Source: an optimization exercise on an open RTL-to-GDS flow (aim: small area). Production flows keep margins and buffers that such runs may drop. Where RTL was checked, it was by simulation tests only, not by an equivalence proof against the original. Some runs may be left out. An edit can pass the tests and still lose a function that they never use. For run 7, only the layout was checked, not whether the RTL still works. No driver is modelled on the clock port, so clocking that relies on it looks cheaper here than on a real chip.

--- design.v ---
`timescale 1ns/10ps
module HuffmanCoding(clk,rst_n,start,data_in,output_start,output_data,output_done);
  input rst_n;
  input clk;
  input start;
  input [3:0]data_in;
  output output_data;
  output output_done;
  output output_start;
  localparam [2:0] S_IDLE=3'd0, S_CNT=3'd1, S_WAIT=3'd2, S_TREE=3'd3, S_OUT0=3'd4, S_OUT=3'd5, S_DONE=3'd6;
  localparam [8:0] INF=9'h1FF;
  reg [2:0] st;
  reg [8:0] n;       
  reg [3:0] c;       
  reg [1:0] ph;      
  reg [6:0] rp;      
  reg tab;           
  reg [9:0] sr;      
  reg ostart;
  reg [3:0] d1, d0;
  reg [9:0] mem [0:85];
  function [9:0] dpd_enc;
    input [3:0] a; input [3:0] b; input [3:0] e;
    begin
      case ({a[3],b[3],e[3]})
        3'b000: dpd_enc = {a[2:0], b[2:0], 1'b0, e[2:0]};
        3'b001: dpd_enc = {a[2:0], b[2:0], 1'b1, 2'b00, e[0]};
        3'b010: dpd_enc = {a[2:0], e[2:1], b[0], 1'b1, 2'b01, e[0]};
        3'b011: dpd_enc = {a[2:0], 2'b10, b[0], 1'b1, 2'b11, e[0]};
        3'b100: dpd_enc = {e[2:1], a[0], b[2:0], 1'b1, 2'b10, e[0]};
        3'b101: dpd_enc = {b[2:1], a[0], 2'b01, b[0], 1'b1, 2'b11, e[0]};
        3'b110: dpd_enc = {e[2:1], a[0], 2'b00, b[0], 1'b1, 2'b11, e[0]};
        default: dpd_enc = {2'b00, a[0], 2'b11, b[0], 1'b1, 2'b11, e[0]};
      endcase
    end
  endfunction
  function [3:0] dpd_dig;
    input [9:0] w; input [1:0] k;
    reg p,q,r,s,t,u,v,x,y,z;
    reg [3:0] h2,h1,h0;
    begin
      {p,q,r,s,t,u,v,x,y,z} = w;
      h2 = {1'b0,p,q,r}; h1 = {1'b0,s,t,u}; h0 = {1'b0,x,y,z};
      if (v) begin
        case ({x,y})
          2'b00: begin h0 = {3'b100,z}; end
          2'b01: begin h1 = {3'b100,u}; h0 = {1'b0,s,t,z}; end
          2'b10: begin h2 = {3'b100,r}; h0 = {1'b0,p,q,z}; end
          default:
            case ({s,t})
              2'b00: begin h2 = {3'b100,r}; h1 = {3'b100,u}; h0 = {1'b0,p,q,z}; end
              2'b01: begin h2 = {3'b100,r}; h1 = {1'b0,p,q,u}; h0 = {3'b100,z}; end
              2'b10: begin h1 = {3'b100,u}; h0 = {3'b100,z}; end
              default: begin h2 = {3'b100,r}; h1 = {3'b100,u}; h0 = {3'b100,z}; end
            endcase
        endcase
      end
      dpd_dig = (k==2'd0) ? h2 : (k==2'd1) ? h1 : h0;
    end
  endfunction
  wire wr = (st==S_CNT) && (ph==2'd2);
  integer i;
  always @(posedge clk) begin
    d1 <= d0;
    d0 <= data_in;
    mem[0] <= wr ? dpd_enc(d1, d0, data_in) : mem[85];
    for (i=1; i<86; i=i+1) mem[i] <= mem[i-1];
  end
  wire [3:0] rdig = dpd_dig(mem[rp], ph);
  reg [8:0] w [0:9];    
  reg [3:0] pt [0:9];   
  reg [9:0] cd [0:9];   
  wire [3:0] s_next = tab ? n[3:0] : rdig;
  wire [3:0] s_sel = (st==S_CNT) ? data_in : s_next;
  wire [4:0] pos_raw = {1'b0,c} + 5'd9 - {1'b0,s_sel};
  wire [3:0] pos = (pos_raw >= 5'd10) ? pos_raw[3:0] - 4'd10 : pos_raw[3:0];
  wire cnt_en = (st==S_CNT) && !n[8];
  reg [8:0] m1v, m2v;
  reg [3:0] m1i, m2i;
  reg [3:0] ra, rb;
  reg [8:0] rsum;
  wire upd = (st==S_TREE) && (n >= 9'd10);
  wire [8:0] hw = w[9];
  wire [8:0] hw_t = (upd && c==ra) ? INF : (upd && c==rb) ? rsum : hw;
  wire le1 = (hw_t <= m1v);
  wire le2 = (hw_t <= m2v);
  wire [8:0] nm1v = le1 ? hw_t : m1v;
  wire [3:0] nm1i = le1 ? c : m1i;
  wire [8:0] nm2v = le1 ? m1v : le2 ? hw_t : m2v;
  wire [3:0] nm2i = le1 ? m1i : le2 ? c : m2i;
  always @(posedge clk) begin
    for (i=0; i<9; i=i+1)
      w[i+1] <= w[i] + ((cnt_en && pos==i) ? 9'd1 : 9'd0);
    if (st==S_IDLE)
      w[0] <= 9'd0;
    else if (st==S_TREE)
      w[0] <= hw_t;
    else
      w[0] <= hw + ((cnt_en && pos==4'd9) ? 9'd1 : 9'd0);
    if (st==S_TREE) begin
      if (c==4'd9) begin
        ra <= nm1i; rb <= nm2i; rsum <= nm1v + nm2v;
        m1v <= INF; m2v <= INF;
      end else begin
        m1v <= nm1v; m1i <= nm1i; m2v <= nm2v; m2i <= nm2i;
      end
    end else begin
      m1v <= INF; m2v <= INF;
    end
  end
  always @(posedge clk) begin
    for (i=0; i<9; i=i+1) begin
      pt[i+1] <= pt[i];
      cd[i+1] <= cd[i];
    end
    if (st==S_IDLE || st==S_CNT || st==S_WAIT) begin
      pt[0] <= c; cd[0] <= 10'd1;
    end else if (upd && pt[9]==ra) begin
      pt[0] <= rb; cd[0] <= {cd[9][8:0], 1'b0};
    end else if (upd && pt[9]==rb) begin
      pt[0] <= pt[9]; cd[0] <= {cd[9][8:0], 1'b1};
    end else begin
      pt[0] <= pt[9]; cd[0] <= cd[9];
    end
  end
  reg [9:0] code_sel;
  always @(*) begin
    code_sel = 10'd0;
    for (i=0; i<10; i=i+1)
      if (pos==i) code_sel = cd[i];
  end
  wire sr_last = (sr[9:1] == 9'd1);
  wire ld = (st==S_OUT0) || ((st==S_OUT) && sr_last);
  always @(posedge clk) begin
    c <= (!rst_n || c==4'd9) ? 4'd0 : c + 4'd1;
    if (!rst_n) begin
      st <= S_IDLE;
      ostart <= 1'b0;
    end else begin
      ostart <= (st==S_OUT0);
      case (st)
        S_IDLE: if (start) begin st <= S_CNT; n <= 9'd0; ph <= 2'd0; end
        S_CNT: begin
          n <= n + 9'd1;
          ph <= (ph==2'd2) ? 2'd0 : ph + 2'd1;
          if (n==9'd257) st <= S_WAIT;
        end
        S_WAIT: if (c==4'd9) begin st <= S_TREE; n <= 9'd0; end
        S_TREE: begin
          n <= n + 9'd1;
          if (n==9'd99) begin st <= S_OUT0; n <= 9'd0; tab <= 1'b1; end
        end
        S_OUT0, S_OUT: if (ld) begin
          st <= S_OUT;
          if (tab) begin
            if (n[3:0]==4'd9) begin tab <= 1'b0; n <= 9'd0; ph <= 2'd0; end
            else n <= n + 9'd1;
          end else if (n[8]) begin
            st <= S_DONE;
          end else begin
            n <= n + 9'd1;
            ph <= (ph==2'd2) ? 2'd0 : ph + 2'd1;
          end
        end
        default: ;
      endcase
    end
  end
  wire rp_back = (st==S_OUT) && ld && !tab && !n[8] && (ph==2'd2);
  always @(posedge clk) begin
    if (st==S_CNT && n==9'd2)
      rp <= 7'd0;
    else if (rp_back)
      rp <= (rp < 7'd2) ? rp + 7'd84 : rp - 7'd2;
    else
      rp <= (rp == 7'd85) ? 7'd0 : rp + 7'd1;
  end
  always @(posedge clk) begin
    if (ld && !(st==S_OUT && !tab && n[8]))
      sr <= code_sel;
    else
      sr <= {1'b0, sr[9:1]};
  end
  assign output_data = sr[0];
  assign output_start = ostart;
  assign output_done = (st==S_OUT) && !tab && n[8] && sr_last;
endmodule
--- run.sh ---
#!/bin/bash
# synth_recipe.tcl (not shown) runs the flow's synth.tcl, then flattens the netlist and writes it again
# the make line also repeats each setting of config.mk as NAME=value (left out here)
make -C /OpenROAD-flow-scripts/flow DESIGN_CONFIG=/design/flow/config.mk WORK_HOME=/design/flow/orfs CLKGATE_MAP_FILE= SYNTH_SCRIPT=/design/flow/synth_recipe.tcl finish
--- config.mk ---
export PLATFORM = sky130hd
export DESIGN_NAME = HuffmanCoding
export DESIGN_NICKNAME = HuffmanCoding
export VERILOG_FILES = /design/flow/design.v
export SDC_FILE = /design/flow/constraint.sdc
export NUM_CORES = 4
export LEC_CHECK = 0
export CAP_MARGIN = 20
export CORE_MARGIN = 2
export CORE_UTILIZATION = 65
export PLACE_DENSITY = 0.75
export SLEW_MARGIN = 20
--- constraint.sdc ---
create_clock -name core_clock -period 8.0 [get_ports {clk}]
set_input_delay 1.6000 -clock core_clock [delete_from_list [all_inputs] [get_ports {clk}]]
set_output_delay 1.6000 -clock core_clock [all_outputs]
set_load 0.01 [all_outputs]
Figure 1. Supply network (run 1).
Pins as bars on the die edge.
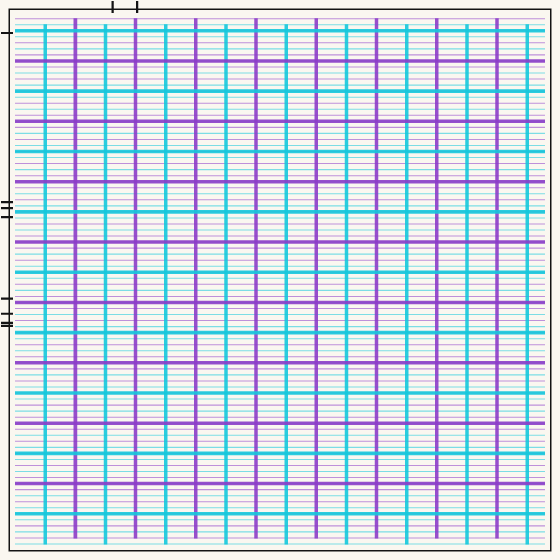
Purple stands for VDD. Cyan stands for VSS.
88 met1 rails follow the rows. The core has 87 rows.

Figure 2. Placement by cell class (run 1).
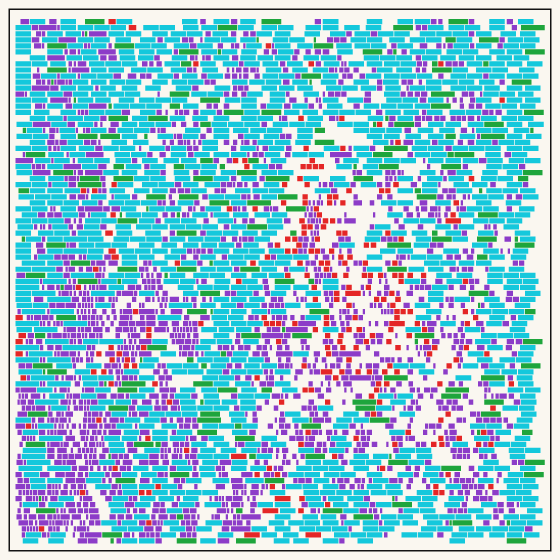
Purple stands for combinational and other logic, cells 1845, share of their area 30%. Red stands for remaining buffers and delay cells, cells 246, share of their area 4.7%. Green stands for clock drivers and dummy loads, cells 198, share of their area 8.7%. Cyan stands for sequential cells, cells 1178, share of their area 56%.

==> out/results.txt, run 1 <==
Status = complete, no violations
Net Count, Synth = 3253
Data arrival, critical path = 8270 ps
Ys Warns = 5
Ys async rst share = 0%
Die boundary height = 243 µm
Final TNS setup = 0 ps
CP Capture Type = flip-flop
I/O Pins = 10
Final setup violation count = 0
Critical Path Most Common Cell = ha_1
Hold depth = 0
CTS Buf Count = 107
Clock sinks = 1178
Max clock buf depth = 3
H-tree levels = 3
Vias in the first global route = 29300
I/O Buffers = 9
Syn Inst Count = 3172
Num rows = 87
Syn_area_per_cell = 11.7 µm²
Dpl cell area = 39400 µm²
Clock latency at the later pin of the worst-skew pair = 720 ps
Die area = 59200 µm²
Final ANT Viol Nets = 0
F_max = 129 MHz
Clock root buffer master = clkbuf_16
DR vias/cell = 7.05
Least-Margin Pin Slew = 1260 ps
Clock skew = 45.7 ps
Share of layout cells above drive strength 1 = 15.1%
Setup CP Type = reg2reg
Commonest non-fill, non-tap cell in the layout = dfxtp_1
Sequential-to-total area share from yosys stat = 64.4%
Worst min path class = reg2reg
Max-slew violation count = 0
CP max FO = 18
Final Hold Fails = 0
Most frequent cells in the layout = dfxtp_1, a22oi_1, buf_4
P&R area growth vs syn = 16.6%
Figure 3. Clock network drawn from the DEF (run 1).
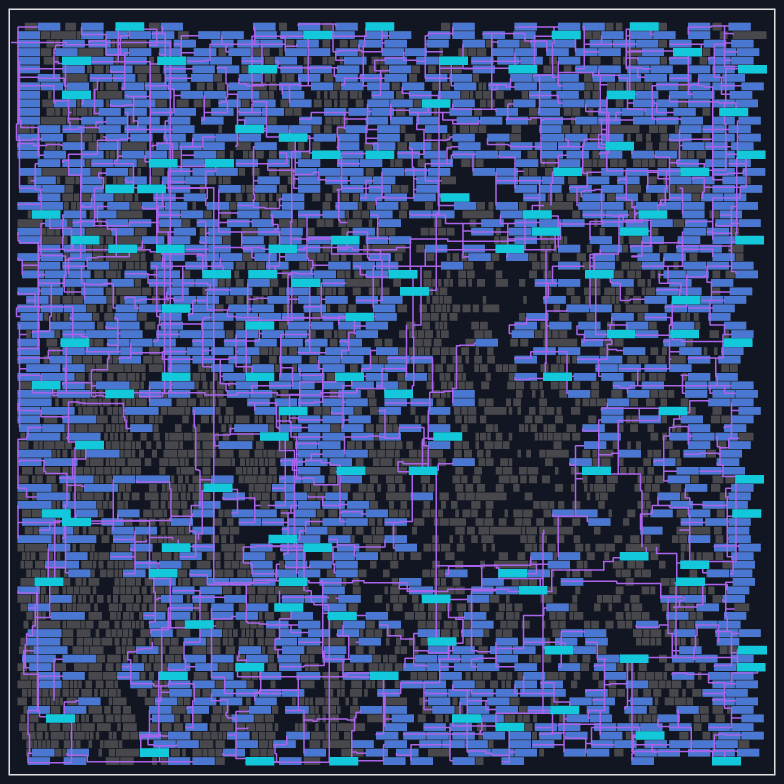
Purple stands for clock wires, length 11800 µm. Cyan stands for clock drivers, count 107. Blue stands for flip-flops, count 1178.
Position of the flops: spread over the die. There are 108 routed clock nets.

Figure 4. Routed metal, one colour a layer (run 1).
The bar under the picture is 50 µm long. Only two layers are drawn.
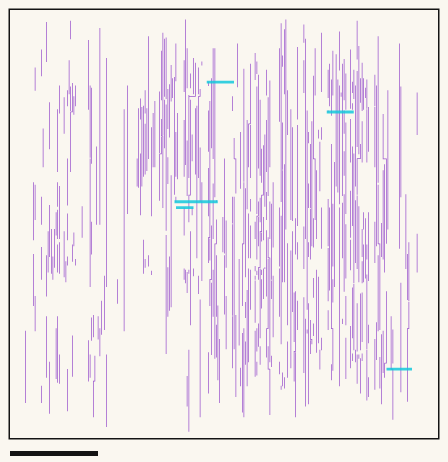
Cyan stands for metal 5, wire length 71.8 µm. Purple stands for metal 4, wire length 13100 µm.
routed wire length: 144000 µm
Routed WL per cell: 34.0 µm
total track usage: 48.1%
via count: 29800

-- run 1: state kept, by name, indices dropped and copies added, names as in the netlist, 3 cells and up --
name,flops
d0,4
n,9
c,4
rb,4
m1v,9
pt,40
ra,4
st,3
m1i,4
rp,7
w,90
rsum,9
d1,4
m2v,9
cd,100
m2i,4
sr,10
mem,860
-- run 1: cell usage after synthesis (10+ instances only) --
| cell type | instances | area [µm²] |
|---|---|---|
| o21a_1 | 14 | 105 |
| nand2_1 | 175 | 657 |
| nand3_1 | 94 | 470 |
| clkbuf_1 | 93 | 349 |
| ha_1 | 72 | 901 |
| mux2_2 | 17 | 191 |
| buf_4 | 10 | 75.1 |
| a22oi_1 | 279 | 2090 |
| xor2_1 | 37 | 324 |
| nor3_1 | 32 | 160 |
| dfxtp_1 | 1141 | 22800 |
| a22o_1 | 70 | 613 |
| a31oi_1 | 13 | 81.3 |
| o21ai_0 | 74 | 370 |
| nand4_1 | 69 | 432 |
| nor2_1 | 191 | 717 |
| and2_1 | 34 | 213 |
| a221oi_1 | 33 | 289 |
| buf_2 | 31 | 155 |
| nand3b_1 | 21 | 158 |
| nand2b_1 | 28 | 175 |
| and3_1 | 55 | 344 |
| mux2i_1 | 44 | 440 |
| inv_1 | 60 | 225 |
| nor4_1 | 21 | 131 |
| nor3b_1 | 10 | 75.1 |
| mux4_2 | 16 | 360 |
| a21oi_1 | 89 | 445 |
| xnor2_1 | 70 | 613 |
| nor2b_1 | 18 | 113 |
| o22ai_1 | 24 | 150 |
| edfxtp_1 | 37 | 1110 |
-- run 1: logic make-up (layout without fill, tap and decap cells) --
group / after synthesis / count (layout) / synth area share, %
multiplexers: 78 / 78 / 2.70
adder cells (fa/ha/maj): 74 / 74 / 2.53
AND/OR/NAND/NOR: 801 / 801 / 11.0
flip-flops: 1178 / 1178 / 64.4
buffers and inverters: 211 / 506 / 2.48
other: 0 / 9 / 0
XOR/XNOR: 107 / 107 / 2.52
AO/OA/AOI/OAI: 723 / 723 / 14.4
-- run 1: repair_timing --
item | CTS | global route
buffers inserted | 0 | 9
hold buffers | 0 | 0
endpoints found under the setup margin | 1 | 82
pin swaps | 1 | 5
resized for setup | 5 | 30
-- run 1: path summary, 6_finish.rpt --
path         startpoint        to  slack, ps
min            pt[0][2]  pt[1][2]        310
max               rp[2]   w[0][8]        270
max reg2reg       rp[2]   w[0][8]        270
min reg2reg    pt[0][2]  pt[1][2]        310
-- run 1: metal layers --
layer	up-vias	part of all wire, %
li1	12000	-
met1	14200	34
met2	2735	43
met3	915	14
met4	10	9.1
met5	-	0.049
-- run 1: per-stage QoR --
step / setup slack (ps) / utilization (%) / hold WS (ps)
after floorplan: 640 / - / 310
after global placement: 90.4 / 69.8 / 312
after detailed placement: 135 / 69.8 / 313
after CTS: 94.6 / 76.4 / 307
after global routing: 14.2 / 76.8 / 319
final: 272 / 76.8 / 309
-- run 1: critical path: cells and delay by family (launching register included) --
kind | cells | cell delay [ps]
compound gates | 14 | 3210
fa+ha+maj | 5 | 1510
simple gates | 7 | 1330
buf+inv | 3 | 660
xor+xnor | 2 | 480
flops | 1 | 360
-- run 1: final cells by class --
type | count | area [µm²] | area share, %
tap | 756 | 946 | 2.18
clock buffer | 144 | 3020 | 6.96
clock inverter | 54 | 682 | 1.57
sequential | 1178 | 24000 | 55.2
inverter | 62 | 233 | 0.536
timing repair buffer | 246 | 1980 | 4.56
antenna | 9 | 22.5 | 0.0519
multi-input combinational | 1783 | 12500 | 28.9
Figure 5. Clock tree after CTS (run 1).
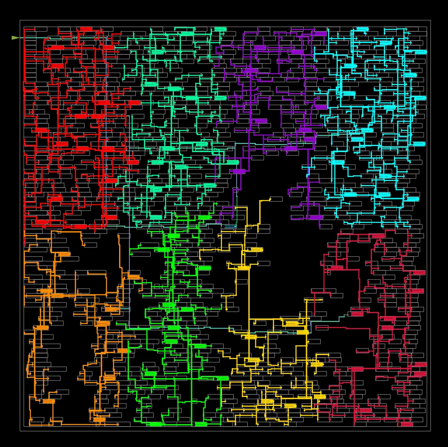

==> run 2, diff against run 1 <==
--- a/design.v
+++ b/design.v
@@ -13,7 +13,8 @@
   reg [8:0] n;       
   reg [3:0] c;       
   reg [1:0] ph;      
-  reg [6:0] rp;      
+  reg [4:0] tq;      
+  reg [1:0] tr;      
   reg tab;           
   reg [9:0] sr;      
   reg ostart;
@@ -66,8 +67,16 @@
     mem[0] <= wr ? dpd_enc(d1, d0, data_in) : mem[85];
     for (i=1; i<86; i=i+1) mem[i] <= mem[i-1];
   end
-  wire [3:0] rdig = dpd_dig(mem[rp], ph);
-  reg [8:0] w [0:9];    
+  reg [9:0] nw, cw;
+  reg [9:0] tapw;
+  always @(*) begin
+    tapw = 10'd0;
+    for (i=0; i<29; i=i+1)
+      if (tq==i) tapw = tapw | mem[3*i];
+  end
+  wire [3:0] rdig = dpd_dig((ph==2'd0) ? nw : cw, ph);
+  reg [8:0] w [0:9];
+  reg pd [0:9];
   reg [3:0] pt [0:9];   
   reg [9:0] cd [0:9];   
   wire [3:0] s_next = tab ? n[3:0] : rdig;
@@ -79,8 +88,9 @@
   reg [3:0] m1i, m2i;
   reg [3:0] ra, rb;
   reg [8:0] rsum;
+  reg [4:0] t5;
   wire upd = (st==S_TREE) && (n >= 9'd10);
-  wire [8:0] hw = w[9];
+  wire [8:0] hw = {w[9][8:4] + {4'd0,pd[9]}, w[9][3:0]};
   wire [8:0] hw_t = (upd && c==ra) ? INF : (upd && c==rb) ? rsum : hw;
   wire le1 = (hw_t <= m1v);
   wire le2 = (hw_t <= m2v);
@@ -89,14 +99,20 @@
   wire [8:0] nm2v = le1 ? m1v : le2 ? hw_t : m2v;
   wire [3:0] nm2i = le1 ? m1i : le2 ? c : m2i;
   always @(posedge clk) begin
-    for (i=0; i<9; i=i+1)
-      w[i+1] <= w[i] + ((cnt_en && pos==i) ? 9'd1 : 9'd0);
-    if (st==S_IDLE)
-      w[0] <= 9'd0;
-    else if (st==S_TREE)
-      w[0] <= hw_t;
-    else
-      w[0] <= hw + ((cnt_en && pos==4'd9) ? 9'd1 : 9'd0);
+    for (i=0; i<9; i=i+1) begin
+      t5 = {1'b0, w[i][3:0]} + ((cnt_en && pos==i) ? 5'd1 : 5'd0);
+      w[i+1] <= {w[i][8:4], t5[3:0]};
+      pd[i+1] <= pd[i] | t5[4];
+    end
+    if (st==S_IDLE) begin
+      w[0] <= 9'd0; pd[0] <= 1'b0;
+    end else if (st==S_TREE) begin
+      w[0] <= hw_t; pd[0] <= 1'b0;
+    end else begin
+      t5 = {1'b0, hw[3:0]} + ((cnt_en && pos==4'd9) ? 5'd1 : 5'd0);
+      w[0] <= {hw[8:4], t5[3:0]};
+      pd[0] <= t5[4];
+    end
     if (st==S_TREE) begin
       if (c==4'd9) begin
         ra <= nm1i; rb <= nm2i; rsum <= nm1v + nm2v;
@@ -166,14 +182,23 @@
       endcase
     end
   end
-  wire rp_back = (st==S_OUT) && ld && !tab && !n[8] && (ph==2'd2);
-  always @(posedge clk) begin
-    if (st==S_CNT && n==9'd2)
-      rp <= 7'd0;
-    else if (rp_back)
-      rp <= (rp < 7'd2) ? rp + 7'd84 : rp - 7'd2;
-    else
-      rp <= (rp == 7'd85) ? 7'd0 : rp + 7'd1;
+  wire rp_back = (st==S_OUT || st==S_OUT0) && ld && (tab ? (n[3:0]==4'd9) : (!n[8] && ph==2'd2));
+  always @(posedge clk) begin
+    if (st==S_CNT && n==9'd2) begin
+      tq <= 5'd0; tr <= 2'd0;
+    end else if (rp_back) begin
+      if (tr==2'd2) tr <= 2'd0;
+      else if (tq==5'd0) begin tq <= 5'd28; tr <= tr; end
+      else begin tq <= tq - 5'd1; tr <= tr + 2'd1; end
+    end else begin
+      if (tq==5'd28 && tr==2'd1) begin tq <= 5'd0; tr <= 2'd0; end
+      else if (tr==2'd2) begin tq <= tq + 5'd1; tr <= 2'd0; end
+      else tr <= tr + 2'd1;
+    end
+    if (tr==2'd0 && (tab || ph!=2'd0 || ld))
+      nw <= tapw;
+    if (ph==2'd0)
+      cw <= nw;
   end
   always @(posedge clk) begin
     if (ld && !(st==S_OUT && !tab && n[8]))
--- a/config.mk
+++ b/config.mk
@@ -5,8 +5,12 @@
 export SDC_FILE = /design/flow/constraint.sdc
 export NUM_CORES = 4
 export LEC_CHECK = 0
+export ABC_AREA = 1
 export CAP_MARGIN = 20
 export CORE_MARGIN = 2
 export CORE_UTILIZATION = 65
+export CTS_BUF_LIST = sky130_fd_sc_hd__clkbuf_16
+export CTS_CLUSTER_DIAMETER = 80
+export CTS_CLUSTER_SIZE = 30
 export PLACE_DENSITY = 0.75
 export SLEW_MARGIN = 20
Figure 6. Clock tree after CTS (run 2).
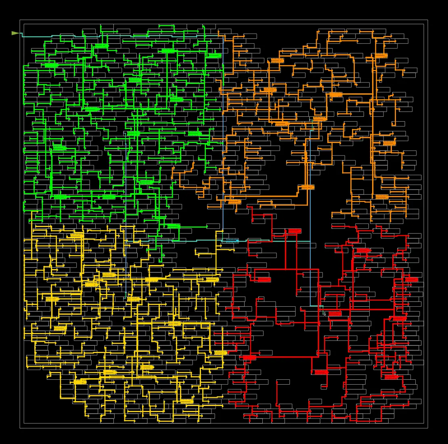
clock sinks: 1207
H-tree levels: 2
CTS Buf Count: 48

Figure 7. Supply network (run 2).
Pins as bars on the die edge.
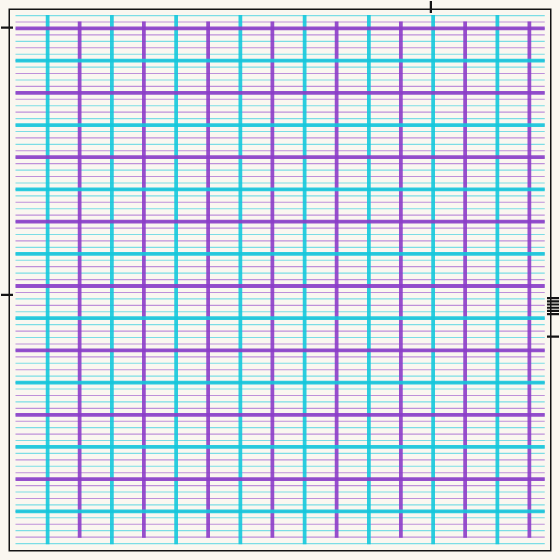
Cyan stands for VSS. Purple stands for VDD.
The core has 82 rows. 16 straps on met4. 83 met1 rails follow the rows. 10 signal pins sit on the boundary. 16 straps on met5.

==> run 2 against run 1 <==
First-iteration DRC count decreased by 74%. Clock skew decreased by 21 ps. Cell count decreased by 20%. Utilization decreased by 7.0 points. Register-to-register slack improved by 1800 ps. Highest routed layer is now met4. Synthesized area decreased by 12%. Critical path depth decreased by 2.
==> out/results.txt, run 2 <==
Clock skew = 24.4 ps
Critical Path Most Common Cell = nand2_1
Main combinational cell family by area after synthesis = simple AND/OR/NAND/NOR gates
Dpl cell area = 33400 µm²
Ys Warns = 6
R2R Setup Slk = 2100 ps
DR vias/cell = 5.23
P&R area growth vs syn = 6.63%
Ys async rst share = 0%
I/O Buffers = 9
Cts repair resizes = 0
Post-CTS Setup Inserts = 0
Register area = 24600 µm²
Num rows = 82
Worst r2r src = ph[1]
Status = complete, no violations
Syn_area_per_cell = 12.2 µm²
Most frequent cell after synthesis = dfxtp_1
Least-Margin Pin Slew = 1130 ps
Hold_ws = 311 ps
Final Hold Fails = 0
Cell taking the most area after synthesis = dfxtp_1
Final ANT Viol Nets = 0
Hold depth = 0
F_max = 169 MHz
Sequential-to-total area share from yosys stat = 75.5%
Largest register FFs = 860
Die area = 52000 µm²
CP Buf/Inv Count = 4
Share of the synthesized area in the top cell type = 71.1%
Figure 8. Congestion heat map (run 2).
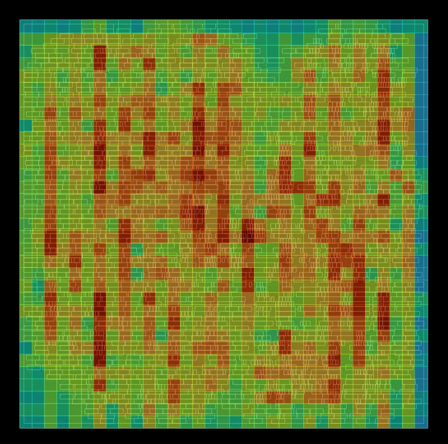
Core Util, Final: 69.8%
met3 Usage GRT: 2.55%
GR peak layer: met2
GR met2 Demand/Resource: 38.3%
met1 Use GR: 32.2%

run 2: how the worst max path moves through the flow:
stage | end | cells past startpoint
floorplan | w[0][2] | 21
global placement | w[0][3] | 22
detailed placement | w[0][3] | 22
CTS | w[0][3] | 29
global route | rsum[8] | 32
finish | w[0][3] | 29
run 2: through the flow:
| step | utilization, % | setup slack [ps] |
|---|---|---|
| 5_1_grt | 69.8 | 1480 |
| 4_1_cts | 69.8 | 2150 |
| 3_3_place_gp | 67.0 | 1870 |
| 6_report | 69.8 | 2100 |
| 2_1_floorplan | - | 3230 |
| 3_5_place_dp | 67.0 | 1760 |
run 2: final cells by class:
type,count,share of cell area (%)
Sequential cell,1207,70.8
Multi-Input combinational cell,1214,20.0
Clock buffer,48,3.45
Tap cell,672,2.42
Inverter,211,2.28
Clock inverter,16,0.546
Timing Repair Buffer,21,0.518
Antenna cell,2,0.0144
run 2: cells by family after synthesis:
| kind of cell | Yosys count |
|---|---|
| flip-flops | 1207 |
| multiplexers | 4 |
| buffers and inverters | 259 |
| AO/OA/AOI/OAI | 278 |
| adder cells (fa/ha/maj) | 70 |
| XOR/XNOR | 51 |
| AND/OR/NAND/NOR | 811 |
run 2: per-layer routing:
| metal | wire, µm | GRT usage [%] | share of wire (%) |
|---|---|---|---|
| met5 | 0 | 0 | 0 |
| met4 | 2030 | 8.60 | 3.4 |
| met3 | 2300 | 2.55 | 3.8 |
| met2 | 27900 | 38.3 | 46 |
| met1 | 27900 | 32.2 | 46 |
Figure 9. Routed metal, one colour a layer (run 2).
The bar under the picture is 50 µm long. Only two layers are drawn.
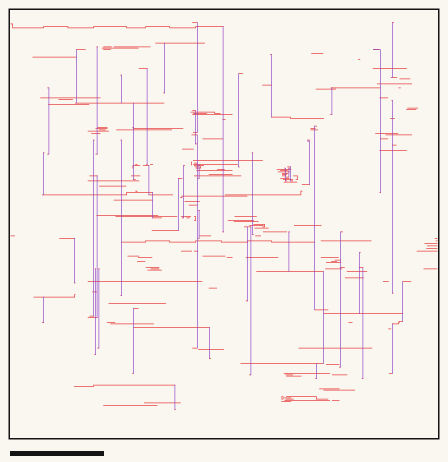

==> run 3, diff against run 2 <==
--- a/design.v
+++ b/design.v
@@ -13,8 +13,8 @@
   reg [8:0] n;       
   reg [3:0] c;       
   reg [1:0] ph;      
-  reg [4:0] tq;      
-  reg [1:0] tr;      
+  reg [3:0] tq;      
+  reg [2:0] tr;
   reg tab;           
   reg [9:0] sr;      
   reg ostart;
@@ -67,14 +67,17 @@
     mem[0] <= wr ? dpd_enc(d1, d0, data_in) : mem[85];
     for (i=1; i<86; i=i+1) mem[i] <= mem[i-1];
   end
-  reg [9:0] nw, cw;
+  reg [9:0] q0, q1, cw;
+  reg [1:0] qn;
+  reg [9:0] tapg [0:3];
   reg [9:0] tapw;
   always @(*) begin
-    tapw = 10'd0;
-    for (i=0; i<29; i=i+1)
-      if (tq==i) tapw = tapw | mem[3*i];
-  end
-  wire [3:0] rdig = dpd_dig((ph==2'd0) ? nw : cw, ph);
+    for (i=0; i<4; i=i+1) tapg[i] = 10'd0;
+    for (i=0; i<15; i=i+1)
+      if (tq[1:0]==(i%4)) tapg[i/4] = mem[6*i];
+    tapw = tapg[tq[3:2]];
+  end
+  wire [3:0] rdig = dpd_dig((ph==2'd0) ? q0 : cw, ph);
   reg [8:0] w [0:9];
   reg pd [0:9];
   reg [3:0] pt [0:9];   
@@ -182,23 +185,32 @@
       endcase
     end
   end
-  wire rp_back = (st==S_OUT || st==S_OUT0) && ld && (tab ? (n[3:0]==4'd9) : (!n[8] && ph==2'd2));
+  wire pop = (st==S_OUT) && ld && !tab && !n[8] && (ph==2'd0);
+  wire fetch = (st==S_TREE || st==S_OUT0 || st==S_OUT) && (tr==3'd0) && (qn!=2'd2 || pop);
   always @(posedge clk) begin
     if (st==S_CNT && n==9'd2) begin
-      tq <= 5'd0; tr <= 2'd0;
-    end else if (rp_back) begin
-      if (tr==2'd2) tr <= 2'd0;
-      else if (tq==5'd0) begin tq <= 5'd28; tr <= tr; end
-      else begin tq <= tq - 5'd1; tr <= tr + 2'd1; end
-    end else begin
-      if (tq==5'd28 && tr==2'd1) begin tq <= 5'd0; tr <= 2'd0; end
-      else if (tr==2'd2) begin tq <= tq + 5'd1; tr <= 2'd0; end
-      else tr <= tr + 2'd1;
-    end
-    if (tr==2'd0 && (tab || ph!=2'd0 || ld))
-      nw <= tapw;
-    if (ph==2'd0)
-      cw <= nw;
+      tq <= 4'd0; tr <= 3'd0; qn <= 2'd0;
+    end else begin
+      if (fetch) begin
+        if (tr>=3'd2) tr <= tr - 3'd2;
+        else if (tq==4'd0) tq <= 4'd14;
+        else begin tq <= tq - 4'd1; tr <= tr + 3'd4; end
+      end else begin
+        if (tq==4'd14 && tr==3'd1) begin tq <= 4'd0; tr <= 3'd0; end
+        else if (tr==3'd5) begin tq <= tq + 4'd1; tr <= 3'd0; end
+        else tr <= tr + 3'd1;
+      end
+      if (fetch && !pop) qn <= qn + 2'd1;
+      if (pop && !fetch) qn <= qn - 2'd1;
+    end
+    if (pop) begin
+      q0 <= (fetch && qn==2'd1) ? tapw : q1;
+      if (fetch) q1 <= tapw;
+    end else if (fetch) begin
+      if (qn==2'd0) q0 <= tapw; else q1 <= tapw;
+    end
+    if (pop)
+      cw <= q0;
   end
   always @(posedge clk) begin
     if (ld && !(st==S_OUT && !tab && n[8]))
==> flow/run.sh (new file) <==
#!/bin/bash
# Own layout flow: the standard flow (standard.sh) with two changes.
#  1. Synthesis: the standard synthesis script, but ABC maps the logic with an
#     area-oriented script (flow/area.abc: dch + amap) instead of ORFS's.
#     Registers, names, flattening and renaming are exactly as standard.
#  2. CTS: larger sink clusters of clkbuf_16 and no dummy loads.
# Each tool's full output goes to a log file in the work folder.
set -euo pipefail
W=$(pwd)
cp flow/area.abc "$W/area.abc"
{
  echo 'proc abc {args} {'
  echo '  set i [lsearch -exact $args -script]'
  echo "  if {\$i >= 0} { set args [lreplace \$args \$i [expr {\$i+1}] -script $W/area.abc] }"
  echo '  yosys abc {*}$args'
  echo '}'
  cat synth_recipe.tcl
} > "$W/own_synth.tcl"
sed "s#SYNTH_SCRIPT=[^ ]*#SYNTH_SCRIPT=$W/own_synth.tcl#" standard.sh > "$W/own_standard.sh"
grep -q "SYNTH_SCRIPT=$W/own_synth.tcl" "$W/own_standard.sh"
export CTS_ARGS="-sink_clustering_enable -repair_clock_nets -sink_clustering_size 30 -sink_clustering_max_diameter 80 -buf_list sky130_fd_sc_hd__clkbuf_16 -dont_use_dummy_load"
bash "$W/own_standard.sh" finish > "$W/flow_make.log" 2>&1
==> flow/area.abc (new file) <==
strash
dch
amap
topo
==> standard.sh (new file) <==
#!/bin/bash
# synth_recipe.tcl (not shown) runs the flow's synth.tcl, then flattens the netlist and writes it again
# the make line also repeats each setting of config.mk as NAME=value (left out here)
make -C /OpenROAD-flow-scripts/flow DESIGN_CONFIG=/design/flow/config.mk WORK_HOME=/design/flow/orfs CLKGATE_MAP_FILE= SYNTH_SCRIPT=/design/flow/synth_recipe.tcl "${@:-finish}"
removed: run.sh
Figure 10. Routed metal, one colour a layer (run 3).
The bar under the picture is 50 µm long. Only two layers are drawn.
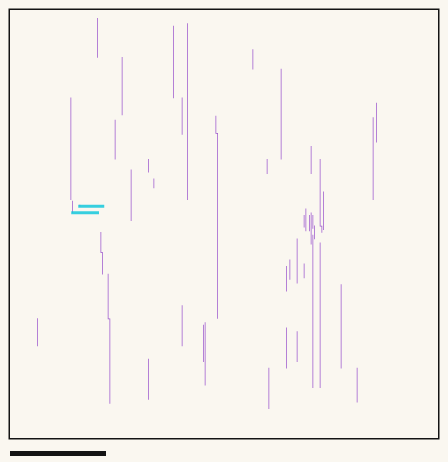
Purple stands for metal 4, wire length 1210 µm. Cyan stands for metal 5, wire length 24.8 µm.

Figure 11. Clock network drawn from the DEF (run 3).
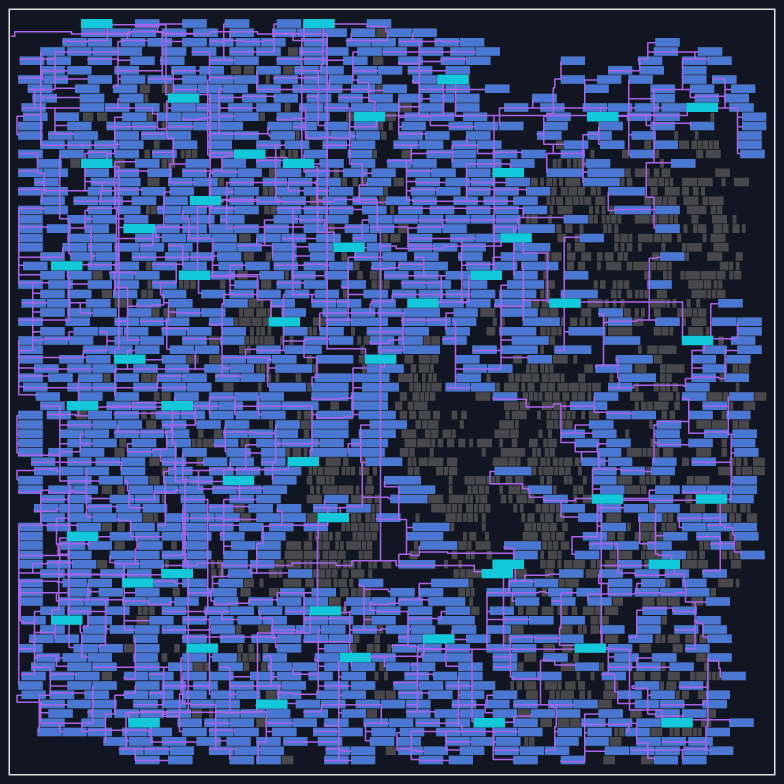
Blue stands for flip-flops, count 1219. Purple stands for clock wires, length 9840 µm. Cyan stands for clock drivers, count 47.
There are 48 routed clock nets. Position of the flops: spread over the die.
clock latency at the later pin of the worst-skew pair: 630 ps

Figure 12. Congestion heat map (run 3).
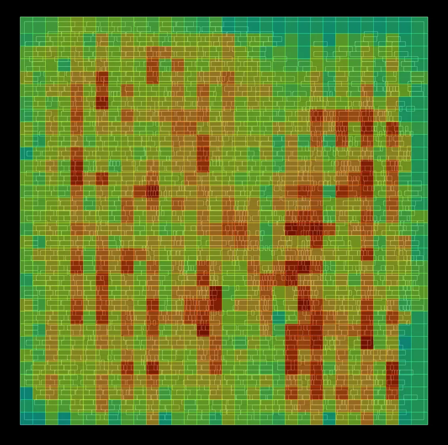
met1 Use GR: 29.8%
Core Util, Final: 70.5%
Routed WL per cell: 18.4 µm
GR met2 Demand/Resource: 36.7%

==> run 3 against run 2 <==
Die area decreased by 4.5%. Critical path type unchanged. Highest routed layer is now met5.
==> out/results.txt, run 3 <==
Status = complete, no violations
Register area = 25100 µm²
I/O Pins = 10
CP Capture Type = flip-flop
Max clock buf depth = 3
Antenna cell count = 0
Clock root buffer master = clkbuf_16
Worst r2r src = n[4]
Least-Margin Pin Slew = 1060 ps
Die boundary height = 223 µm
F_max = 137 MHz
Setup CP Type = reg2reg
Total track usage = 21.8%
CTS Buf Count = 47
P&R area growth vs syn = 7.57%
Final ANT Viol Nets = 0
Hold depth = 0
Final Hold Fails = 0
Net Count, Synth = 2302
H-tree levels = 2
I/O Buffers = 9
Final setup violation count = 0
Share of the synthesized area in the top cell type = 74.1%
Clock skew = 65.8 ps
Ys Warns = 7
R2R Setup Slk = 720 ps
Most frequent cells in the layout = dfxtp_1, clkinv_1, nor2_1
Largest register FFs = 860
Num rows = 80
Ys async rst share = 0%
Hold_buf cts = 0
HP Start = mem[81][9]
Final TNS setup = 0 ps
Cell taking the most area after synthesis = dfxtp_1
Vias in the first global route = 16100
Most frequent cell after synthesis = dfxtp_1
Worst Hold End = mem[82][9]
Worst min path class = reg2reg
Footprint of the multi-input gates = 5590 µm²
DR vias/cell = 5.47
Sequential-to-total area share from yosys stat = 80.5%
Die area = 49700 µm²
Via count = 16000
Routed wire length = 53600 µm
==> run 3: cell types whose count changed after synthesis, moves of 20 or more <==
| cell | change |
|---|---|
| nand2_1 | -262 |
| inv_1 | -179 |
| clkinv_1 | +146 |
| nand3_1 | -128 |
| o22ai_1 | +47 |
| nand4_1 | -41 |
| xor2_1 | -40 |
| a221o_1 | +26 |
| inv_2 | -24 |
| a32o_1 | -23 |
| nand2_2 | -23 |
| nor2_1 | -21 |
| buf_2 | -20 |
| nor3_1 | +20 |
==> run 3: metal layers <==
layer	vias to the layer above	GRT usage [%]	wire length (µm)
met5	-	0	24
met4	4	5.37	1210
met3	104	3.50	2480
met2	376	36.7	25300
met1	7657	29.8	24600
li1	7836	-	-
==> run 3: metrics by stage <==
step                setup slack (ps)  instances  utilization [%]
finish                           716       2921             70.5
global route                    21.5       2921             70.5
CTS                              420       2919             70.3
detailed placement               426       2872             67.9
global placement                 657       2872             67.9
floorplan                        256       2219                -
==> run 3: logic make-up after synthesis <==
family,after synthesis,share of synthesized area [%]
AO/OA/AOI/OAI,420,9.53
XOR/XNOR,1,0.0281
adder cells (fa/ha/maj),76,3.10
buffers and inverters,154,1.86
flip-flops,1219,80.5
AND/OR/NAND/NOR,349,5.02
==> run 3: layout make-up <==
cell class | instances | share of cell area (%)
sequential | 1219 | 74.8
multi-input combinational | 846 | 16.7
clock buffer | 47 | 3.51
tap | 615 | 2.30
inverter | 154 | 1.75
timing repair buffer | 40 | 0.963
==> run 3: how the worst max path moves through the flow <==
| stage | from | to |
|---|---|---|
| after floorplan | st[1] | rsum[8] |
| after global placement | n[4] | rsum[8] |
| after detailed placement | ph[1] | sr[0] |
| after CTS | ph[1] | sr[8] |
| after global routing | n[4] | rsum[8] |
| final | n[4] | rsum[8] |
==> run 3: what timing repair did <==
item,CTS,global route
resized for setup,0,9
hold endpoints to repair,0,0
endpoints found under the setup margin,0,12
setup buffers,0,2
==> run 3: worst max-delay path, delay by kind of cell, from the launching register on <==
| kind | cells | cell delay [ps] |
|---|---|---|
| AOI/OAI and AO/OA | 14 | 2300 |
| adders and majority gates | 2 | 790 |
| and+or+nand+nor | 14 | 1750 |
| buffers and inverters | 8 | 1720 |
| DFF | 1 | 480 |
Figure 13. Supply network (run 3).
Pins as bars on the die edge.
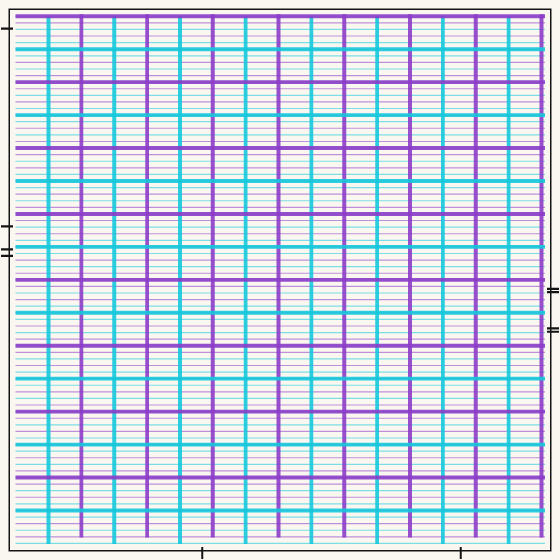

==> run 4, diff against run 3 <==
--- a/design.v
+++ b/design.v
@@ -16,7 +16,20 @@
   reg [3:0] tq;      
   reg [2:0] tr;
   reg tab;           
-  reg [9:0] sr;      
+  reg [42:0] shr;
+  wire [9:0] q0 = shr[9:0];      
+  wire [9:0] q1 = shr[19:10];    
+  wire [9:0] cw = shr[29:20];    
+  wire [9:0] sr = shr[39:30];    
+  wire [8:0] m1v = shr[8:0];     
+  wire [3:0] m1i = shr[12:9];
+  wire [8:0] m2v = shr[21:13];   
+  wire [3:0] m2i = shr[25:22];
+  wire [3:0] ra = shr[29:26];    
+  wire [3:0] rb = shr[33:30];
+  wire [8:0] rsum = shr[42:34];
+  reg upd;           
+  wire updt = upd && (st==S_TREE);
   reg ostart;
   reg [3:0] d1, d0;
   reg [9:0] mem [0:85];
@@ -67,7 +80,6 @@
     mem[0] <= wr ? dpd_enc(d1, d0, data_in) : mem[85];
     for (i=1; i<86; i=i+1) mem[i] <= mem[i-1];
   end
-  reg [9:0] q0, q1, cw;
   reg [1:0] qn;
   reg [9:0] tapg [0:3];
   reg [9:0] tapw;
@@ -87,14 +99,9 @@
   wire [4:0] pos_raw = {1'b0,c} + 5'd9 - {1'b0,s_sel};
   wire [3:0] pos = (pos_raw >= 5'd10) ? pos_raw[3:0] - 4'd10 : pos_raw[3:0];
   wire cnt_en = (st==S_CNT) && !n[8];
-  reg [8:0] m1v, m2v;
-  reg [3:0] m1i, m2i;
-  reg [3:0] ra, rb;
-  reg [8:0] rsum;
   reg [4:0] t5;
-  wire upd = (st==S_TREE) && (n >= 9'd10);
   wire [8:0] hw = {w[9][8:4] + {4'd0,pd[9]}, w[9][3:0]};
-  wire [8:0] hw_t = (upd && c==ra) ? INF : (upd && c==rb) ? rsum : hw;
+  wire [8:0] hw_t = (updt && c==ra) ? INF : (updt && c==rb) ? rsum : hw;
   wire le1 = (hw_t <= m1v);
   wire le2 = (hw_t <= m2v);
   wire [8:0] nm1v = le1 ? hw_t : m1v;
@@ -116,16 +123,6 @@
       w[0] <= {hw[8:4], t5[3:0]};
       pd[0] <= t5[4];
     end
-    if (st==S_TREE) begin
-      if (c==4'd9) begin
-        ra <= nm1i; rb <= nm2i; rsum <= nm1v + nm2v;
-        m1v <= INF; m2v <= INF;
-      end else begin
-        m1v <= nm1v; m1i <= nm1i; m2v <= nm2v; m2i <= nm2i;
-      end
-    end else begin
-      m1v <= INF; m2v <= INF;
-    end
   end
   always @(posedge clk) begin
     for (i=0; i<9; i=i+1) begin
@@ -134,9 +131,9 @@
     end
     if (st==S_IDLE || st==S_CNT || st==S_WAIT) begin
       pt[0] <= c; cd[0] <= 10'd1;
-    end else if (upd && pt[9]==ra) begin
+    end else if (updt && pt[9]==ra) begin
       pt[0] <= rb; cd[0] <= {cd[9][8:0], 1'b0};
-    end else if (upd && pt[9]==rb) begin
+    end else if (updt && pt[9]==rb) begin
       pt[0] <= pt[9]; cd[0] <= {cd[9][8:0], 1'b1};
     end else begin
       pt[0] <= pt[9]; cd[0] <= cd[9];
@@ -186,7 +183,7 @@
     end
   end
   wire pop = (st==S_OUT) && ld && !tab && !n[8] && (ph==2'd0);
-  wire fetch = (st==S_TREE || st==S_OUT0 || st==S_OUT) && (tr==3'd0) && (qn!=2'd2 || pop);
+  wire fetch = (st==S_OUT0 || st==S_OUT) && (tr==3'd0) && (qn!=2'd2 || pop);
   always @(posedge clk) begin
     if (st==S_CNT && n==9'd2) begin
       tq <= 4'd0; tr <= 3'd0; qn <= 2'd0;
@@ -203,20 +200,33 @@
       if (fetch && !pop) qn <= qn + 2'd1;
       if (pop && !fetch) qn <= qn - 2'd1;
     end
-    if (pop) begin
-      q0 <= (fetch && qn==2'd1) ? tapw : q1;
-      if (fetch) q1 <= tapw;
-    end else if (fetch) begin
-      if (qn==2'd0) q0 <= tapw; else q1 <= tapw;
-    end
-    if (pop)
-      cw <= q0;
-  end
-  always @(posedge clk) begin
-    if (ld && !(st==S_OUT && !tab && n[8]))
-      sr <= code_sel;
-    else
-      sr <= {1'b0, sr[9:1]};
+  end
+  always @(posedge clk) begin
+    if (st==S_TREE) begin
+      if (c==4'd9) begin
+        upd <= 1'b1;
+        shr[29:26] <= nm1i; shr[33:30] <= nm2i; shr[42:34] <= nm1v + nm2v;
+        shr[8:0] <= INF; shr[21:13] <= INF;
+      end else begin
+        shr[8:0] <= nm1v; shr[12:9] <= nm1i; shr[21:13] <= nm2v; shr[25:22] <= nm2i;
+      end
+    end else if (st==S_OUT0 || st==S_OUT || st==S_DONE) begin
+      if (pop) begin
+        shr[9:0] <= (fetch && qn==2'd1) ? tapw : q1;
+        if (fetch) shr[19:10] <= tapw;
+      end else if (fetch) begin
+        if (qn==2'd0) shr[9:0] <= tapw; else shr[19:10] <= tapw;
+      end
+      if (pop)
+        shr[29:20] <= q0;
+      if (ld && !(st==S_OUT && !tab && n[8]))
+        shr[39:30] <= code_sel;
+      else
+        shr[39:30] <= {1'b0, sr[9:1]};
+    end else begin
+      upd <= 1'b0;
+      shr[8:0] <= INF; shr[21:13] <= INF;
+    end
   end
   assign output_data = sr[0];
   assign output_start = ostart;
--- a/config.mk
+++ b/config.mk
@@ -8,9 +8,9 @@
 export ABC_AREA = 1
 export CAP_MARGIN = 20
 export CORE_MARGIN = 2
-export CORE_UTILIZATION = 65
+export CORE_UTILIZATION = 75
 export CTS_BUF_LIST = sky130_fd_sc_hd__clkbuf_16
 export CTS_CLUSTER_DIAMETER = 80
 export CTS_CLUSTER_SIZE = 30
-export PLACE_DENSITY = 0.75
+export PLACE_DENSITY = 0.85
 export SLEW_MARGIN = 20
Figure 14. Supply network (run 4).
Pins as bars on the die edge.
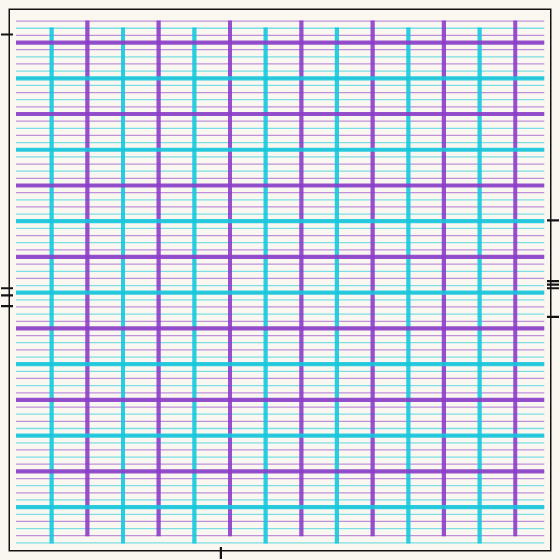
Purple stands for VDD. Cyan stands for VSS.
The core has 73 rows. 74 met1 rails follow the rows. 14 straps on met4. 14 straps on met5.

Figure 15. Clock tree after CTS (run 4).
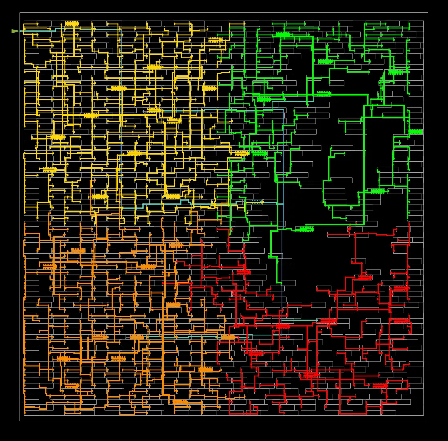
clock sinks: 1181
Seq Cell Count: 1181
CTS Buf Count: 46
clock root buffer master: clkbuf_16

==> run 4 against run 3 <==
Still clean. Flip-flop and latch count decreased by 38. Critical path depth down 8. Cell area decreased by 2.3%. Fmax is 1.1% lower. Clock skew is 20 ps higher. Synthesized cell count is the same. Largest cell class unchanged. Highest routed layer is now met4.
==> out/results.txt, run 4 <==
Least-Margin Pin Slew = 1030 ps
Hold depth = 0
Die boundary height = 206 µm
Max-slew violation count = 0
Syn Inst Count = 2219
F_max = 136 MHz
Core Util, Final = 82.0%
Synth Area in XOR/XNOR = 0.0288%
Worst Hold End = mem[17][5]
Net Count, Synth = 2302
CP max FO = 11
Hold_buf cts = 0
Vias in the first global route = 18600
Sequential-to-total area share from yosys stat = 79.5%
Status = complete, no violations
Final Hold Fails = 0
Share of the synthesized area in the top cell type = 74.0%
Critical Path Most Common Cell = clkinv_1
DR vias/cell = 6.35
Ys Warns = 7
Share of layout cells above drive strength 1 = 4.27%
Syn_area_per_cell = 13.7 µm²
Main combinational cell family by area after synthesis = compound AO/OA/AOI/OAI gates
Data arrival, critical path = 7710 ps
Most frequent cell after synthesis = dfxtp_1
Routed wire length = 75700 µm
Dpl cell area = 31600 µm²
Top Registers = mem (860), cd (100), w (90)
CP delay by family, top = compound AO/OA/AOI/OAI gates
Clock latency at the later pin of the worst-skew pair = 660 ps
CP Capture Type = flip-flop
HP Start = mem[16][5]
I/O Buffers = 9
CP Buf/Inv Count = 6
Synth Area in Adders = 3.17%
H-tree levels = 2
Post-synthesis mux area share = 0%
Most frequent cells in the layout = dfxtp_1, nor2_1, clkinv_1
P&R area growth vs syn = 7.49%
Final ANT Viol Nets = 0
Setup CP Type = reg2reg
Hold_ws = 281 ps
Die area = 42200 µm²
Num rows = 73
Worst min path class = reg2reg
Post-synthesis compound-gate area fraction = 10.2%
Commonest non-fill, non-tap cell in the layout = dfxtp_1
Top reg by flops = mem
Simple-gate share of the synthesized area = 5.54%
I/O Pins = 10
Via count = 18100
Synth top area cells = dfxtp_1, edfxtp_1, ha_1
Ys async rst share = 0%
Max clock buf depth = 3
Largest register FFs = 860
Figure 16. Congestion heat map (run 4).
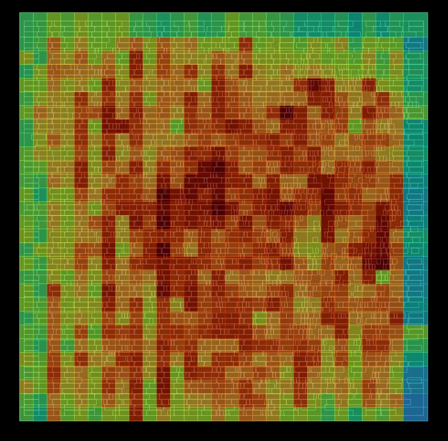
GR met2 Demand/Resource: 60.8%
met1 Use GR: 45.4%
met3 Usage GRT: 7.30%
Routed WL per cell: 26.6 µm
total track usage: 36.5%

==> run 4: cell count changes in the layout (fill, tap and decap cells not counted), sizes merged, moves of 13 or more <==
cell / previous run / this run
a31oi: 4 / 19
clkinv: 152 / 130
dfxtp: 1153 / 1125
nand2: 81 / 103
nor2: 136 / 165
or2: 16 / 3
==> run 4: repair_timing <==
action,4_1_cts,5_1_grt
endpoints found under the setup margin,0,10
setup buffers,0,0
resized for setup,0,2
==> run 4: cell type report <==
| cell class | instances | area (µm²) |
|---|---|---|
| Tap cell | 525 | 657 |
| Clock buffer | 46 | 1150 |
| Timing Repair Buffer | 52 | 410 |
| Inverter | 130 | 488 |
| Multi-Input combinational cell | 908 | 5820 |
| Fill cell | 1794 | 7180 |
| Antenna cell | 1 | 2.50 |
| Sequential cell | 1181 | 24200 |
==> run 4: how the worst max path moves through the flow <==
stage                     slack [ps]  startpoint       to  depth (start not counted)
after global placement           650       ph[0]  shr[30]                         32
final                            640       ph[0]  shr[34]                         30
after global routing              20       ph[0]  shr[34]                         32
after floorplan                  460       st[1]  shr[42]                         33
after detailed placement         410       ph[0]  shr[34]                         32
after CTS                        360       ph[0]  shr[30]                         32
==> run 4: cells by family after synthesis <==
kind of cell | after synthesis
compound gates | 441
xor+xnor | 1
fa+ha+maj | 76
buf+inv | 130
flops | 1181
simple gates | 390
==> run 4: metrics by stage <==
stage                     setup WS (ps)  instances
final                               638       2843
after CTS                           361       2842
after global placement              646       2795
after global routing               15.5       2842
after floorplan                     461       2219
after detailed placement            407       2796
==> run 4: metal layers <==
metal  global-route usage [%]  up-vias  share of wire, %
met5                        0        -                 0
met1                     45.4     8782                38
met4                     19.0        0               5.6
li1                         -     7907                 -
met3                     7.30      306               8.4
met2                     60.8     1068                48
Figure 17. Clock network drawn from the DEF (run 4).
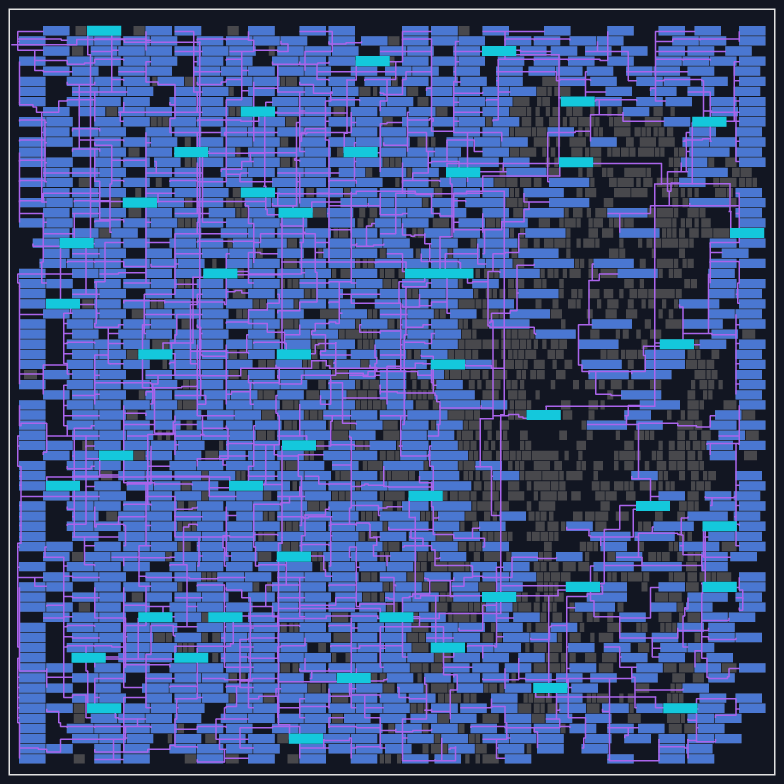

==> run 5, diff against run 4 <==
--- a/design.v
+++ b/design.v
@@ -16,7 +16,7 @@
   reg [3:0] tq;      
   reg [2:0] tr;
   reg tab;           
-  reg [42:0] shr;
+  reg [41:0] shr;
   wire [9:0] q0 = shr[9:0];      
   wire [9:0] q1 = shr[19:10];    
   wire [9:0] cw = shr[29:20];    
@@ -27,9 +27,10 @@
   wire [3:0] m2i = shr[25:22];
   wire [3:0] ra = shr[29:26];    
   wire [3:0] rb = shr[33:30];
-  wire [8:0] rsum = shr[42:34];
+  wire [7:0] rsum = shr[41:34];
   reg upd;           
-  wire updt = upd && (st==S_TREE);
+  wire updt = upd;
+  reg isa, isb;      
   reg ostart;
   reg [3:0] d1, d0;
   reg [9:0] mem [0:85];
@@ -90,7 +91,7 @@
     tapw = tapg[tq[3:2]];
   end
   wire [3:0] rdig = dpd_dig((ph==2'd0) ? q0 : cw, ph);
-  reg [8:0] w [0:9];
+  reg [7:0] w [0:9];
   reg pd [0:9];
   reg [3:0] pt [0:9];   
   reg [9:0] cd [0:9];   
@@ -100,8 +101,8 @@
   wire [3:0] pos = (pos_raw >= 5'd10) ? pos_raw[3:0] - 4'd10 : pos_raw[3:0];
   wire cnt_en = (st==S_CNT) && !n[8];
   reg [4:0] t5;
-  wire [8:0] hw = {w[9][8:4] + {4'd0,pd[9]}, w[9][3:0]};
-  wire [8:0] hw_t = (updt && c==ra) ? INF : (updt && c==rb) ? rsum : hw;
+  wire [7:0] hw = {(w[9][7:4]==4'hF && pd[9]) ? 4'hF : w[9][7:4] + {3'd0,pd[9]}, w[9][3:0]};
+  wire [8:0] hw_t = isa ? INF : isb ? {1'b0, rsum} : {pd[9], w[9]};
   wire le1 = (hw_t <= m1v);
   wire le2 = (hw_t <= m2v);
   wire [8:0] nm1v = le1 ? hw_t : m1v;
@@ -111,16 +112,16 @@
   always @(posedge clk) begin
     for (i=0; i<9; i=i+1) begin
       t5 = {1'b0, w[i][3:0]} + ((cnt_en && pos==i) ? 5'd1 : 5'd0);
-      w[i+1] <= {w[i][8:4], t5[3:0]};
+      w[i+1] <= {w[i][7:4], t5[3:0]};
       pd[i+1] <= pd[i] | t5[4];
     end
     if (st==S_IDLE) begin
-      w[0] <= 9'd0; pd[0] <= 1'b0;
+      w[0] <= 8'd0; pd[0] <= 1'b0;
     end else if (st==S_TREE) begin
-      w[0] <= hw_t; pd[0] <= 1'b0;
+      w[0] <= hw_t[7:0]; pd[0] <= hw_t[8];
     end else begin
       t5 = {1'b0, hw[3:0]} + ((cnt_en && pos==4'd9) ? 5'd1 : 5'd0);
-      w[0] <= {hw[8:4], t5[3:0]};
+      w[0] <= {hw[7:4], t5[3:0]};
       pd[0] <= t5[4];
     end
   end
@@ -161,7 +162,10 @@
           ph <= (ph==2'd2) ? 2'd0 : ph + 2'd1;
           if (n==9'd257) st <= S_WAIT;
         end
-        S_WAIT: if (c==4'd9) begin st <= S_TREE; n <= 9'd0; end
+        S_WAIT: begin
+          n <= n + 9'd1;
+          if (c==4'd9 && n>=9'd266) begin st <= S_TREE; n <= 9'd0; end
+        end
         S_TREE: begin
           n <= n + 9'd1;
           if (n==9'd99) begin st <= S_OUT0; n <= 9'd0; tab <= 1'b1; end
@@ -204,10 +208,14 @@
   always @(posedge clk) begin
     if (st==S_TREE) begin
       if (c==4'd9) begin
-        upd <= 1'b1;
-        shr[29:26] <= nm1i; shr[33:30] <= nm2i; shr[42:34] <= nm1v + nm2v;
+        upd <= (n != 9'd99);
+        isa <= (n != 9'd99) && (nm1i == 4'd0);
+        isb <= (n != 9'd99) && (nm2i == 4'd0);
+        shr[29:26] <= nm1i; shr[33:30] <= nm2i; shr[41:34] <= nm1v[7:0] + nm2v[7:0];
         shr[8:0] <= INF; shr[21:13] <= INF;
       end else begin
+        isa <= upd && (c + 4'd1 == ra);
+        isb <= upd && (c + 4'd1 == rb);
         shr[8:0] <= nm1v; shr[12:9] <= nm1i; shr[21:13] <= nm2v; shr[25:22] <= nm2i;
       end
     end else if (st==S_OUT0 || st==S_OUT || st==S_DONE) begin
@@ -224,7 +232,7 @@
       else
         shr[39:30] <= {1'b0, sr[9:1]};
     end else begin
-      upd <= 1'b0;
+      upd <= 1'b0; isa <= 1'b0; isb <= 1'b0;
       shr[8:0] <= INF; shr[21:13] <= INF;
     end
   end
==> flow/area.abc (replaced) <==
strash
dch
amap -A 8 -F 8
topo
Figure 18. Clock network drawn from the DEF (run 5).
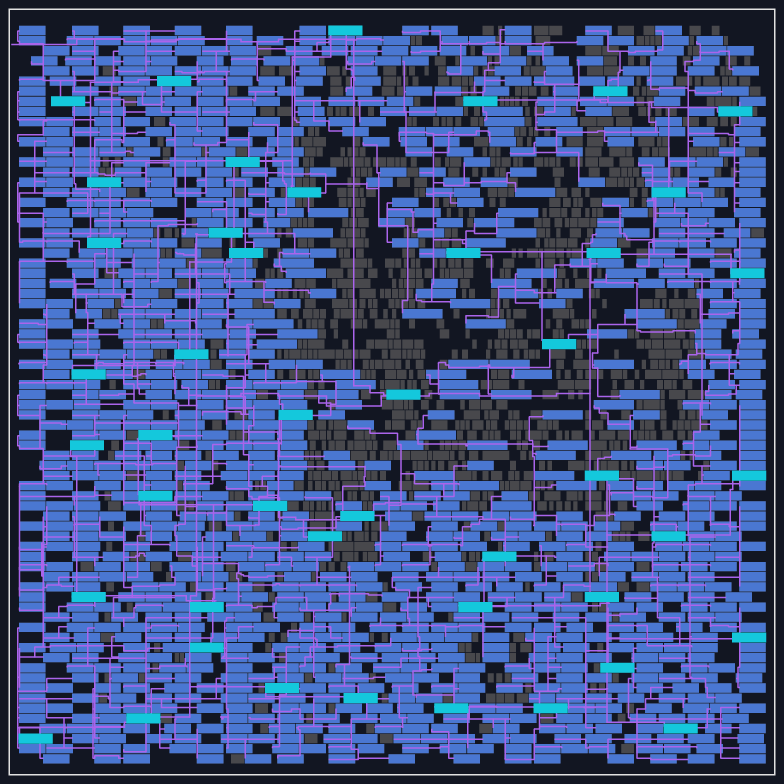
Blue stands for flip-flops, count 1172. Cyan stands for clock drivers, count 45. Purple stands for clock wires, length 9600 µm.
There are 46 routed clock nets.

Figure 19. Routed metal, one colour a layer (run 5).
The bar under the picture is 50 µm long. Only two layers are drawn.
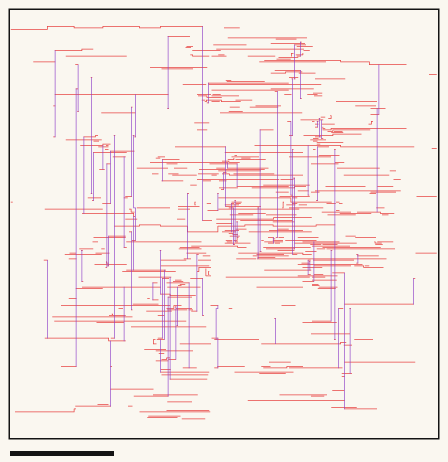
Red stands for metal 3, wire length 5060 µm. Purple stands for metal 4, wire length 2290 µm.

==> run 5 against run 4 <==
Still clean. Global-route usage is 4.4 points lower. Non-clock buffer count decreased by 12. Cell count grew 0.18%. Count of clock-buffer cells in the layout down 1. Clock skew is 7.6 ps lower. Cell area fell by 0.48%. Via count fell by 2.7%.
==> out/results.txt, run 5 <==
Setup CP Type = reg2reg
CP max FO = 12
Most frequent cell after synthesis = dfxtp_1
Hold depth = 0
I/O Pins = 10
Total track usage = 32.2%
Share of the synthesized area in the top cell type = 73.4%
Final ANT Viol Nets = 0
Top cell types by occurrence after synthesis = dfxtp_1, a21oi_1, clkinv_1
Routed wire length = 66800 µm
Final setup violation count = 0
CP Capture Type = flip-flop
Antenna cell count = 0
Commonest non-fill, non-tap cell in the layout = dfxtp_1
Syn_area_per_cell = 13.6 µm²
Clock root buffer master = clkbuf_16
Most frequent cells in the layout = dfxtp_1, a21oi_1, clkinv_1
Largest register FFs = 860
Status = complete, no violations
Fillers = 1997
Clock sinks = 1172
Synth top area cells = dfxtp_1, edfxtp_1, ha_1
Routed WL per cell = 23.5 µm
Final Hold Fails = 0
Dpl cell area = 31400 µm²
Top Registers = mem (860), cd (100), w (80)
H-tree levels = 2
Figure 20. Supply network (run 5).
Pins as bars on the die edge.
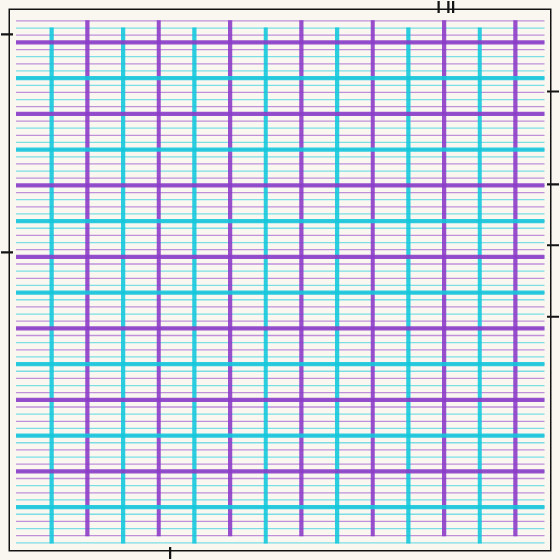
Cyan stands for VSS. Purple stands for VDD.
14 straps on met5. The core has 73 rows. 10 signal pins sit on the boundary. 14 straps on met4.

-- run 5: final timing paths --
| check | endpoint | start | slack (ps) |
|---|---|---|---|
| worst max-delay path | shr[38] | ph[1] | 510 |
| worst min register to register | mem[8][4] | mem[7][4] | 270 |
| worst max register to register | shr[38] | ph[1] | 510 |
| worst min-delay path | mem[8][4] | mem[7][4] | 270 |
-- run 5: cell type report --
class / instances / area, µm² / area share (%)
Clock buffer: 45 / 1130 / 3.46
Sequential cell: 1172 / 24000 / 73.8
Inverter: 142 / 533 / 1.64
Multi-Input combinational cell: 924 / 5900 / 18.1
Tap cell: 525 / 657 / 2.02
Timing Repair Buffer: 40 / 323 / 0.991
-- run 5: logic make-up after synthesis --
kind of cell / Yosys count / synth area share, %
AOI/OAI and AO/OA: 546 / 11.8
DFF: 1172 / 79.0
adders and majority gates: 75 / 3.13
buffers and inverters: 142 / 1.75
and+or+nand+nor: 303 / 4.35
-- run 5: stage by stage --
| stage | worst slack [ps] | TNS, ps |
|---|---|---|
| floorplan | 1270 | 0 |
| CTS | 158 | 0 |
| detailed placement | 253 | 0 |
| finish | 513 | 0 |
| global route | -45.8 | -45.8 |
| global placement | 767 | 0 |
-- run 5: timing repair --
item / CTS / global route
setup buffers: 0 / 0
gates resized for setup: 0 / 3
setup endpoints to repair: 0 / 10
-- run 5: worst max-delay path, delay by kind of cell (launching register included) --
family / cells / cell delay (ps)
AOI/OAI and AO/OA: 18 / 3560
DFF: 1 / 500
and+or+nand+nor: 6 / 1190
buffers and inverters: 5 / 720
adders and majority gates: 4 / 1220
-- run 5: layer usage --
layer,global-route usage [%],vias up,wire length (µm)
met5,0,-,0
met3,4.24,177,5060
met1,43.9,8527,27900
li1,-,8017,-
met2,53.4,853,31600
met4,11.5,0,2290
Figure 21. Congestion heat map (run 5).
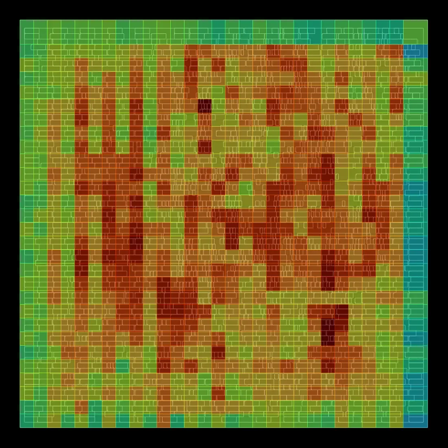

==> run 6, diff against run 5 <==
--- a/flow/run.sh
+++ b/flow/run.sh
@@ -18,5 +18,5 @@
 } > "$W/own_synth.tcl"
 sed "s#SYNTH_SCRIPT=[^ ]*#SYNTH_SCRIPT=$W/own_synth.tcl#" standard.sh > "$W/own_standard.sh"
 grep -q "SYNTH_SCRIPT=$W/own_synth.tcl" "$W/own_standard.sh"
-export CTS_ARGS="-sink_clustering_enable -repair_clock_nets -sink_clustering_size 30 -sink_clustering_max_diameter 80 -buf_list sky130_fd_sc_hd__clkbuf_16 -dont_use_dummy_load"
+export CTS_ARGS="-sink_clustering_enable -repair_clock_nets -sink_clustering_size 25 -sink_clustering_max_diameter 60 -buf_list sky130_fd_sc_hd__clkbuf_16 -dont_use_dummy_load"
 bash "$W/own_standard.sh" finish > "$W/flow_make.log" 2>&1
==> flow/area.abc (replaced) <==
strash
dch
amap
topo
--- a/config.mk
+++ b/config.mk
@@ -10,7 +10,7 @@
 export CORE_MARGIN = 2
 export CORE_UTILIZATION = 75
 export CTS_BUF_LIST = sky130_fd_sc_hd__clkbuf_16
-export CTS_CLUSTER_DIAMETER = 80
-export CTS_CLUSTER_SIZE = 30
+export CTS_CLUSTER_DIAMETER = 60
+export CTS_CLUSTER_SIZE = 25
 export PLACE_DENSITY = 0.85
 export SLEW_MARGIN = 20
Figure 22. Congestion heat map (run 6).
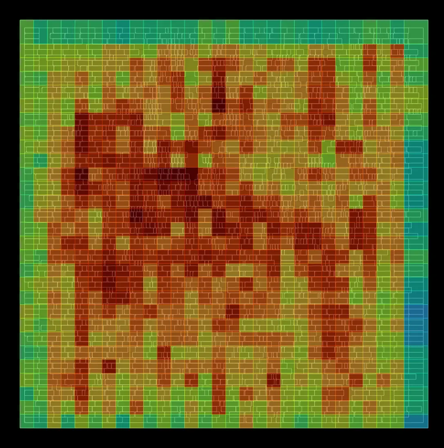
Routed WL per cell: 25.7 µm
met1 Use GR: 44.0%
Core Util, Final: 82.2%
met3 Usage GRT: 7.22%

Figure 23. Supply network (run 6).
Pins as bars on the die edge.
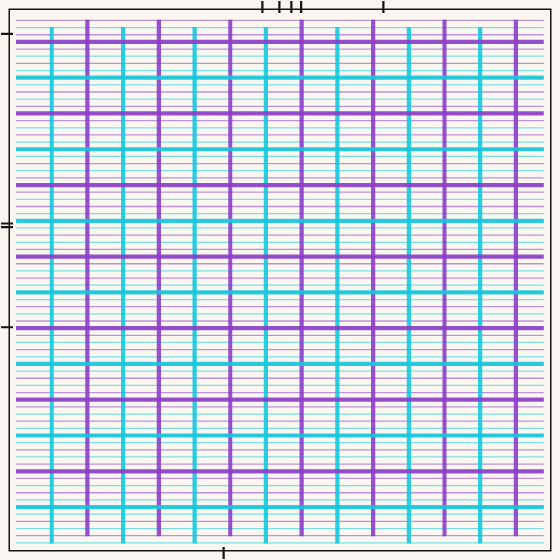
Cyan stands for VSS. Purple stands for VDD.
10 signal pins sit on the boundary. 14 straps on met4.
Core Footprint: 39800 µm²
die boundary height: 205 µm
Die W: 205 µm

==> run 6 against run 5 <==
Flip-flop and latch count is the same. Worst setup slack worse by 110 ps. Synthesized area fell by 0.18%. Cell area up 0.53%. Clock skew increased by 13 ps. Cell count decreased by 0.56%. Register-to-register slack got worse by 110 ps. First-iteration DRC count grew 18%. Critical path depth fell by 4. Non-clock buffer count shrank 7. Critical endpoint is now shr[31]. Largest cell class unchanged.
==> out/results.txt, run 6 <==
Die area = 42100 µm²
Top reg by flops = mem
Synth top area cells = dfxtp_1, edfxtp_1, ha_1
Routed wire length = 72700 µm
Data arrival, critical path = 7960 ps
CP Capture Type = flip-flop
Status = complete, no violations
Top cell types by occurrence after synthesis = dfxtp_1, nor2_1, clkinv_1
Least-Margin Pin Slew = 1000 ps
Clock root buffer master = clkbuf_16
Sequential-to-total area share from yosys stat = 79.1%
Syn_area_per_cell = 13.7 µm²
Commonest non-fill, non-tap cell in the layout = dfxtp_1
Top Registers = mem (860), cd (100), w (80)
Worst min path class = reg2reg
Clock skew = 91.6 ps
Vias in the first global route = 18600
Syn Inst Count = 2218
Ys async rst share = 0%
DR vias/cell = 6.34
CP max FO = 11
Total track usage = 35.1%
Via count = 18000
Final setup violation count = 0
Num rows = 73
Max-slew violation count = 0
Final TNS setup = 0 ps
I/O Pins = 10
Net Count, Synth = 2300
Clock latency at the later pin of the worst-skew pair = 650 ps
Largest register FFs = 860
Dpl cell area = 31300 µm²
I/O Buffers = 9
Share of the synthesized area in the top cell type = 73.5%
Clock sinks = 1172
Final Hold Fails = 0
Setup CP Type = reg2reg
Most frequent cells in the layout = dfxtp_1, nor2_1, clkinv_1
H-tree levels = 2
F_max = 132 MHz
Figure 24. Placement by cell class (run 6).
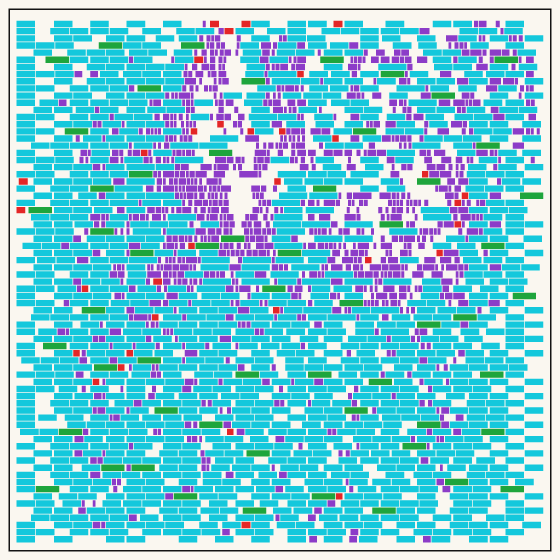
Green stands for clock drivers, cells 56, share of their area 4.4%. Cyan stands for sequential cells, cells 1172, share of their area 75%. Purple stands for combinational and other logic, cells 1046, share of their area 20%. Red stands for remaining buffers and delay cells, cells 33, share of their area 0.84%.

-- run 6: cell types whose count changed after synthesis, moves of 13 or more --
cell and delta:
a21oi_1 -61, a221o_1 +21, o21ai_0 -32, a221oi_1 +13
a22o_1 +22, a32o_1 -23, nand2_1 +18, o22ai_1 -18
nor2_1 +36, o221ai_1 -14
-- run 6: timing repair --
action / CTS / global route
setup endpoints to repair: 0 / 17
hold buffers: 0 / 0
gates resized for setup: 0 / 3
setup buffers: 0 / 0
-- run 6: metal layers --
| metal | share of wire [%] | track usage, % | vias to the layer above |
|---|---|---|---|
| li1 | - | - | 7907 |
| met1 | 38 | 44.0 | 8525 |
| met2 | 48 | 58.5 | 1134 |
| met3 | 8.5 | 7.22 | 385 |
| met4 | 5.7 | 17.0 | 0 |
| met5 | 0 | 0 | - |
-- run 6: layout make-up --
cell class              count  area, µm²
flip-flops and latches   1172      24000
inverters                 130        488
fillers                  1885       7080
multi-input cells         916       5900
repair buffers             33        270
well taps                 525        657
clock buffers              56       1400
-- run 6: worst max-delay path, delay by kind of cell (launching register included) --
kind                       cells  cell delay, ps
AOI/OAI and AO/OA             15            3910
adders and majority gates      4            1140
buffers and inverters          6            1000
and+or+nand+nor                4             740
DFF                            1             520
-- run 6: stage by stage --
stage               hold slack [ps]  util, %  cells  setup slack, ps
floorplan                       310        -   2218             1370
global placement                310     78.7   2776              919
detailed placement              312     78.7   2776              345
CTS                             292     82.2   2832              158
global route                    302     82.2   2832             50.1
finish                          302     82.2   2832              402
-- run 6: final timing paths --
kind	startpoint	end	slack, ps	cells after the start
max	ph[0]	shr[31]	400	29
min	mem[7][6]	mem[8][6]	300	0
min reg2reg	mem[7][6]	mem[8][6]	300	0
max reg2reg	ph[0]	shr[31]	400	29
-- run 6: kinds of logic (layout without fill, tap and decap cells) --
logic type	after synthesis	after routing	share of synthesized area [%]
buffers and inverters	130	219	1.61
AO/OA/AOI/OAI	469	469	10.9
flip-flops	1172	1172	79.1
AND/OR/NAND/NOR	372	372	5.27
adder cells (fa/ha/maj)	75	75	3.14
Figure 25. Routed metal, one colour a layer (run 6).
The bar under the picture is 50 µm long. Only two layers are drawn.
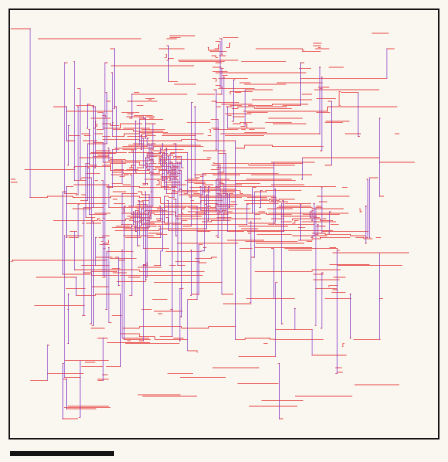

==> run 7: a larger rewrite; changed files in full <==
removed: flow/run.sh
removed: flow/area.abc
removed: standard.sh
==> design.v <==
`timescale 1ns/10ps
module codenum(clk,rst_n,en_1,en_2,data_in,id0_r,id1_r,code_0,code_1,code_2,code_3,code_4,code_5,code_6,code_7,code_8,code_9);
  input clk;
  input rst_n;
  input [3:0]data_in;
  input en_1; 
  input en_2; 
  input [3:0]id0_r;
  input [3:0]id1_r;
  output [8:0]code_0;
  output [8:0]code_1;
  output [8:0]code_2;
  output [8:0]code_3;
  output [8:0]code_4;
  output [8:0]code_5;
  output [8:0]code_6;
  output [8:0]code_7;
  output [8:0]code_8;
  output [8:0]code_9; 
  reg [8:0]code_num[9:0]; 
  parameter times_max=9'h1FF;
  integer i;
  always@(posedge clk)
    begin
      if(!rst_n)
        for(i=0;i<10;i=i+1)
          code_num[i]<=0;
      else if(en_1) 
    case(data_in)
		4'b0000: code_num[0]<=code_num[0]+1;
		4'b0001: code_num[1]<=code_num[1]+1;
		4'b0010: code_num[2]<=code_num[2]+1;
		4'b0011: code_num[3]<=code_num[3]+1;
		4'b0100: code_num[4]<=code_num[4]+1;
		4'b0101: code_num[5]<=code_num[5]+1;
		4'b0110: code_num[6]<=code_num[6]+1;
		4'b0111: code_num[7]<=code_num[7]+1;
		4'b1000: code_num[8]<=code_num[8]+1;
		4'b1001: code_num[9]<=code_num[9]+1;
    endcase
      else if(en_2) 
       begin
		code_num[id1_r]<=code_num[id1_r]+code_num[id0_r];
		code_num[id0_r]<=times_max;
      end
   end
  assign code_0=code_num[0];
  assign code_1=code_num[1];
  assign code_2=code_num[2];
  assign code_3=code_num[3];
  assign code_4=code_num[4];
  assign code_5=code_num[5];
  assign code_6=code_num[6];
  assign code_7=code_num[7];
  assign code_8=code_num[8];
  assign code_9=code_num[9];
endmodule
module codetree(clk,rst_n,en,vic0,vic1,tree0_tmp,tree1_tmp);
  input clk;
  input rst_n;
  input en; 
  input [3:0]vic0;
  input [3:0]vic1; 
  output [9:0]tree0_tmp;
  output [9:0]tree1_tmp;
  reg [9:0]code_tree[9:0]; 
  always@(posedge clk)
    begin
     if(!rst_n)
        begin
           code_tree[0]<=10'b0000000001;
           code_tree[1]<=10'b0000000010;
           code_tree[2]<=10'b0000000100;
           code_tree[3]<=10'b0000001000;
           code_tree[4]<=10'b0000010000;
           code_tree[5]<=10'b0000100000;
           code_tree[6]<=10'b0001000000;
           code_tree[7]<=10'b0010000000;
           code_tree[8]<=10'b0100000000;
           code_tree[9]<=10'b1000000000;
        end
     else if(en) 
        code_tree[vic1]<=code_tree[vic0]+code_tree[vic1];
  end
  assign tree0_tmp=code_tree[vic0];
  assign tree1_tmp=code_tree[vic1];
endmodule
module control(clk,rst_n,start,start_keep,coding_sign,
               pipe1,pipe2,pipe3,pipe4,pipe5,pipe6,pipe7,pipe8,
               refresh,coding_encoder,fsm_start);
  input clk;
  input rst_n;
  input start;
  output start_keep;
  output coding_sign;
  output reg pipe1;
  output reg pipe2;
  output reg pipe3;
  output reg pipe4;
  output reg pipe5;
  output reg pipe6;
  output reg pipe7;
  output reg pipe8;
  output reg refresh;
  output reg coding_encoder; 
  output  fsm_start; 
  parameter times=256; 
  parameter times_code=9; 
  reg start_reg;
  reg fsm_start_reg;
  reg [7:0]counter;
  always@(posedge clk)
    begin
      if(!rst_n)
        start_reg<=0;
      else if(counter==times-1)
        start_reg<=0;
      else if(start)
        start_reg<=1;
    end
  always@(posedge clk)
    begin
      if(!rst_n)
        counter<=0;
      else if(counter==times-1)
        counter<=0;
      else if(start_reg)
        counter<=counter+1;
    end
  assign start_keep=start_reg;
  reg [3:0]curr_st;
  reg [3:0]next_st;
  reg [7:0]counter_code;
  parameter S0=0;
  parameter S1=1;
  parameter S2=2;
  parameter S3=3;
  parameter S4=4;
  parameter S5=5;
  parameter S6=6;
  parameter S7=7;
  parameter S8=8;
  parameter S9=9;
  parameter S10=10;
  always@(posedge clk)
    begin
    if(!rst_n)
	curr_st<=S0;
    else
	curr_st<=next_st;
	end
  always@(posedge clk)
    begin
     if(next_st==S0)
      counter_code<=0;
     else if(next_st==S1)
      counter_code<=counter_code+1;
    end
  always@(*)
    case(curr_st)
     S0:
      if(counter==times-1)
        next_st=S1;
      else
        next_st=S0;
     S1:next_st=S2;
     S2:next_st=S3;
     S3:next_st=S4;
     S4:next_st=S5;
     S5:next_st=S6;
     S6:next_st=S7;
     S7:next_st=S8;
     S8:next_st=S9;
     S9:next_st=S10;
     S10:
      if(counter_code==times_code)
        next_st=S0;
      else
        next_st=S1;
     default:next_st=S0;
    endcase
 assign coding_sign=(curr_st==S1);
  always@(posedge clk)
    begin
	  if(!rst_n)
        fsm_start_reg<=0;
      else if((curr_st==S10)&&(next_st==S0))
        fsm_start_reg<=1;
	  else
	    fsm_start_reg<=0;
    end
assign fsm_start=fsm_start_reg;
   always@(posedge clk)
    begin
        pipe1<=coding_sign;
    end
   always@(posedge clk)
    begin
        pipe2<=pipe1;
    end
   always@(posedge clk)
    begin
        pipe3<=pipe2;
    end
   always@(posedge clk)
    begin
        pipe4<=pipe3;
    end
   always@(posedge clk)
    begin
        pipe5<=pipe4;
    end
   always@(posedge clk)
    begin
        pipe6<=pipe5;
    end
   always@(posedge clk)
    begin
        pipe7<=pipe6;
    end
   always@(posedge clk)
    begin
        pipe8<=pipe7;
    end
   always@(posedge clk)
    begin
       refresh<=pipe8;
    end
   always@(posedge clk)
    begin
       coding_encoder<=refresh;
    end
 endmodule
 module data_fifo ( rst, clk, rd_en, wr_en, wr_data, rd_data);
 parameter DEPTH=256; 
 parameter WIDTH=4;     
 input                                    rst;
 input                                    clk;
 input                                    rd_en;                 
 input                                    wr_en;                 
 input    [WIDTH-1:0]            wr_data;             
 output[WIDTH-1:0]            rd_data;             
 reg [7:0]                      rd_ptr;               
 reg [7:0]                      wr_ptr;               
 reg                            rd_turn;             
 reg                            wr_turn;             
 reg [WIDTH-1:0]                rd_data_reg;    
 reg [WIDTH-1:0]                fifo_mem [DEPTH-1:0];     
 integer i;
 always @(posedge clk or negedge rst)
   begin
     if (~rst)
       begin
                 rd_ptr <= 0;
                 rd_turn <= 0;
       end
     else if (rd_en)
       begin
                 if (rd_ptr==DEPTH-1)
                     begin
                         rd_ptr <= 0;
                         rd_turn <= ~rd_turn;
                     end
                 else
                     begin
                         rd_ptr <= rd_ptr + 1;
                     end
       end
   end
 always @(posedge clk or negedge rst)
   begin
     if (~rst)
       begin
                 wr_ptr <= 0;
                 wr_turn <= 0;
       end
     else if (wr_en)
       begin
                 if (wr_ptr==DEPTH-1)
                     begin
                         wr_ptr <= 0;
                         wr_turn <= ~wr_turn;
                     end
                 else
                     begin
                         wr_ptr <= wr_ptr + 1;
                     end
       end
   end
 always @(posedge clk or negedge rst)
   begin
     if (~rst)
       begin
           for(i=0;i<DEPTH;i=i+1)
                     begin
                         fifo_mem[i] <= 0;
                     end
       end
     else if (wr_en)
       begin
           fifo_mem[wr_ptr] <= wr_data;
       end
   end
 always @(posedge clk or negedge rst)
   begin
     if (~rst)
       begin
           rd_data_reg <= 0;
       end
     else if (rd_en)
       begin
           rd_data_reg <= fifo_mem[rd_ptr];
       end
   end
 assign rd_data = rd_data_reg;
 endmodule
module encoder(clk,rst_n,en,r_tree,
 tree_r0,tree_r1,codehf_0,codehf_1,codehf_2,codehf_3,codehf_4,codehf_5,codehf_6,codehf_7,codehf_8,codehf_9,
 code_length_0,code_length_1,code_length_2,code_length_3,code_length_4,code_length_5,code_length_6,code_length_7,code_length_8,code_length_9);
   input clk;
   input rst_n;
   input en; 
   input r_tree; 
   input [9:0]tree_r0; 
   input [9:0]tree_r1; 
   output [8:0]codehf_0;
   output [8:0]codehf_1;
   output [8:0]codehf_2;
   output [8:0]codehf_3;
   output [8:0]codehf_4;
   output [8:0]codehf_5;
   output [8:0]codehf_6;
   output [8:0]codehf_7;
   output [8:0]codehf_8;
   output [8:0]codehf_9; 
   output [3:0]code_length_0;
   output [3:0]code_length_1;
   output [3:0]code_length_2;
   output [3:0]code_length_3;
   output [3:0]code_length_4;
   output [3:0]code_length_5;
   output [3:0]code_length_6;
   output [3:0]code_length_7;
   output [3:0]code_length_8;
   output [3:0]code_length_9;  
   reg [8:0]code_hoff[9:0];  
   reg [8:0]code_sign[9:0];  
   reg [3:0]code_length[9:0];
   reg [9:0]tree_sum;
   reg [9:0]tree_1;
   integer i,j;
 always@(posedge clk)
   begin
   if (!rst_n)
     begin
     code_hoff[0]<=9'b0_0000_0000;
     code_hoff[1]<=9'b0_0000_0000;
     code_hoff[2]<=9'b0_0000_0000;
     code_hoff[3]<=9'b0_0000_0000;
     code_hoff[4]<=9'b0_0000_0000;
     code_hoff[5]<=9'b0_0000_0000;
     code_hoff[6]<=9'b0_0000_0000;
     code_hoff[7]<=9'b0_0000_0000;
     code_hoff[8]<=9'b0_0000_0000;
     code_hoff[9]<=9'b0_0000_0000; 
     code_sign[0]<=9'b0_0000_0001;
     code_sign[1]<=9'b0_0000_0001;
     code_sign[2]<=9'b0_0000_0001;
     code_sign[3]<=9'b0_0000_0001;
     code_sign[4]<=9'b0_0000_0001;
     code_sign[5]<=9'b0_0000_0001;
     code_sign[6]<=9'b0_0000_0001;
     code_sign[7]<=9'b0_0000_0001;
     code_sign[8]<=9'b0_0000_0001;
     code_sign[9]<=9'b0_0000_0001; 
     code_length[0]<=0;
     code_length[1]<=0;
     code_length[2]<=0;
     code_length[3]<=0;
     code_length[4]<=0;
     code_length[5]<=0;
     code_length[6]<=0;
     code_length[7]<=0;
     code_length[8]<=0;
     code_length[9]<=0;
     end
   else if(en)
    begin
     for(i=0;i<10;i=i+1)
     if(tree_1[i]==1)
      code_hoff[i]<=code_hoff[i]|code_sign[i];
     for(j=0;j<10;j=j+1)
      if(tree_sum[j]==1)
       begin
        code_sign[j]<=code_sign[j]<<1;
        code_length[j]<=code_length[j]+1;
       end
    end
 end
 always@(posedge clk)
    begin
     if(r_tree)
      begin
       tree_sum<=tree_r0+tree_r1;
       tree_1<=tree_r1;
      end
    end
    assign codehf_0=code_hoff[0];
    assign codehf_1=code_hoff[1];
    assign codehf_2=code_hoff[2];
    assign codehf_3=code_hoff[3];
    assign codehf_4=code_hoff[4];
    assign codehf_5=code_hoff[5];
    assign codehf_6=code_hoff[6];
    assign codehf_7=code_hoff[7];
    assign codehf_8=code_hoff[8];
    assign codehf_9=code_hoff[9];
    assign code_length_0=code_length[0];
    assign code_length_1=code_length[1];
    assign code_length_2=code_length[2];
    assign code_length_3=code_length[3];
    assign code_length_4=code_length[4];
    assign code_length_5=code_length[5];
    assign code_length_6=code_length[6];
    assign code_length_7=code_length[7];
    assign code_length_8=code_length[8];
    assign code_length_9=code_length[9];
 endmodule
module Output(clk,data_in,rst_n,fsm_start,
              codehf_r0,codehf_r1,codehf_r2,codehf_r3,codehf_r4,codehf_r5,codehf_r6,codehf_r7,codehf_r8,codehf_r9,
              length_r0,length_r1,length_r2,length_r3,length_r4,length_r5,length_r6,length_r7,length_r8,length_r9,
              output_data,output_start,output_done,fifo_rd);
input clk;
input [3:0]data_in; 
input rst_n;
input [8:0]codehf_r0;
input [8:0]codehf_r1;
input [8:0]codehf_r2;
input [8:0]codehf_r3;
input [8:0]codehf_r4;
input [8:0]codehf_r5;
input [8:0]codehf_r6;
input [8:0]codehf_r7;
input [8:0]codehf_r8;
input [8:0]codehf_r9; 
input [3:0]length_r0;
input [3:0]length_r1;
input [3:0]length_r2;
input [3:0]length_r3;
input [3:0]length_r4;
input [3:0]length_r5;
input [3:0]length_r6;
input [3:0]length_r7;
input [3:0]length_r8;
input [3:0]length_r9; 
input fsm_start; 
output reg output_data; 
output reg output_start; 
output reg output_done; 
output fifo_rd; 
parameter S_IDLE=2'b00;
parameter S_TABLE=2'b01; 
parameter S_DATA=2'b10; 
parameter L2=9; 
parameter L4=255; 
reg [1:0]curr_st;
reg [3:0]cnt_10; 
reg [8:0]cnt_256; 
reg [3:0]cnt_output; 
wire [3:0]sym=(curr_st==S_TABLE)?cnt_10:data_in;
reg [8:0]hoff_sel;
reg [3:0]length_sel;
always@(*)
  begin
   case(sym)
     4'b0000: begin hoff_sel=codehf_r0; length_sel=length_r0; end
     4'b0001: begin hoff_sel=codehf_r1; length_sel=length_r1; end
     4'b0010: begin hoff_sel=codehf_r2; length_sel=length_r2; end
     4'b0011: begin hoff_sel=codehf_r3; length_sel=length_r3; end
     4'b0100: begin hoff_sel=codehf_r4; length_sel=length_r4; end
     4'b0101: begin hoff_sel=codehf_r5; length_sel=length_r5; end
     4'b0110: begin hoff_sel=codehf_r6; length_sel=length_r6; end
     4'b0111: begin hoff_sel=codehf_r7; length_sel=length_r7; end
     4'b1000: begin hoff_sel=codehf_r8; length_sel=length_r8; end
     4'b1001: begin hoff_sel=codehf_r9; length_sel=length_r9; end
     default: begin hoff_sel=0; length_sel=0; end
   endcase
  end
wire [3:0]length_m1=length_sel-4'd1;
wire [3:0]bit_idx=length_m1-cnt_output; 
wire last_bit=(cnt_output==length_m1);
wire table_end=(curr_st==S_TABLE)&&last_bit&&(cnt_10==L2);
wire data_end=(curr_st==S_DATA)&&last_bit&&(cnt_256==L4);
always@(posedge clk)
  begin
   if(!rst_n)
    begin
     curr_st<=S_IDLE;
     cnt_10<=0;
     cnt_256<=0;
     cnt_output<=0;
    end
   else
    case(curr_st)
     S_IDLE:
      if(fsm_start)
       begin
        curr_st<=S_TABLE;
        cnt_10<=0;
        cnt_output<=0;
       end
     S_TABLE:
      if(last_bit)
       begin
        cnt_output<=0;
        if(cnt_10==L2)
         begin
          curr_st<=S_DATA;
          cnt_256<=0;
         end
        else
         cnt_10<=cnt_10+1;
       end
      else
       cnt_output<=cnt_output+1;
     S_DATA:
      if(last_bit)
       begin
        cnt_output<=0;
        if(cnt_256==L4)
         curr_st<=S_IDLE;
        else
         cnt_256<=cnt_256+1;
       end
      else
       cnt_output<=cnt_output+1;
     default: curr_st<=S_IDLE;
    endcase
  end
always@(posedge clk)
  begin
   if(!rst_n)
    begin
     output_data<=0;
     output_start<=0;
     output_done<=0;
    end
   else
    begin
     output_data<=(curr_st==S_IDLE)?1'b0:hoff_sel[bit_idx];
     output_start<=(curr_st==S_TABLE)&&(cnt_10==0)&&(cnt_output==0);
     output_done<=data_end;
    end
  end
assign fifo_rd=table_end|((curr_st==S_DATA)&&last_bit&&(cnt_256!=L4));
endmodule
module selector(clk,rst_n,coding_sign,pipe1,pipe2,pipe3,pipe4,pipe5,pipe6,pipe7,pipe8,code_r0,code_r1,code_r2,code_r3,code_r4,code_r5,code_r6,code_r7,code_r8,code_r9,id0,id1);
  input clk;
  input rst_n;
  input coding_sign; 
  input pipe1;
  input pipe2;
  input pipe3;
  input pipe4;
  input pipe5;
  input pipe6;
  input pipe7;
  input pipe8; 
  input [8:0]code_r0;
  input [8:0]code_r1;
  input [8:0]code_r2;
  input [8:0]code_r3;
  input [8:0]code_r4;
  input [8:0]code_r5;
  input [8:0]code_r6;
  input [8:0]code_r7;
  input [8:0]code_r8;
  input [8:0]code_r9; 
  output  [3:0]id0;
  output  [3:0]id1;
  reg [8:0]code_num_tmp[3:0];
  reg [3:0]code_idx[5:0];
  reg [8:0]code_num_1[9:0]; 
  always@(posedge clk)
  begin
    if(coding_sign)
	 begin
		code_num_tmp[0]<=(code_r0>=code_r1)?code_r1:code_r0;
		code_num_tmp[1]<=(code_r2>=code_r3)?code_r3:code_r2;
		code_num_tmp[2]<=(code_r4>=code_r5)?code_r5:code_r4;
		code_num_tmp[3]<=(code_r6>=code_r7)?code_r7:code_r6;
		code_idx[0]<=(code_r0>=code_r1)?1:0;
		code_idx[1]<=(code_r2>=code_r3)?3:2;
		code_idx[2]<=(code_r4>=code_r5)?5:4;
		code_idx[3]<=(code_r6>=code_r7)?7:6;
     end
    else if(pipe1)
     begin
		code_num_tmp[0]<=(code_num_tmp[0]>=code_num_tmp[1])?code_num_tmp[1]:code_num_tmp[0];
		code_num_tmp[1]<=(code_num_tmp[2]>=code_num_tmp[3])?code_num_tmp[3]:code_num_tmp[2];
		code_idx[0]<=(code_num_tmp[0]>=code_num_tmp[1])?code_idx[1]:code_idx[0];
		code_idx[1]<=(code_num_tmp[2]>=code_num_tmp[3])?code_idx[3]:code_idx[2];
     end
    else if(pipe2)
     begin
		code_num_tmp[0]<=(code_num_tmp[0]>=code_num_tmp[1])?code_num_tmp[1]:code_num_tmp[0];
		code_idx[0]<=(code_num_tmp[0]>=code_num_tmp[1])?code_idx[1]:code_idx[0];
		code_num_tmp[1]<=(code_r8>=code_r9)?code_r9:code_r8; 
		code_idx[1]<=(code_r8>=code_r9)?9:8;
     end
    else if(pipe3)
		code_idx[4]<=(code_num_tmp[0]>=code_num_tmp[1])?code_idx[1]:code_idx[0];
    else if(pipe4)
     begin
		code_num_1[0]<=(id0==0)?9'h1FF:code_r0;
		code_num_1[1]<=(id0==1)?9'h1FF:code_r1;
		code_num_1[2]<=(id0==2)?9'h1FF:code_r2;
		code_num_1[3]<=(id0==3)?9'h1FF:code_r3;
		code_num_1[4]<=(id0==4)?9'h1FF:code_r4;
		code_num_1[5]<=(id0==5)?9'h1FF:code_r5;
		code_num_1[6]<=(id0==6)?9'h1FF:code_r6;
		code_num_1[7]<=(id0==7)?9'h1FF:code_r7;
		code_num_1[8]<=(id0==8)?9'h1FF:code_r8;
		code_num_1[9]<=(id0==9)?9'h1FF:code_r9;
     end
    else if(pipe5) 
	 begin
		code_num_tmp[0]<=(code_num_1[0]>=code_num_1[1])?code_num_1[1]:code_num_1[0];
		code_num_tmp[1]<=(code_num_1[2]>=code_num_1[3])?code_num_1[3]:code_num_1[2];
		code_num_tmp[2]<=(code_num_1[4]>=code_num_1[5])?code_num_1[5]:code_num_1[4];
		code_num_tmp[3]<=(code_num_1[6]>=code_num_1[7])?code_num_1[7]:code_num_1[6];
		code_idx[0]<=(code_num_1[0]>=code_num_1[1])?1:0;
		code_idx[1]<=(code_num_1[2]>=code_num_1[3])?3:2;
		code_idx[2]<=(code_num_1[4]>=code_num_1[5])?5:4;
		code_idx[3]<=(code_num_1[6]>=code_num_1[7])?7:6;
	 end
    else if(pipe6)
     begin
		code_num_tmp[0]<=(code_num_tmp[0]>=code_num_tmp[1])?code_num_tmp[1]:code_num_tmp[0];
		code_num_tmp[1]<=(code_num_tmp[2]>=code_num_tmp[3])?code_num_tmp[3]:code_num_tmp[2];
		code_idx[0]<=(code_num_tmp[0]>=code_num_tmp[1])?code_idx[1]:code_idx[0];
		code_idx[1]<=(code_num_tmp[2]>=code_num_tmp[3])?code_idx[3]:code_idx[2]; 
     end
    else if(pipe7)
     begin
		code_num_tmp[0]<=(code_num_tmp[0]>=code_num_tmp[1])?code_num_tmp[1]:code_num_tmp[0];
		code_idx[0]<=(code_num_tmp[0]>=code_num_tmp[1])?code_idx[1]:code_idx[0];
		code_num_tmp[1]<=(code_num_1[8]>=code_num_1[9])?code_num_1[9]:code_num_1[8];
		code_idx[1]<=(code_num_1[8]>=code_num_1[9])?9:8;
     end
    else if(pipe8)
     code_idx[5]<=(code_num_tmp[0]>=code_num_tmp[1])?code_idx[1]:code_idx[0];
  end
  assign id0=code_idx[4];
  assign id1=code_idx[5];
endmodule
module HuffmanCoding(clk,rst_n,start,data_in,output_start,output_data,output_done);
  input rst_n;
  input clk;
  input start;
  input [3:0]data_in;
  output output_data;
  output output_done;
  output output_start;
   wire start_keep;
   wire coding_sign;
   wire [8:0]code_r0;
   wire [8:0]code_r1;
   wire [8:0]code_r2;
   wire [8:0]code_r3;
   wire [8:0]code_r4;
   wire [8:0]code_r5;
   wire [8:0]code_r6;
   wire [8:0]code_r7;
   wire [8:0]code_r8;
   wire [8:0]code_r9;
   wire [3:0]id0;
   wire [3:0]id1;
   wire [9:0]tree0_tmp;
   wire [9:0]tree1_tmp;
   wire  [8:0]codehf_0;
   wire  [8:0]codehf_1;
   wire  [8:0]codehf_2;
   wire  [8:0]codehf_3;
   wire  [8:0]codehf_4;
   wire  [8:0]codehf_5;
   wire  [8:0]codehf_6;
   wire  [8:0]codehf_7;
   wire  [8:0]codehf_8;
   wire  [8:0]codehf_9;
   wire  [3:0]code_length_0;
   wire  [3:0]code_length_1;
   wire  [3:0]code_length_2;
   wire  [3:0]code_length_3;
   wire  [3:0]code_length_4;
   wire  [3:0]code_length_5;
   wire  [3:0]code_length_6;
   wire  [3:0]code_length_7;
   wire  [3:0]code_length_8;
   wire  [3:0]code_length_9;
   wire fifo_rd;
   wire fsm_start;
   wire [3:0]data_in_out;
 control control(.clk(clk),.rst_n(rst_n),.start(start),.start_keep(start_keep),.coding_sign(coding_sign),.fsm_start(fsm_start),.pipe1(coding_sign_delay),.pipe2(coding_sign_delay2),.pipe3(coding_sign_delay3),.pipe4(coding_sign_delay4),.pipe5(coding_sign_delay5),.pipe6(coding_sign_delay6),.pipe7(coding_sign_delay7),.pipe8(coding_sign_delay8),.refresh(coding_sign_delay9),.coding_encoder(coding_sign_tree));
 codenum codenum(.clk(clk),.rst_n(rst_n),.en_1(start_keep),.en_2(coding_sign_delay9),.data_in(data_in),.code_0(code_r0),.code_1(code_r1),.code_2(code_r2),.code_3(code_r3),.code_4(code_r4),.code_5(code_r5),.code_6(code_r6),.code_7(code_r7),.code_8(code_r8),.code_9(code_r9),.id0_r(id0),.id1_r(id1));
 selector selector(.clk(clk),.rst_n(rst_n),.coding_sign(coding_sign),.pipe1(coding_sign_delay),.pipe2(coding_sign_delay2),.pipe3(coding_sign_delay3),.pipe4(coding_sign_delay4),.pipe5(coding_sign_delay5),.pipe6(coding_sign_delay6),.pipe7(coding_sign_delay7),.pipe8(coding_sign_delay8),.code_r0(code_r0),.code_r1(code_r1),.code_r2(code_r2),.code_r3(code_r3),.code_r4(code_r4),.code_r5(code_r5),.code_r6(code_r6),.code_r7(code_r7),.code_r8(code_r8),.code_r9(code_r9),.id0(id0),.id1(id1));
 codetree codetree(.clk(clk),.rst_n(rst_n),.en(coding_sign_delay9),.vic0(id0),.vic1(id1),.tree0_tmp(tree0_tmp),.tree1_tmp(tree1_tmp));
 encoder encoder(.clk(clk),.rst_n(rst_n),.en(coding_sign_tree),.r_tree(coding_sign_delay9),.tree_r0(tree0_tmp),.tree_r1(tree1_tmp),.codehf_0(codehf_0),.codehf_1(codehf_1),.codehf_2(codehf_2),.codehf_3(codehf_3),.codehf_4(codehf_4),.codehf_5(codehf_5),.codehf_6(codehf_6),.codehf_7(codehf_7),.codehf_8(codehf_8),.codehf_9(codehf_9),.
 code_length_0(code_length_0),.code_length_1(code_length_1),.code_length_2(code_length_2),.code_length_3(code_length_3),.code_length_4(code_length_4),.code_length_5(code_length_5),.code_length_6(code_length_6),.code_length_7(code_length_7),.code_length_8(code_length_8),.code_length_9(code_length_9));
 Output Output(.clk(clk),.rst_n(rst_n),
 .codehf_r0(codehf_0),.codehf_r1(codehf_1),.codehf_r2(codehf_2),.codehf_r3(codehf_3),.codehf_r4(codehf_4),.codehf_r5(codehf_5),.codehf_r6(codehf_6),.codehf_r7(codehf_7),.codehf_r8(codehf_8),.codehf_r9(codehf_9),
 .length_r0(code_length_0),.length_r1(code_length_1),.length_r2(code_length_2),.length_r3(code_length_3),.length_r4(code_length_4),.length_r5(code_length_5),.length_r6(code_length_6),.length_r7(code_length_7),.length_r8(code_length_8),.length_r9(code_length_9),
 .output_data(output_data),.data_in(data_in_out),.output_start(output_start),.output_done(output_done),.fifo_rd(fifo_rd),.fsm_start(fsm_start));
 data_fifo data_fifo(.clk(clk),.rst(rst_n),.wr_data(data_in),.rd_data(data_in_out),.rd_en(fifo_rd),.wr_en(start_keep));
 endmodule
==> run.sh <==
#!/bin/bash
# synth_recipe.tcl (not shown) runs the flow's synth.tcl, then flattens the netlist and writes it again
# the make line also repeats each setting of config.mk as NAME=value (left out here)
make -C /OpenROAD-flow-scripts/flow DESIGN_CONFIG=/design/flow/config.mk WORK_HOME=/design/flow/orfs CLKGATE_MAP_FILE= SYNTH_SCRIPT=/design/flow/synth_recipe.tcl finish
==> config.mk <==
export PLATFORM = sky130hd
export DESIGN_NAME = HuffmanCoding
export DESIGN_NICKNAME = HuffmanCoding
export VERILOG_FILES = /design/flow/design.v
export SDC_FILE = /design/flow/constraint.sdc
export NUM_CORES = 4
export LEC_CHECK = 0
export CAP_MARGIN = 20
export CORE_MARGIN = 2
export CORE_UTILIZATION = 45
export PLACE_DENSITY = 0.6
export SLEW_MARGIN = 20
Figure 26. Routed metal, one colour a layer (run 7).
The bar under the picture is 100 µm long. Only two layers are drawn.
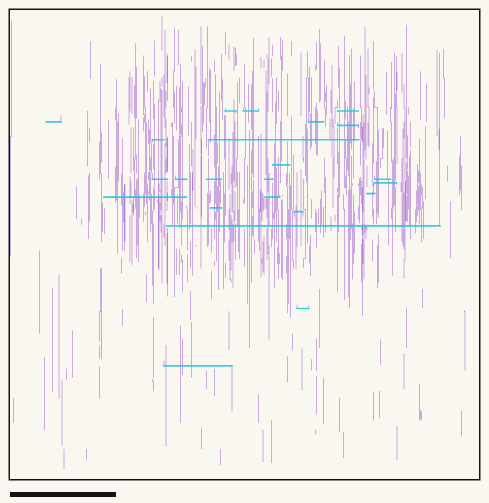
Purple stands for metal 4, wire length 23.3 mm. Cyan stands for metal 5, wire length 790 µm.

Figure 27. Supply network (run 7).
Pins as bars on the die edge.
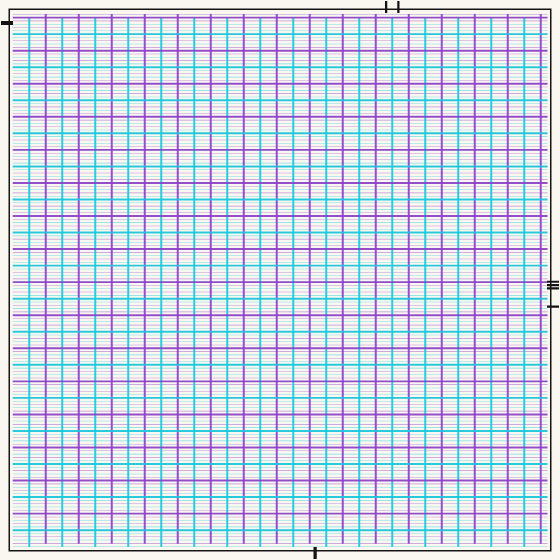
Cyan stands for VSS. Purple stands for VDD.
32 straps on met5. 162 met1 rails follow the rows.
die boundary height: 444 µm
Core Footprint: 193000 µm²

==> run 7 against run 6 <==
Still clean. Die area grew to 4.7 times the previous value. Count of clock-buffer cells in the layout is 229 higher. Cell area grew to 3.0 times the previous value. Critical endpoint is now data_fifo.rd_data_reg[3].
==> out/results.txt, run 7 <==
Status = complete, no violations
Net Count, Synth = 7860
Clock sinks = 1794
Synth Area in Adders = 2.51%
Setup CP Type = reg2reg
Post-CTS Setup Inserts = 0
F_max = 178 MHz
Die W = 444 µm
Cell taking the most area after synthesis = dfrtp_1
Share of the synthesized area in the top cell type = 30.0%
Simple-gate share of the synthesized area = 11.0%
Syn Inst Count = 7680
Via count = 70200
Top reg by flops = data_fifo.fifo_mem
Final setup violation count = 0
P&R area growth vs syn = 11.4%
I/O Buffers = 9
Data arrival, critical path = 6390 ps
Ys async rst share = 58.2%
CP Capture Type = flip-flop
Post-synthesis compound-gate area fraction = 11.0%
Syn_area_per_cell = 11.4 µm²
DR vias/cell = 6.85
Least-Margin Pin Slew = 1290 ps
Total track usage = 40.1%
Hold_buf cts = 0
I/O Pins = 10
Post-synthesis mux area share = 20.2%
Top cell types by occurrence after synthesis = mux2_2, dfrtp_1, nor2_1
Max clock buf depth = 3
Clock root buffer master = clkbuf_16
Num rows = 161
Most frequent cell after synthesis = mux2_2
Most frequent cells in the layout = mux2_2, dfrtp_1, nor2_1
Final worst slack = 2370 ps
DP Worst Slack = 2620 ps
Routed WL per cell = 39.3 µm
Cts repair resizes = 0
Worst min path class = reg2reg
Figure 28. Clock network drawn from the DEF (run 7).
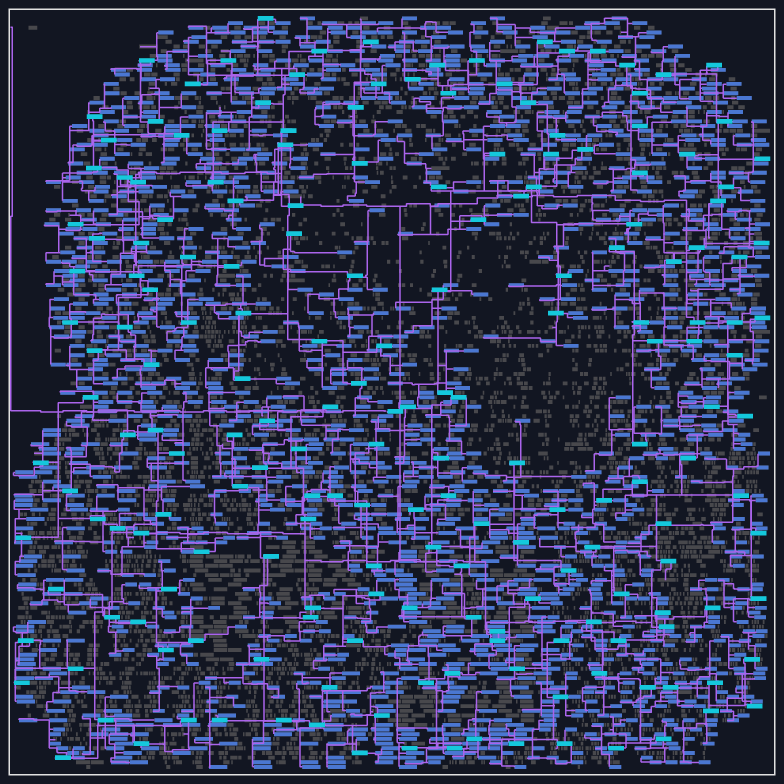
Blue stands for flip-flops, count 1794. Purple stands for clock wires, length 24.1 mm. Cyan stands for clock drivers, count 194.
There are 195 routed clock nets.
clock latency at the later pin of the worst-skew pair: 900 ps

-- run 7: cell count changes after synthesis, sizes merged, moves of 130 or more --
cell	previous run	this run
a21oi	101	327
a22oi	6	254
clkbuf	0	498
clkinv	130	0
dfrtp	0	1044
dfxtp	1115	426
edfxtp	57	324
inv	0	165
mux2	0	1068
mux4	0	192
nand2	86	586
nand3	23	279
nor2	174	680
-- run 7: per-layer routing --
| layer | wire length, µm | track usage [%] | up-vias | share of wire [%] |
|---|---|---|---|---|
| met1 | 161000 | 53.9 | 36000 | 40 |
| li1 | - | - | 28200 | - |
| met2 | 160000 | 54.1 | 4825 | 40 |
| met5 | 790 | 1.44 | - | 0.20 |
| met3 | 57300 | 18.3 | 1133 | 14 |
| met4 | 23300 | 19.6 | 46 | 5.8 |
-- run 7: cell type report --
type	count	area (µm²)
flip-flops and latches	1794	44400
clock inverters	78	956
well taps	2526	3160
fillers	17100	95400
diodes	23	57.6
multi-input cells	5156	40400
repair buffers	216	1750
clock buffers	285	5740
inverters	165	627
-- run 7: final timing paths --
path                                     startpoint                          to  slack [ps]  depth (start not counted)
worst max-delay path            data_fifo.rd_ptr[3]    data_fifo.rd_data_reg[3]        2370                         11
worst min-delay path                  control.pipe7               control.pipe8         350                          0
worst max register to register  data_fifo.rd_ptr[3]    data_fifo.rd_data_reg[3]        2370                         11
worst min register to register        control.pipe7               control.pipe8         350                          0
max in group asynchronous                     rst_n  data_fifo.fifo_mem[174][2]        4770                          4
min in group asynchronous                     rst_n  data_fifo.fifo_mem[118][0]         630                          1
-- run 7: kinds of logic (layout without fill, tap and decap cells) --
kind of cell	after synthesis	after routing
AO/OA/AOI/OAI	1388	1388
XOR/XNOR	122	122
adder cells (fa/ha/maj)	173	173
buffers and inverters	730	744
flip-flops	1794	1794
multiplexers	1381	1381
other	0	23
AND/OR/NAND/NOR	2092	2092
-- run 7: critical path, delay by kind of cell (launching register included) --
family | cells | cell delay [ps]
flip-flops | 1 | 1000
buffers and inverters | 2 | 940
AND/OR/NAND/NOR | 4 | 2370
AO/OA/AOI/OAI | 5 | 1140
-- run 7: metrics by stage --
| stage | cells | hold slack (ps) | utilization, % |
|---|---|---|---|
| after CTS | 10200 | 349 | 50.4 |
| after global routing | 10200 | 367 | 50.4 |
| after detailed placement | 9857 | 337 | 46.9 |
| final | 10200 | 350 | 50.4 |
| after global placement | 9854 | 332 | 46.9 |
| after floorplan | 7680 | 324 | - |

[separate check: timing with driven ports]
In the flow no input, the clock included, has a driving cell. The finished layouts below were timed again as built, in two steps. Step 1, drivers: a clkbuf_16 drives clk and a buf_2 each remaining input, both assumed. Step 2 adds t to the input delays and takes it off the output delays; t is the mean of the earliest and latest rising clock arrival at the registers after step 1. Input paths then give back, and output paths get back, about the clock's delay inside the block. a / b / c = ideal / step 1 / step 2; a / b = the first two.
run	t, ns	slack for setup (ns)	slew at the worst register clock pin (ns)
run 1	0.763	0.272 / 0.272 / 0.272	0.07 / 0.07
run 2	0.686	2.099 / 2.099 / 1.717	0.11 / 0.11
run 3	0.647	0.716 / 0.716 / 0.716	0.11 / 0.11
run 4	0.668	0.638 / 0.638 / 0.637	0.12 / 0.12
run 5	0.665	0.513 / 0.513 / 0.513	0.12 / 0.12
run 6	0.663	0.402 / 0.402 / 0.402	0.10 / 0.10
run 7	0.961	2.369 / 2.369 / 2.369	0.07 / 0.07
After both steps setup and hold are still met in every run listed. For run 2, which loses most, drivers alone change the setup slack by 0.000 ns; drivers and shift together by -0.382 ns.
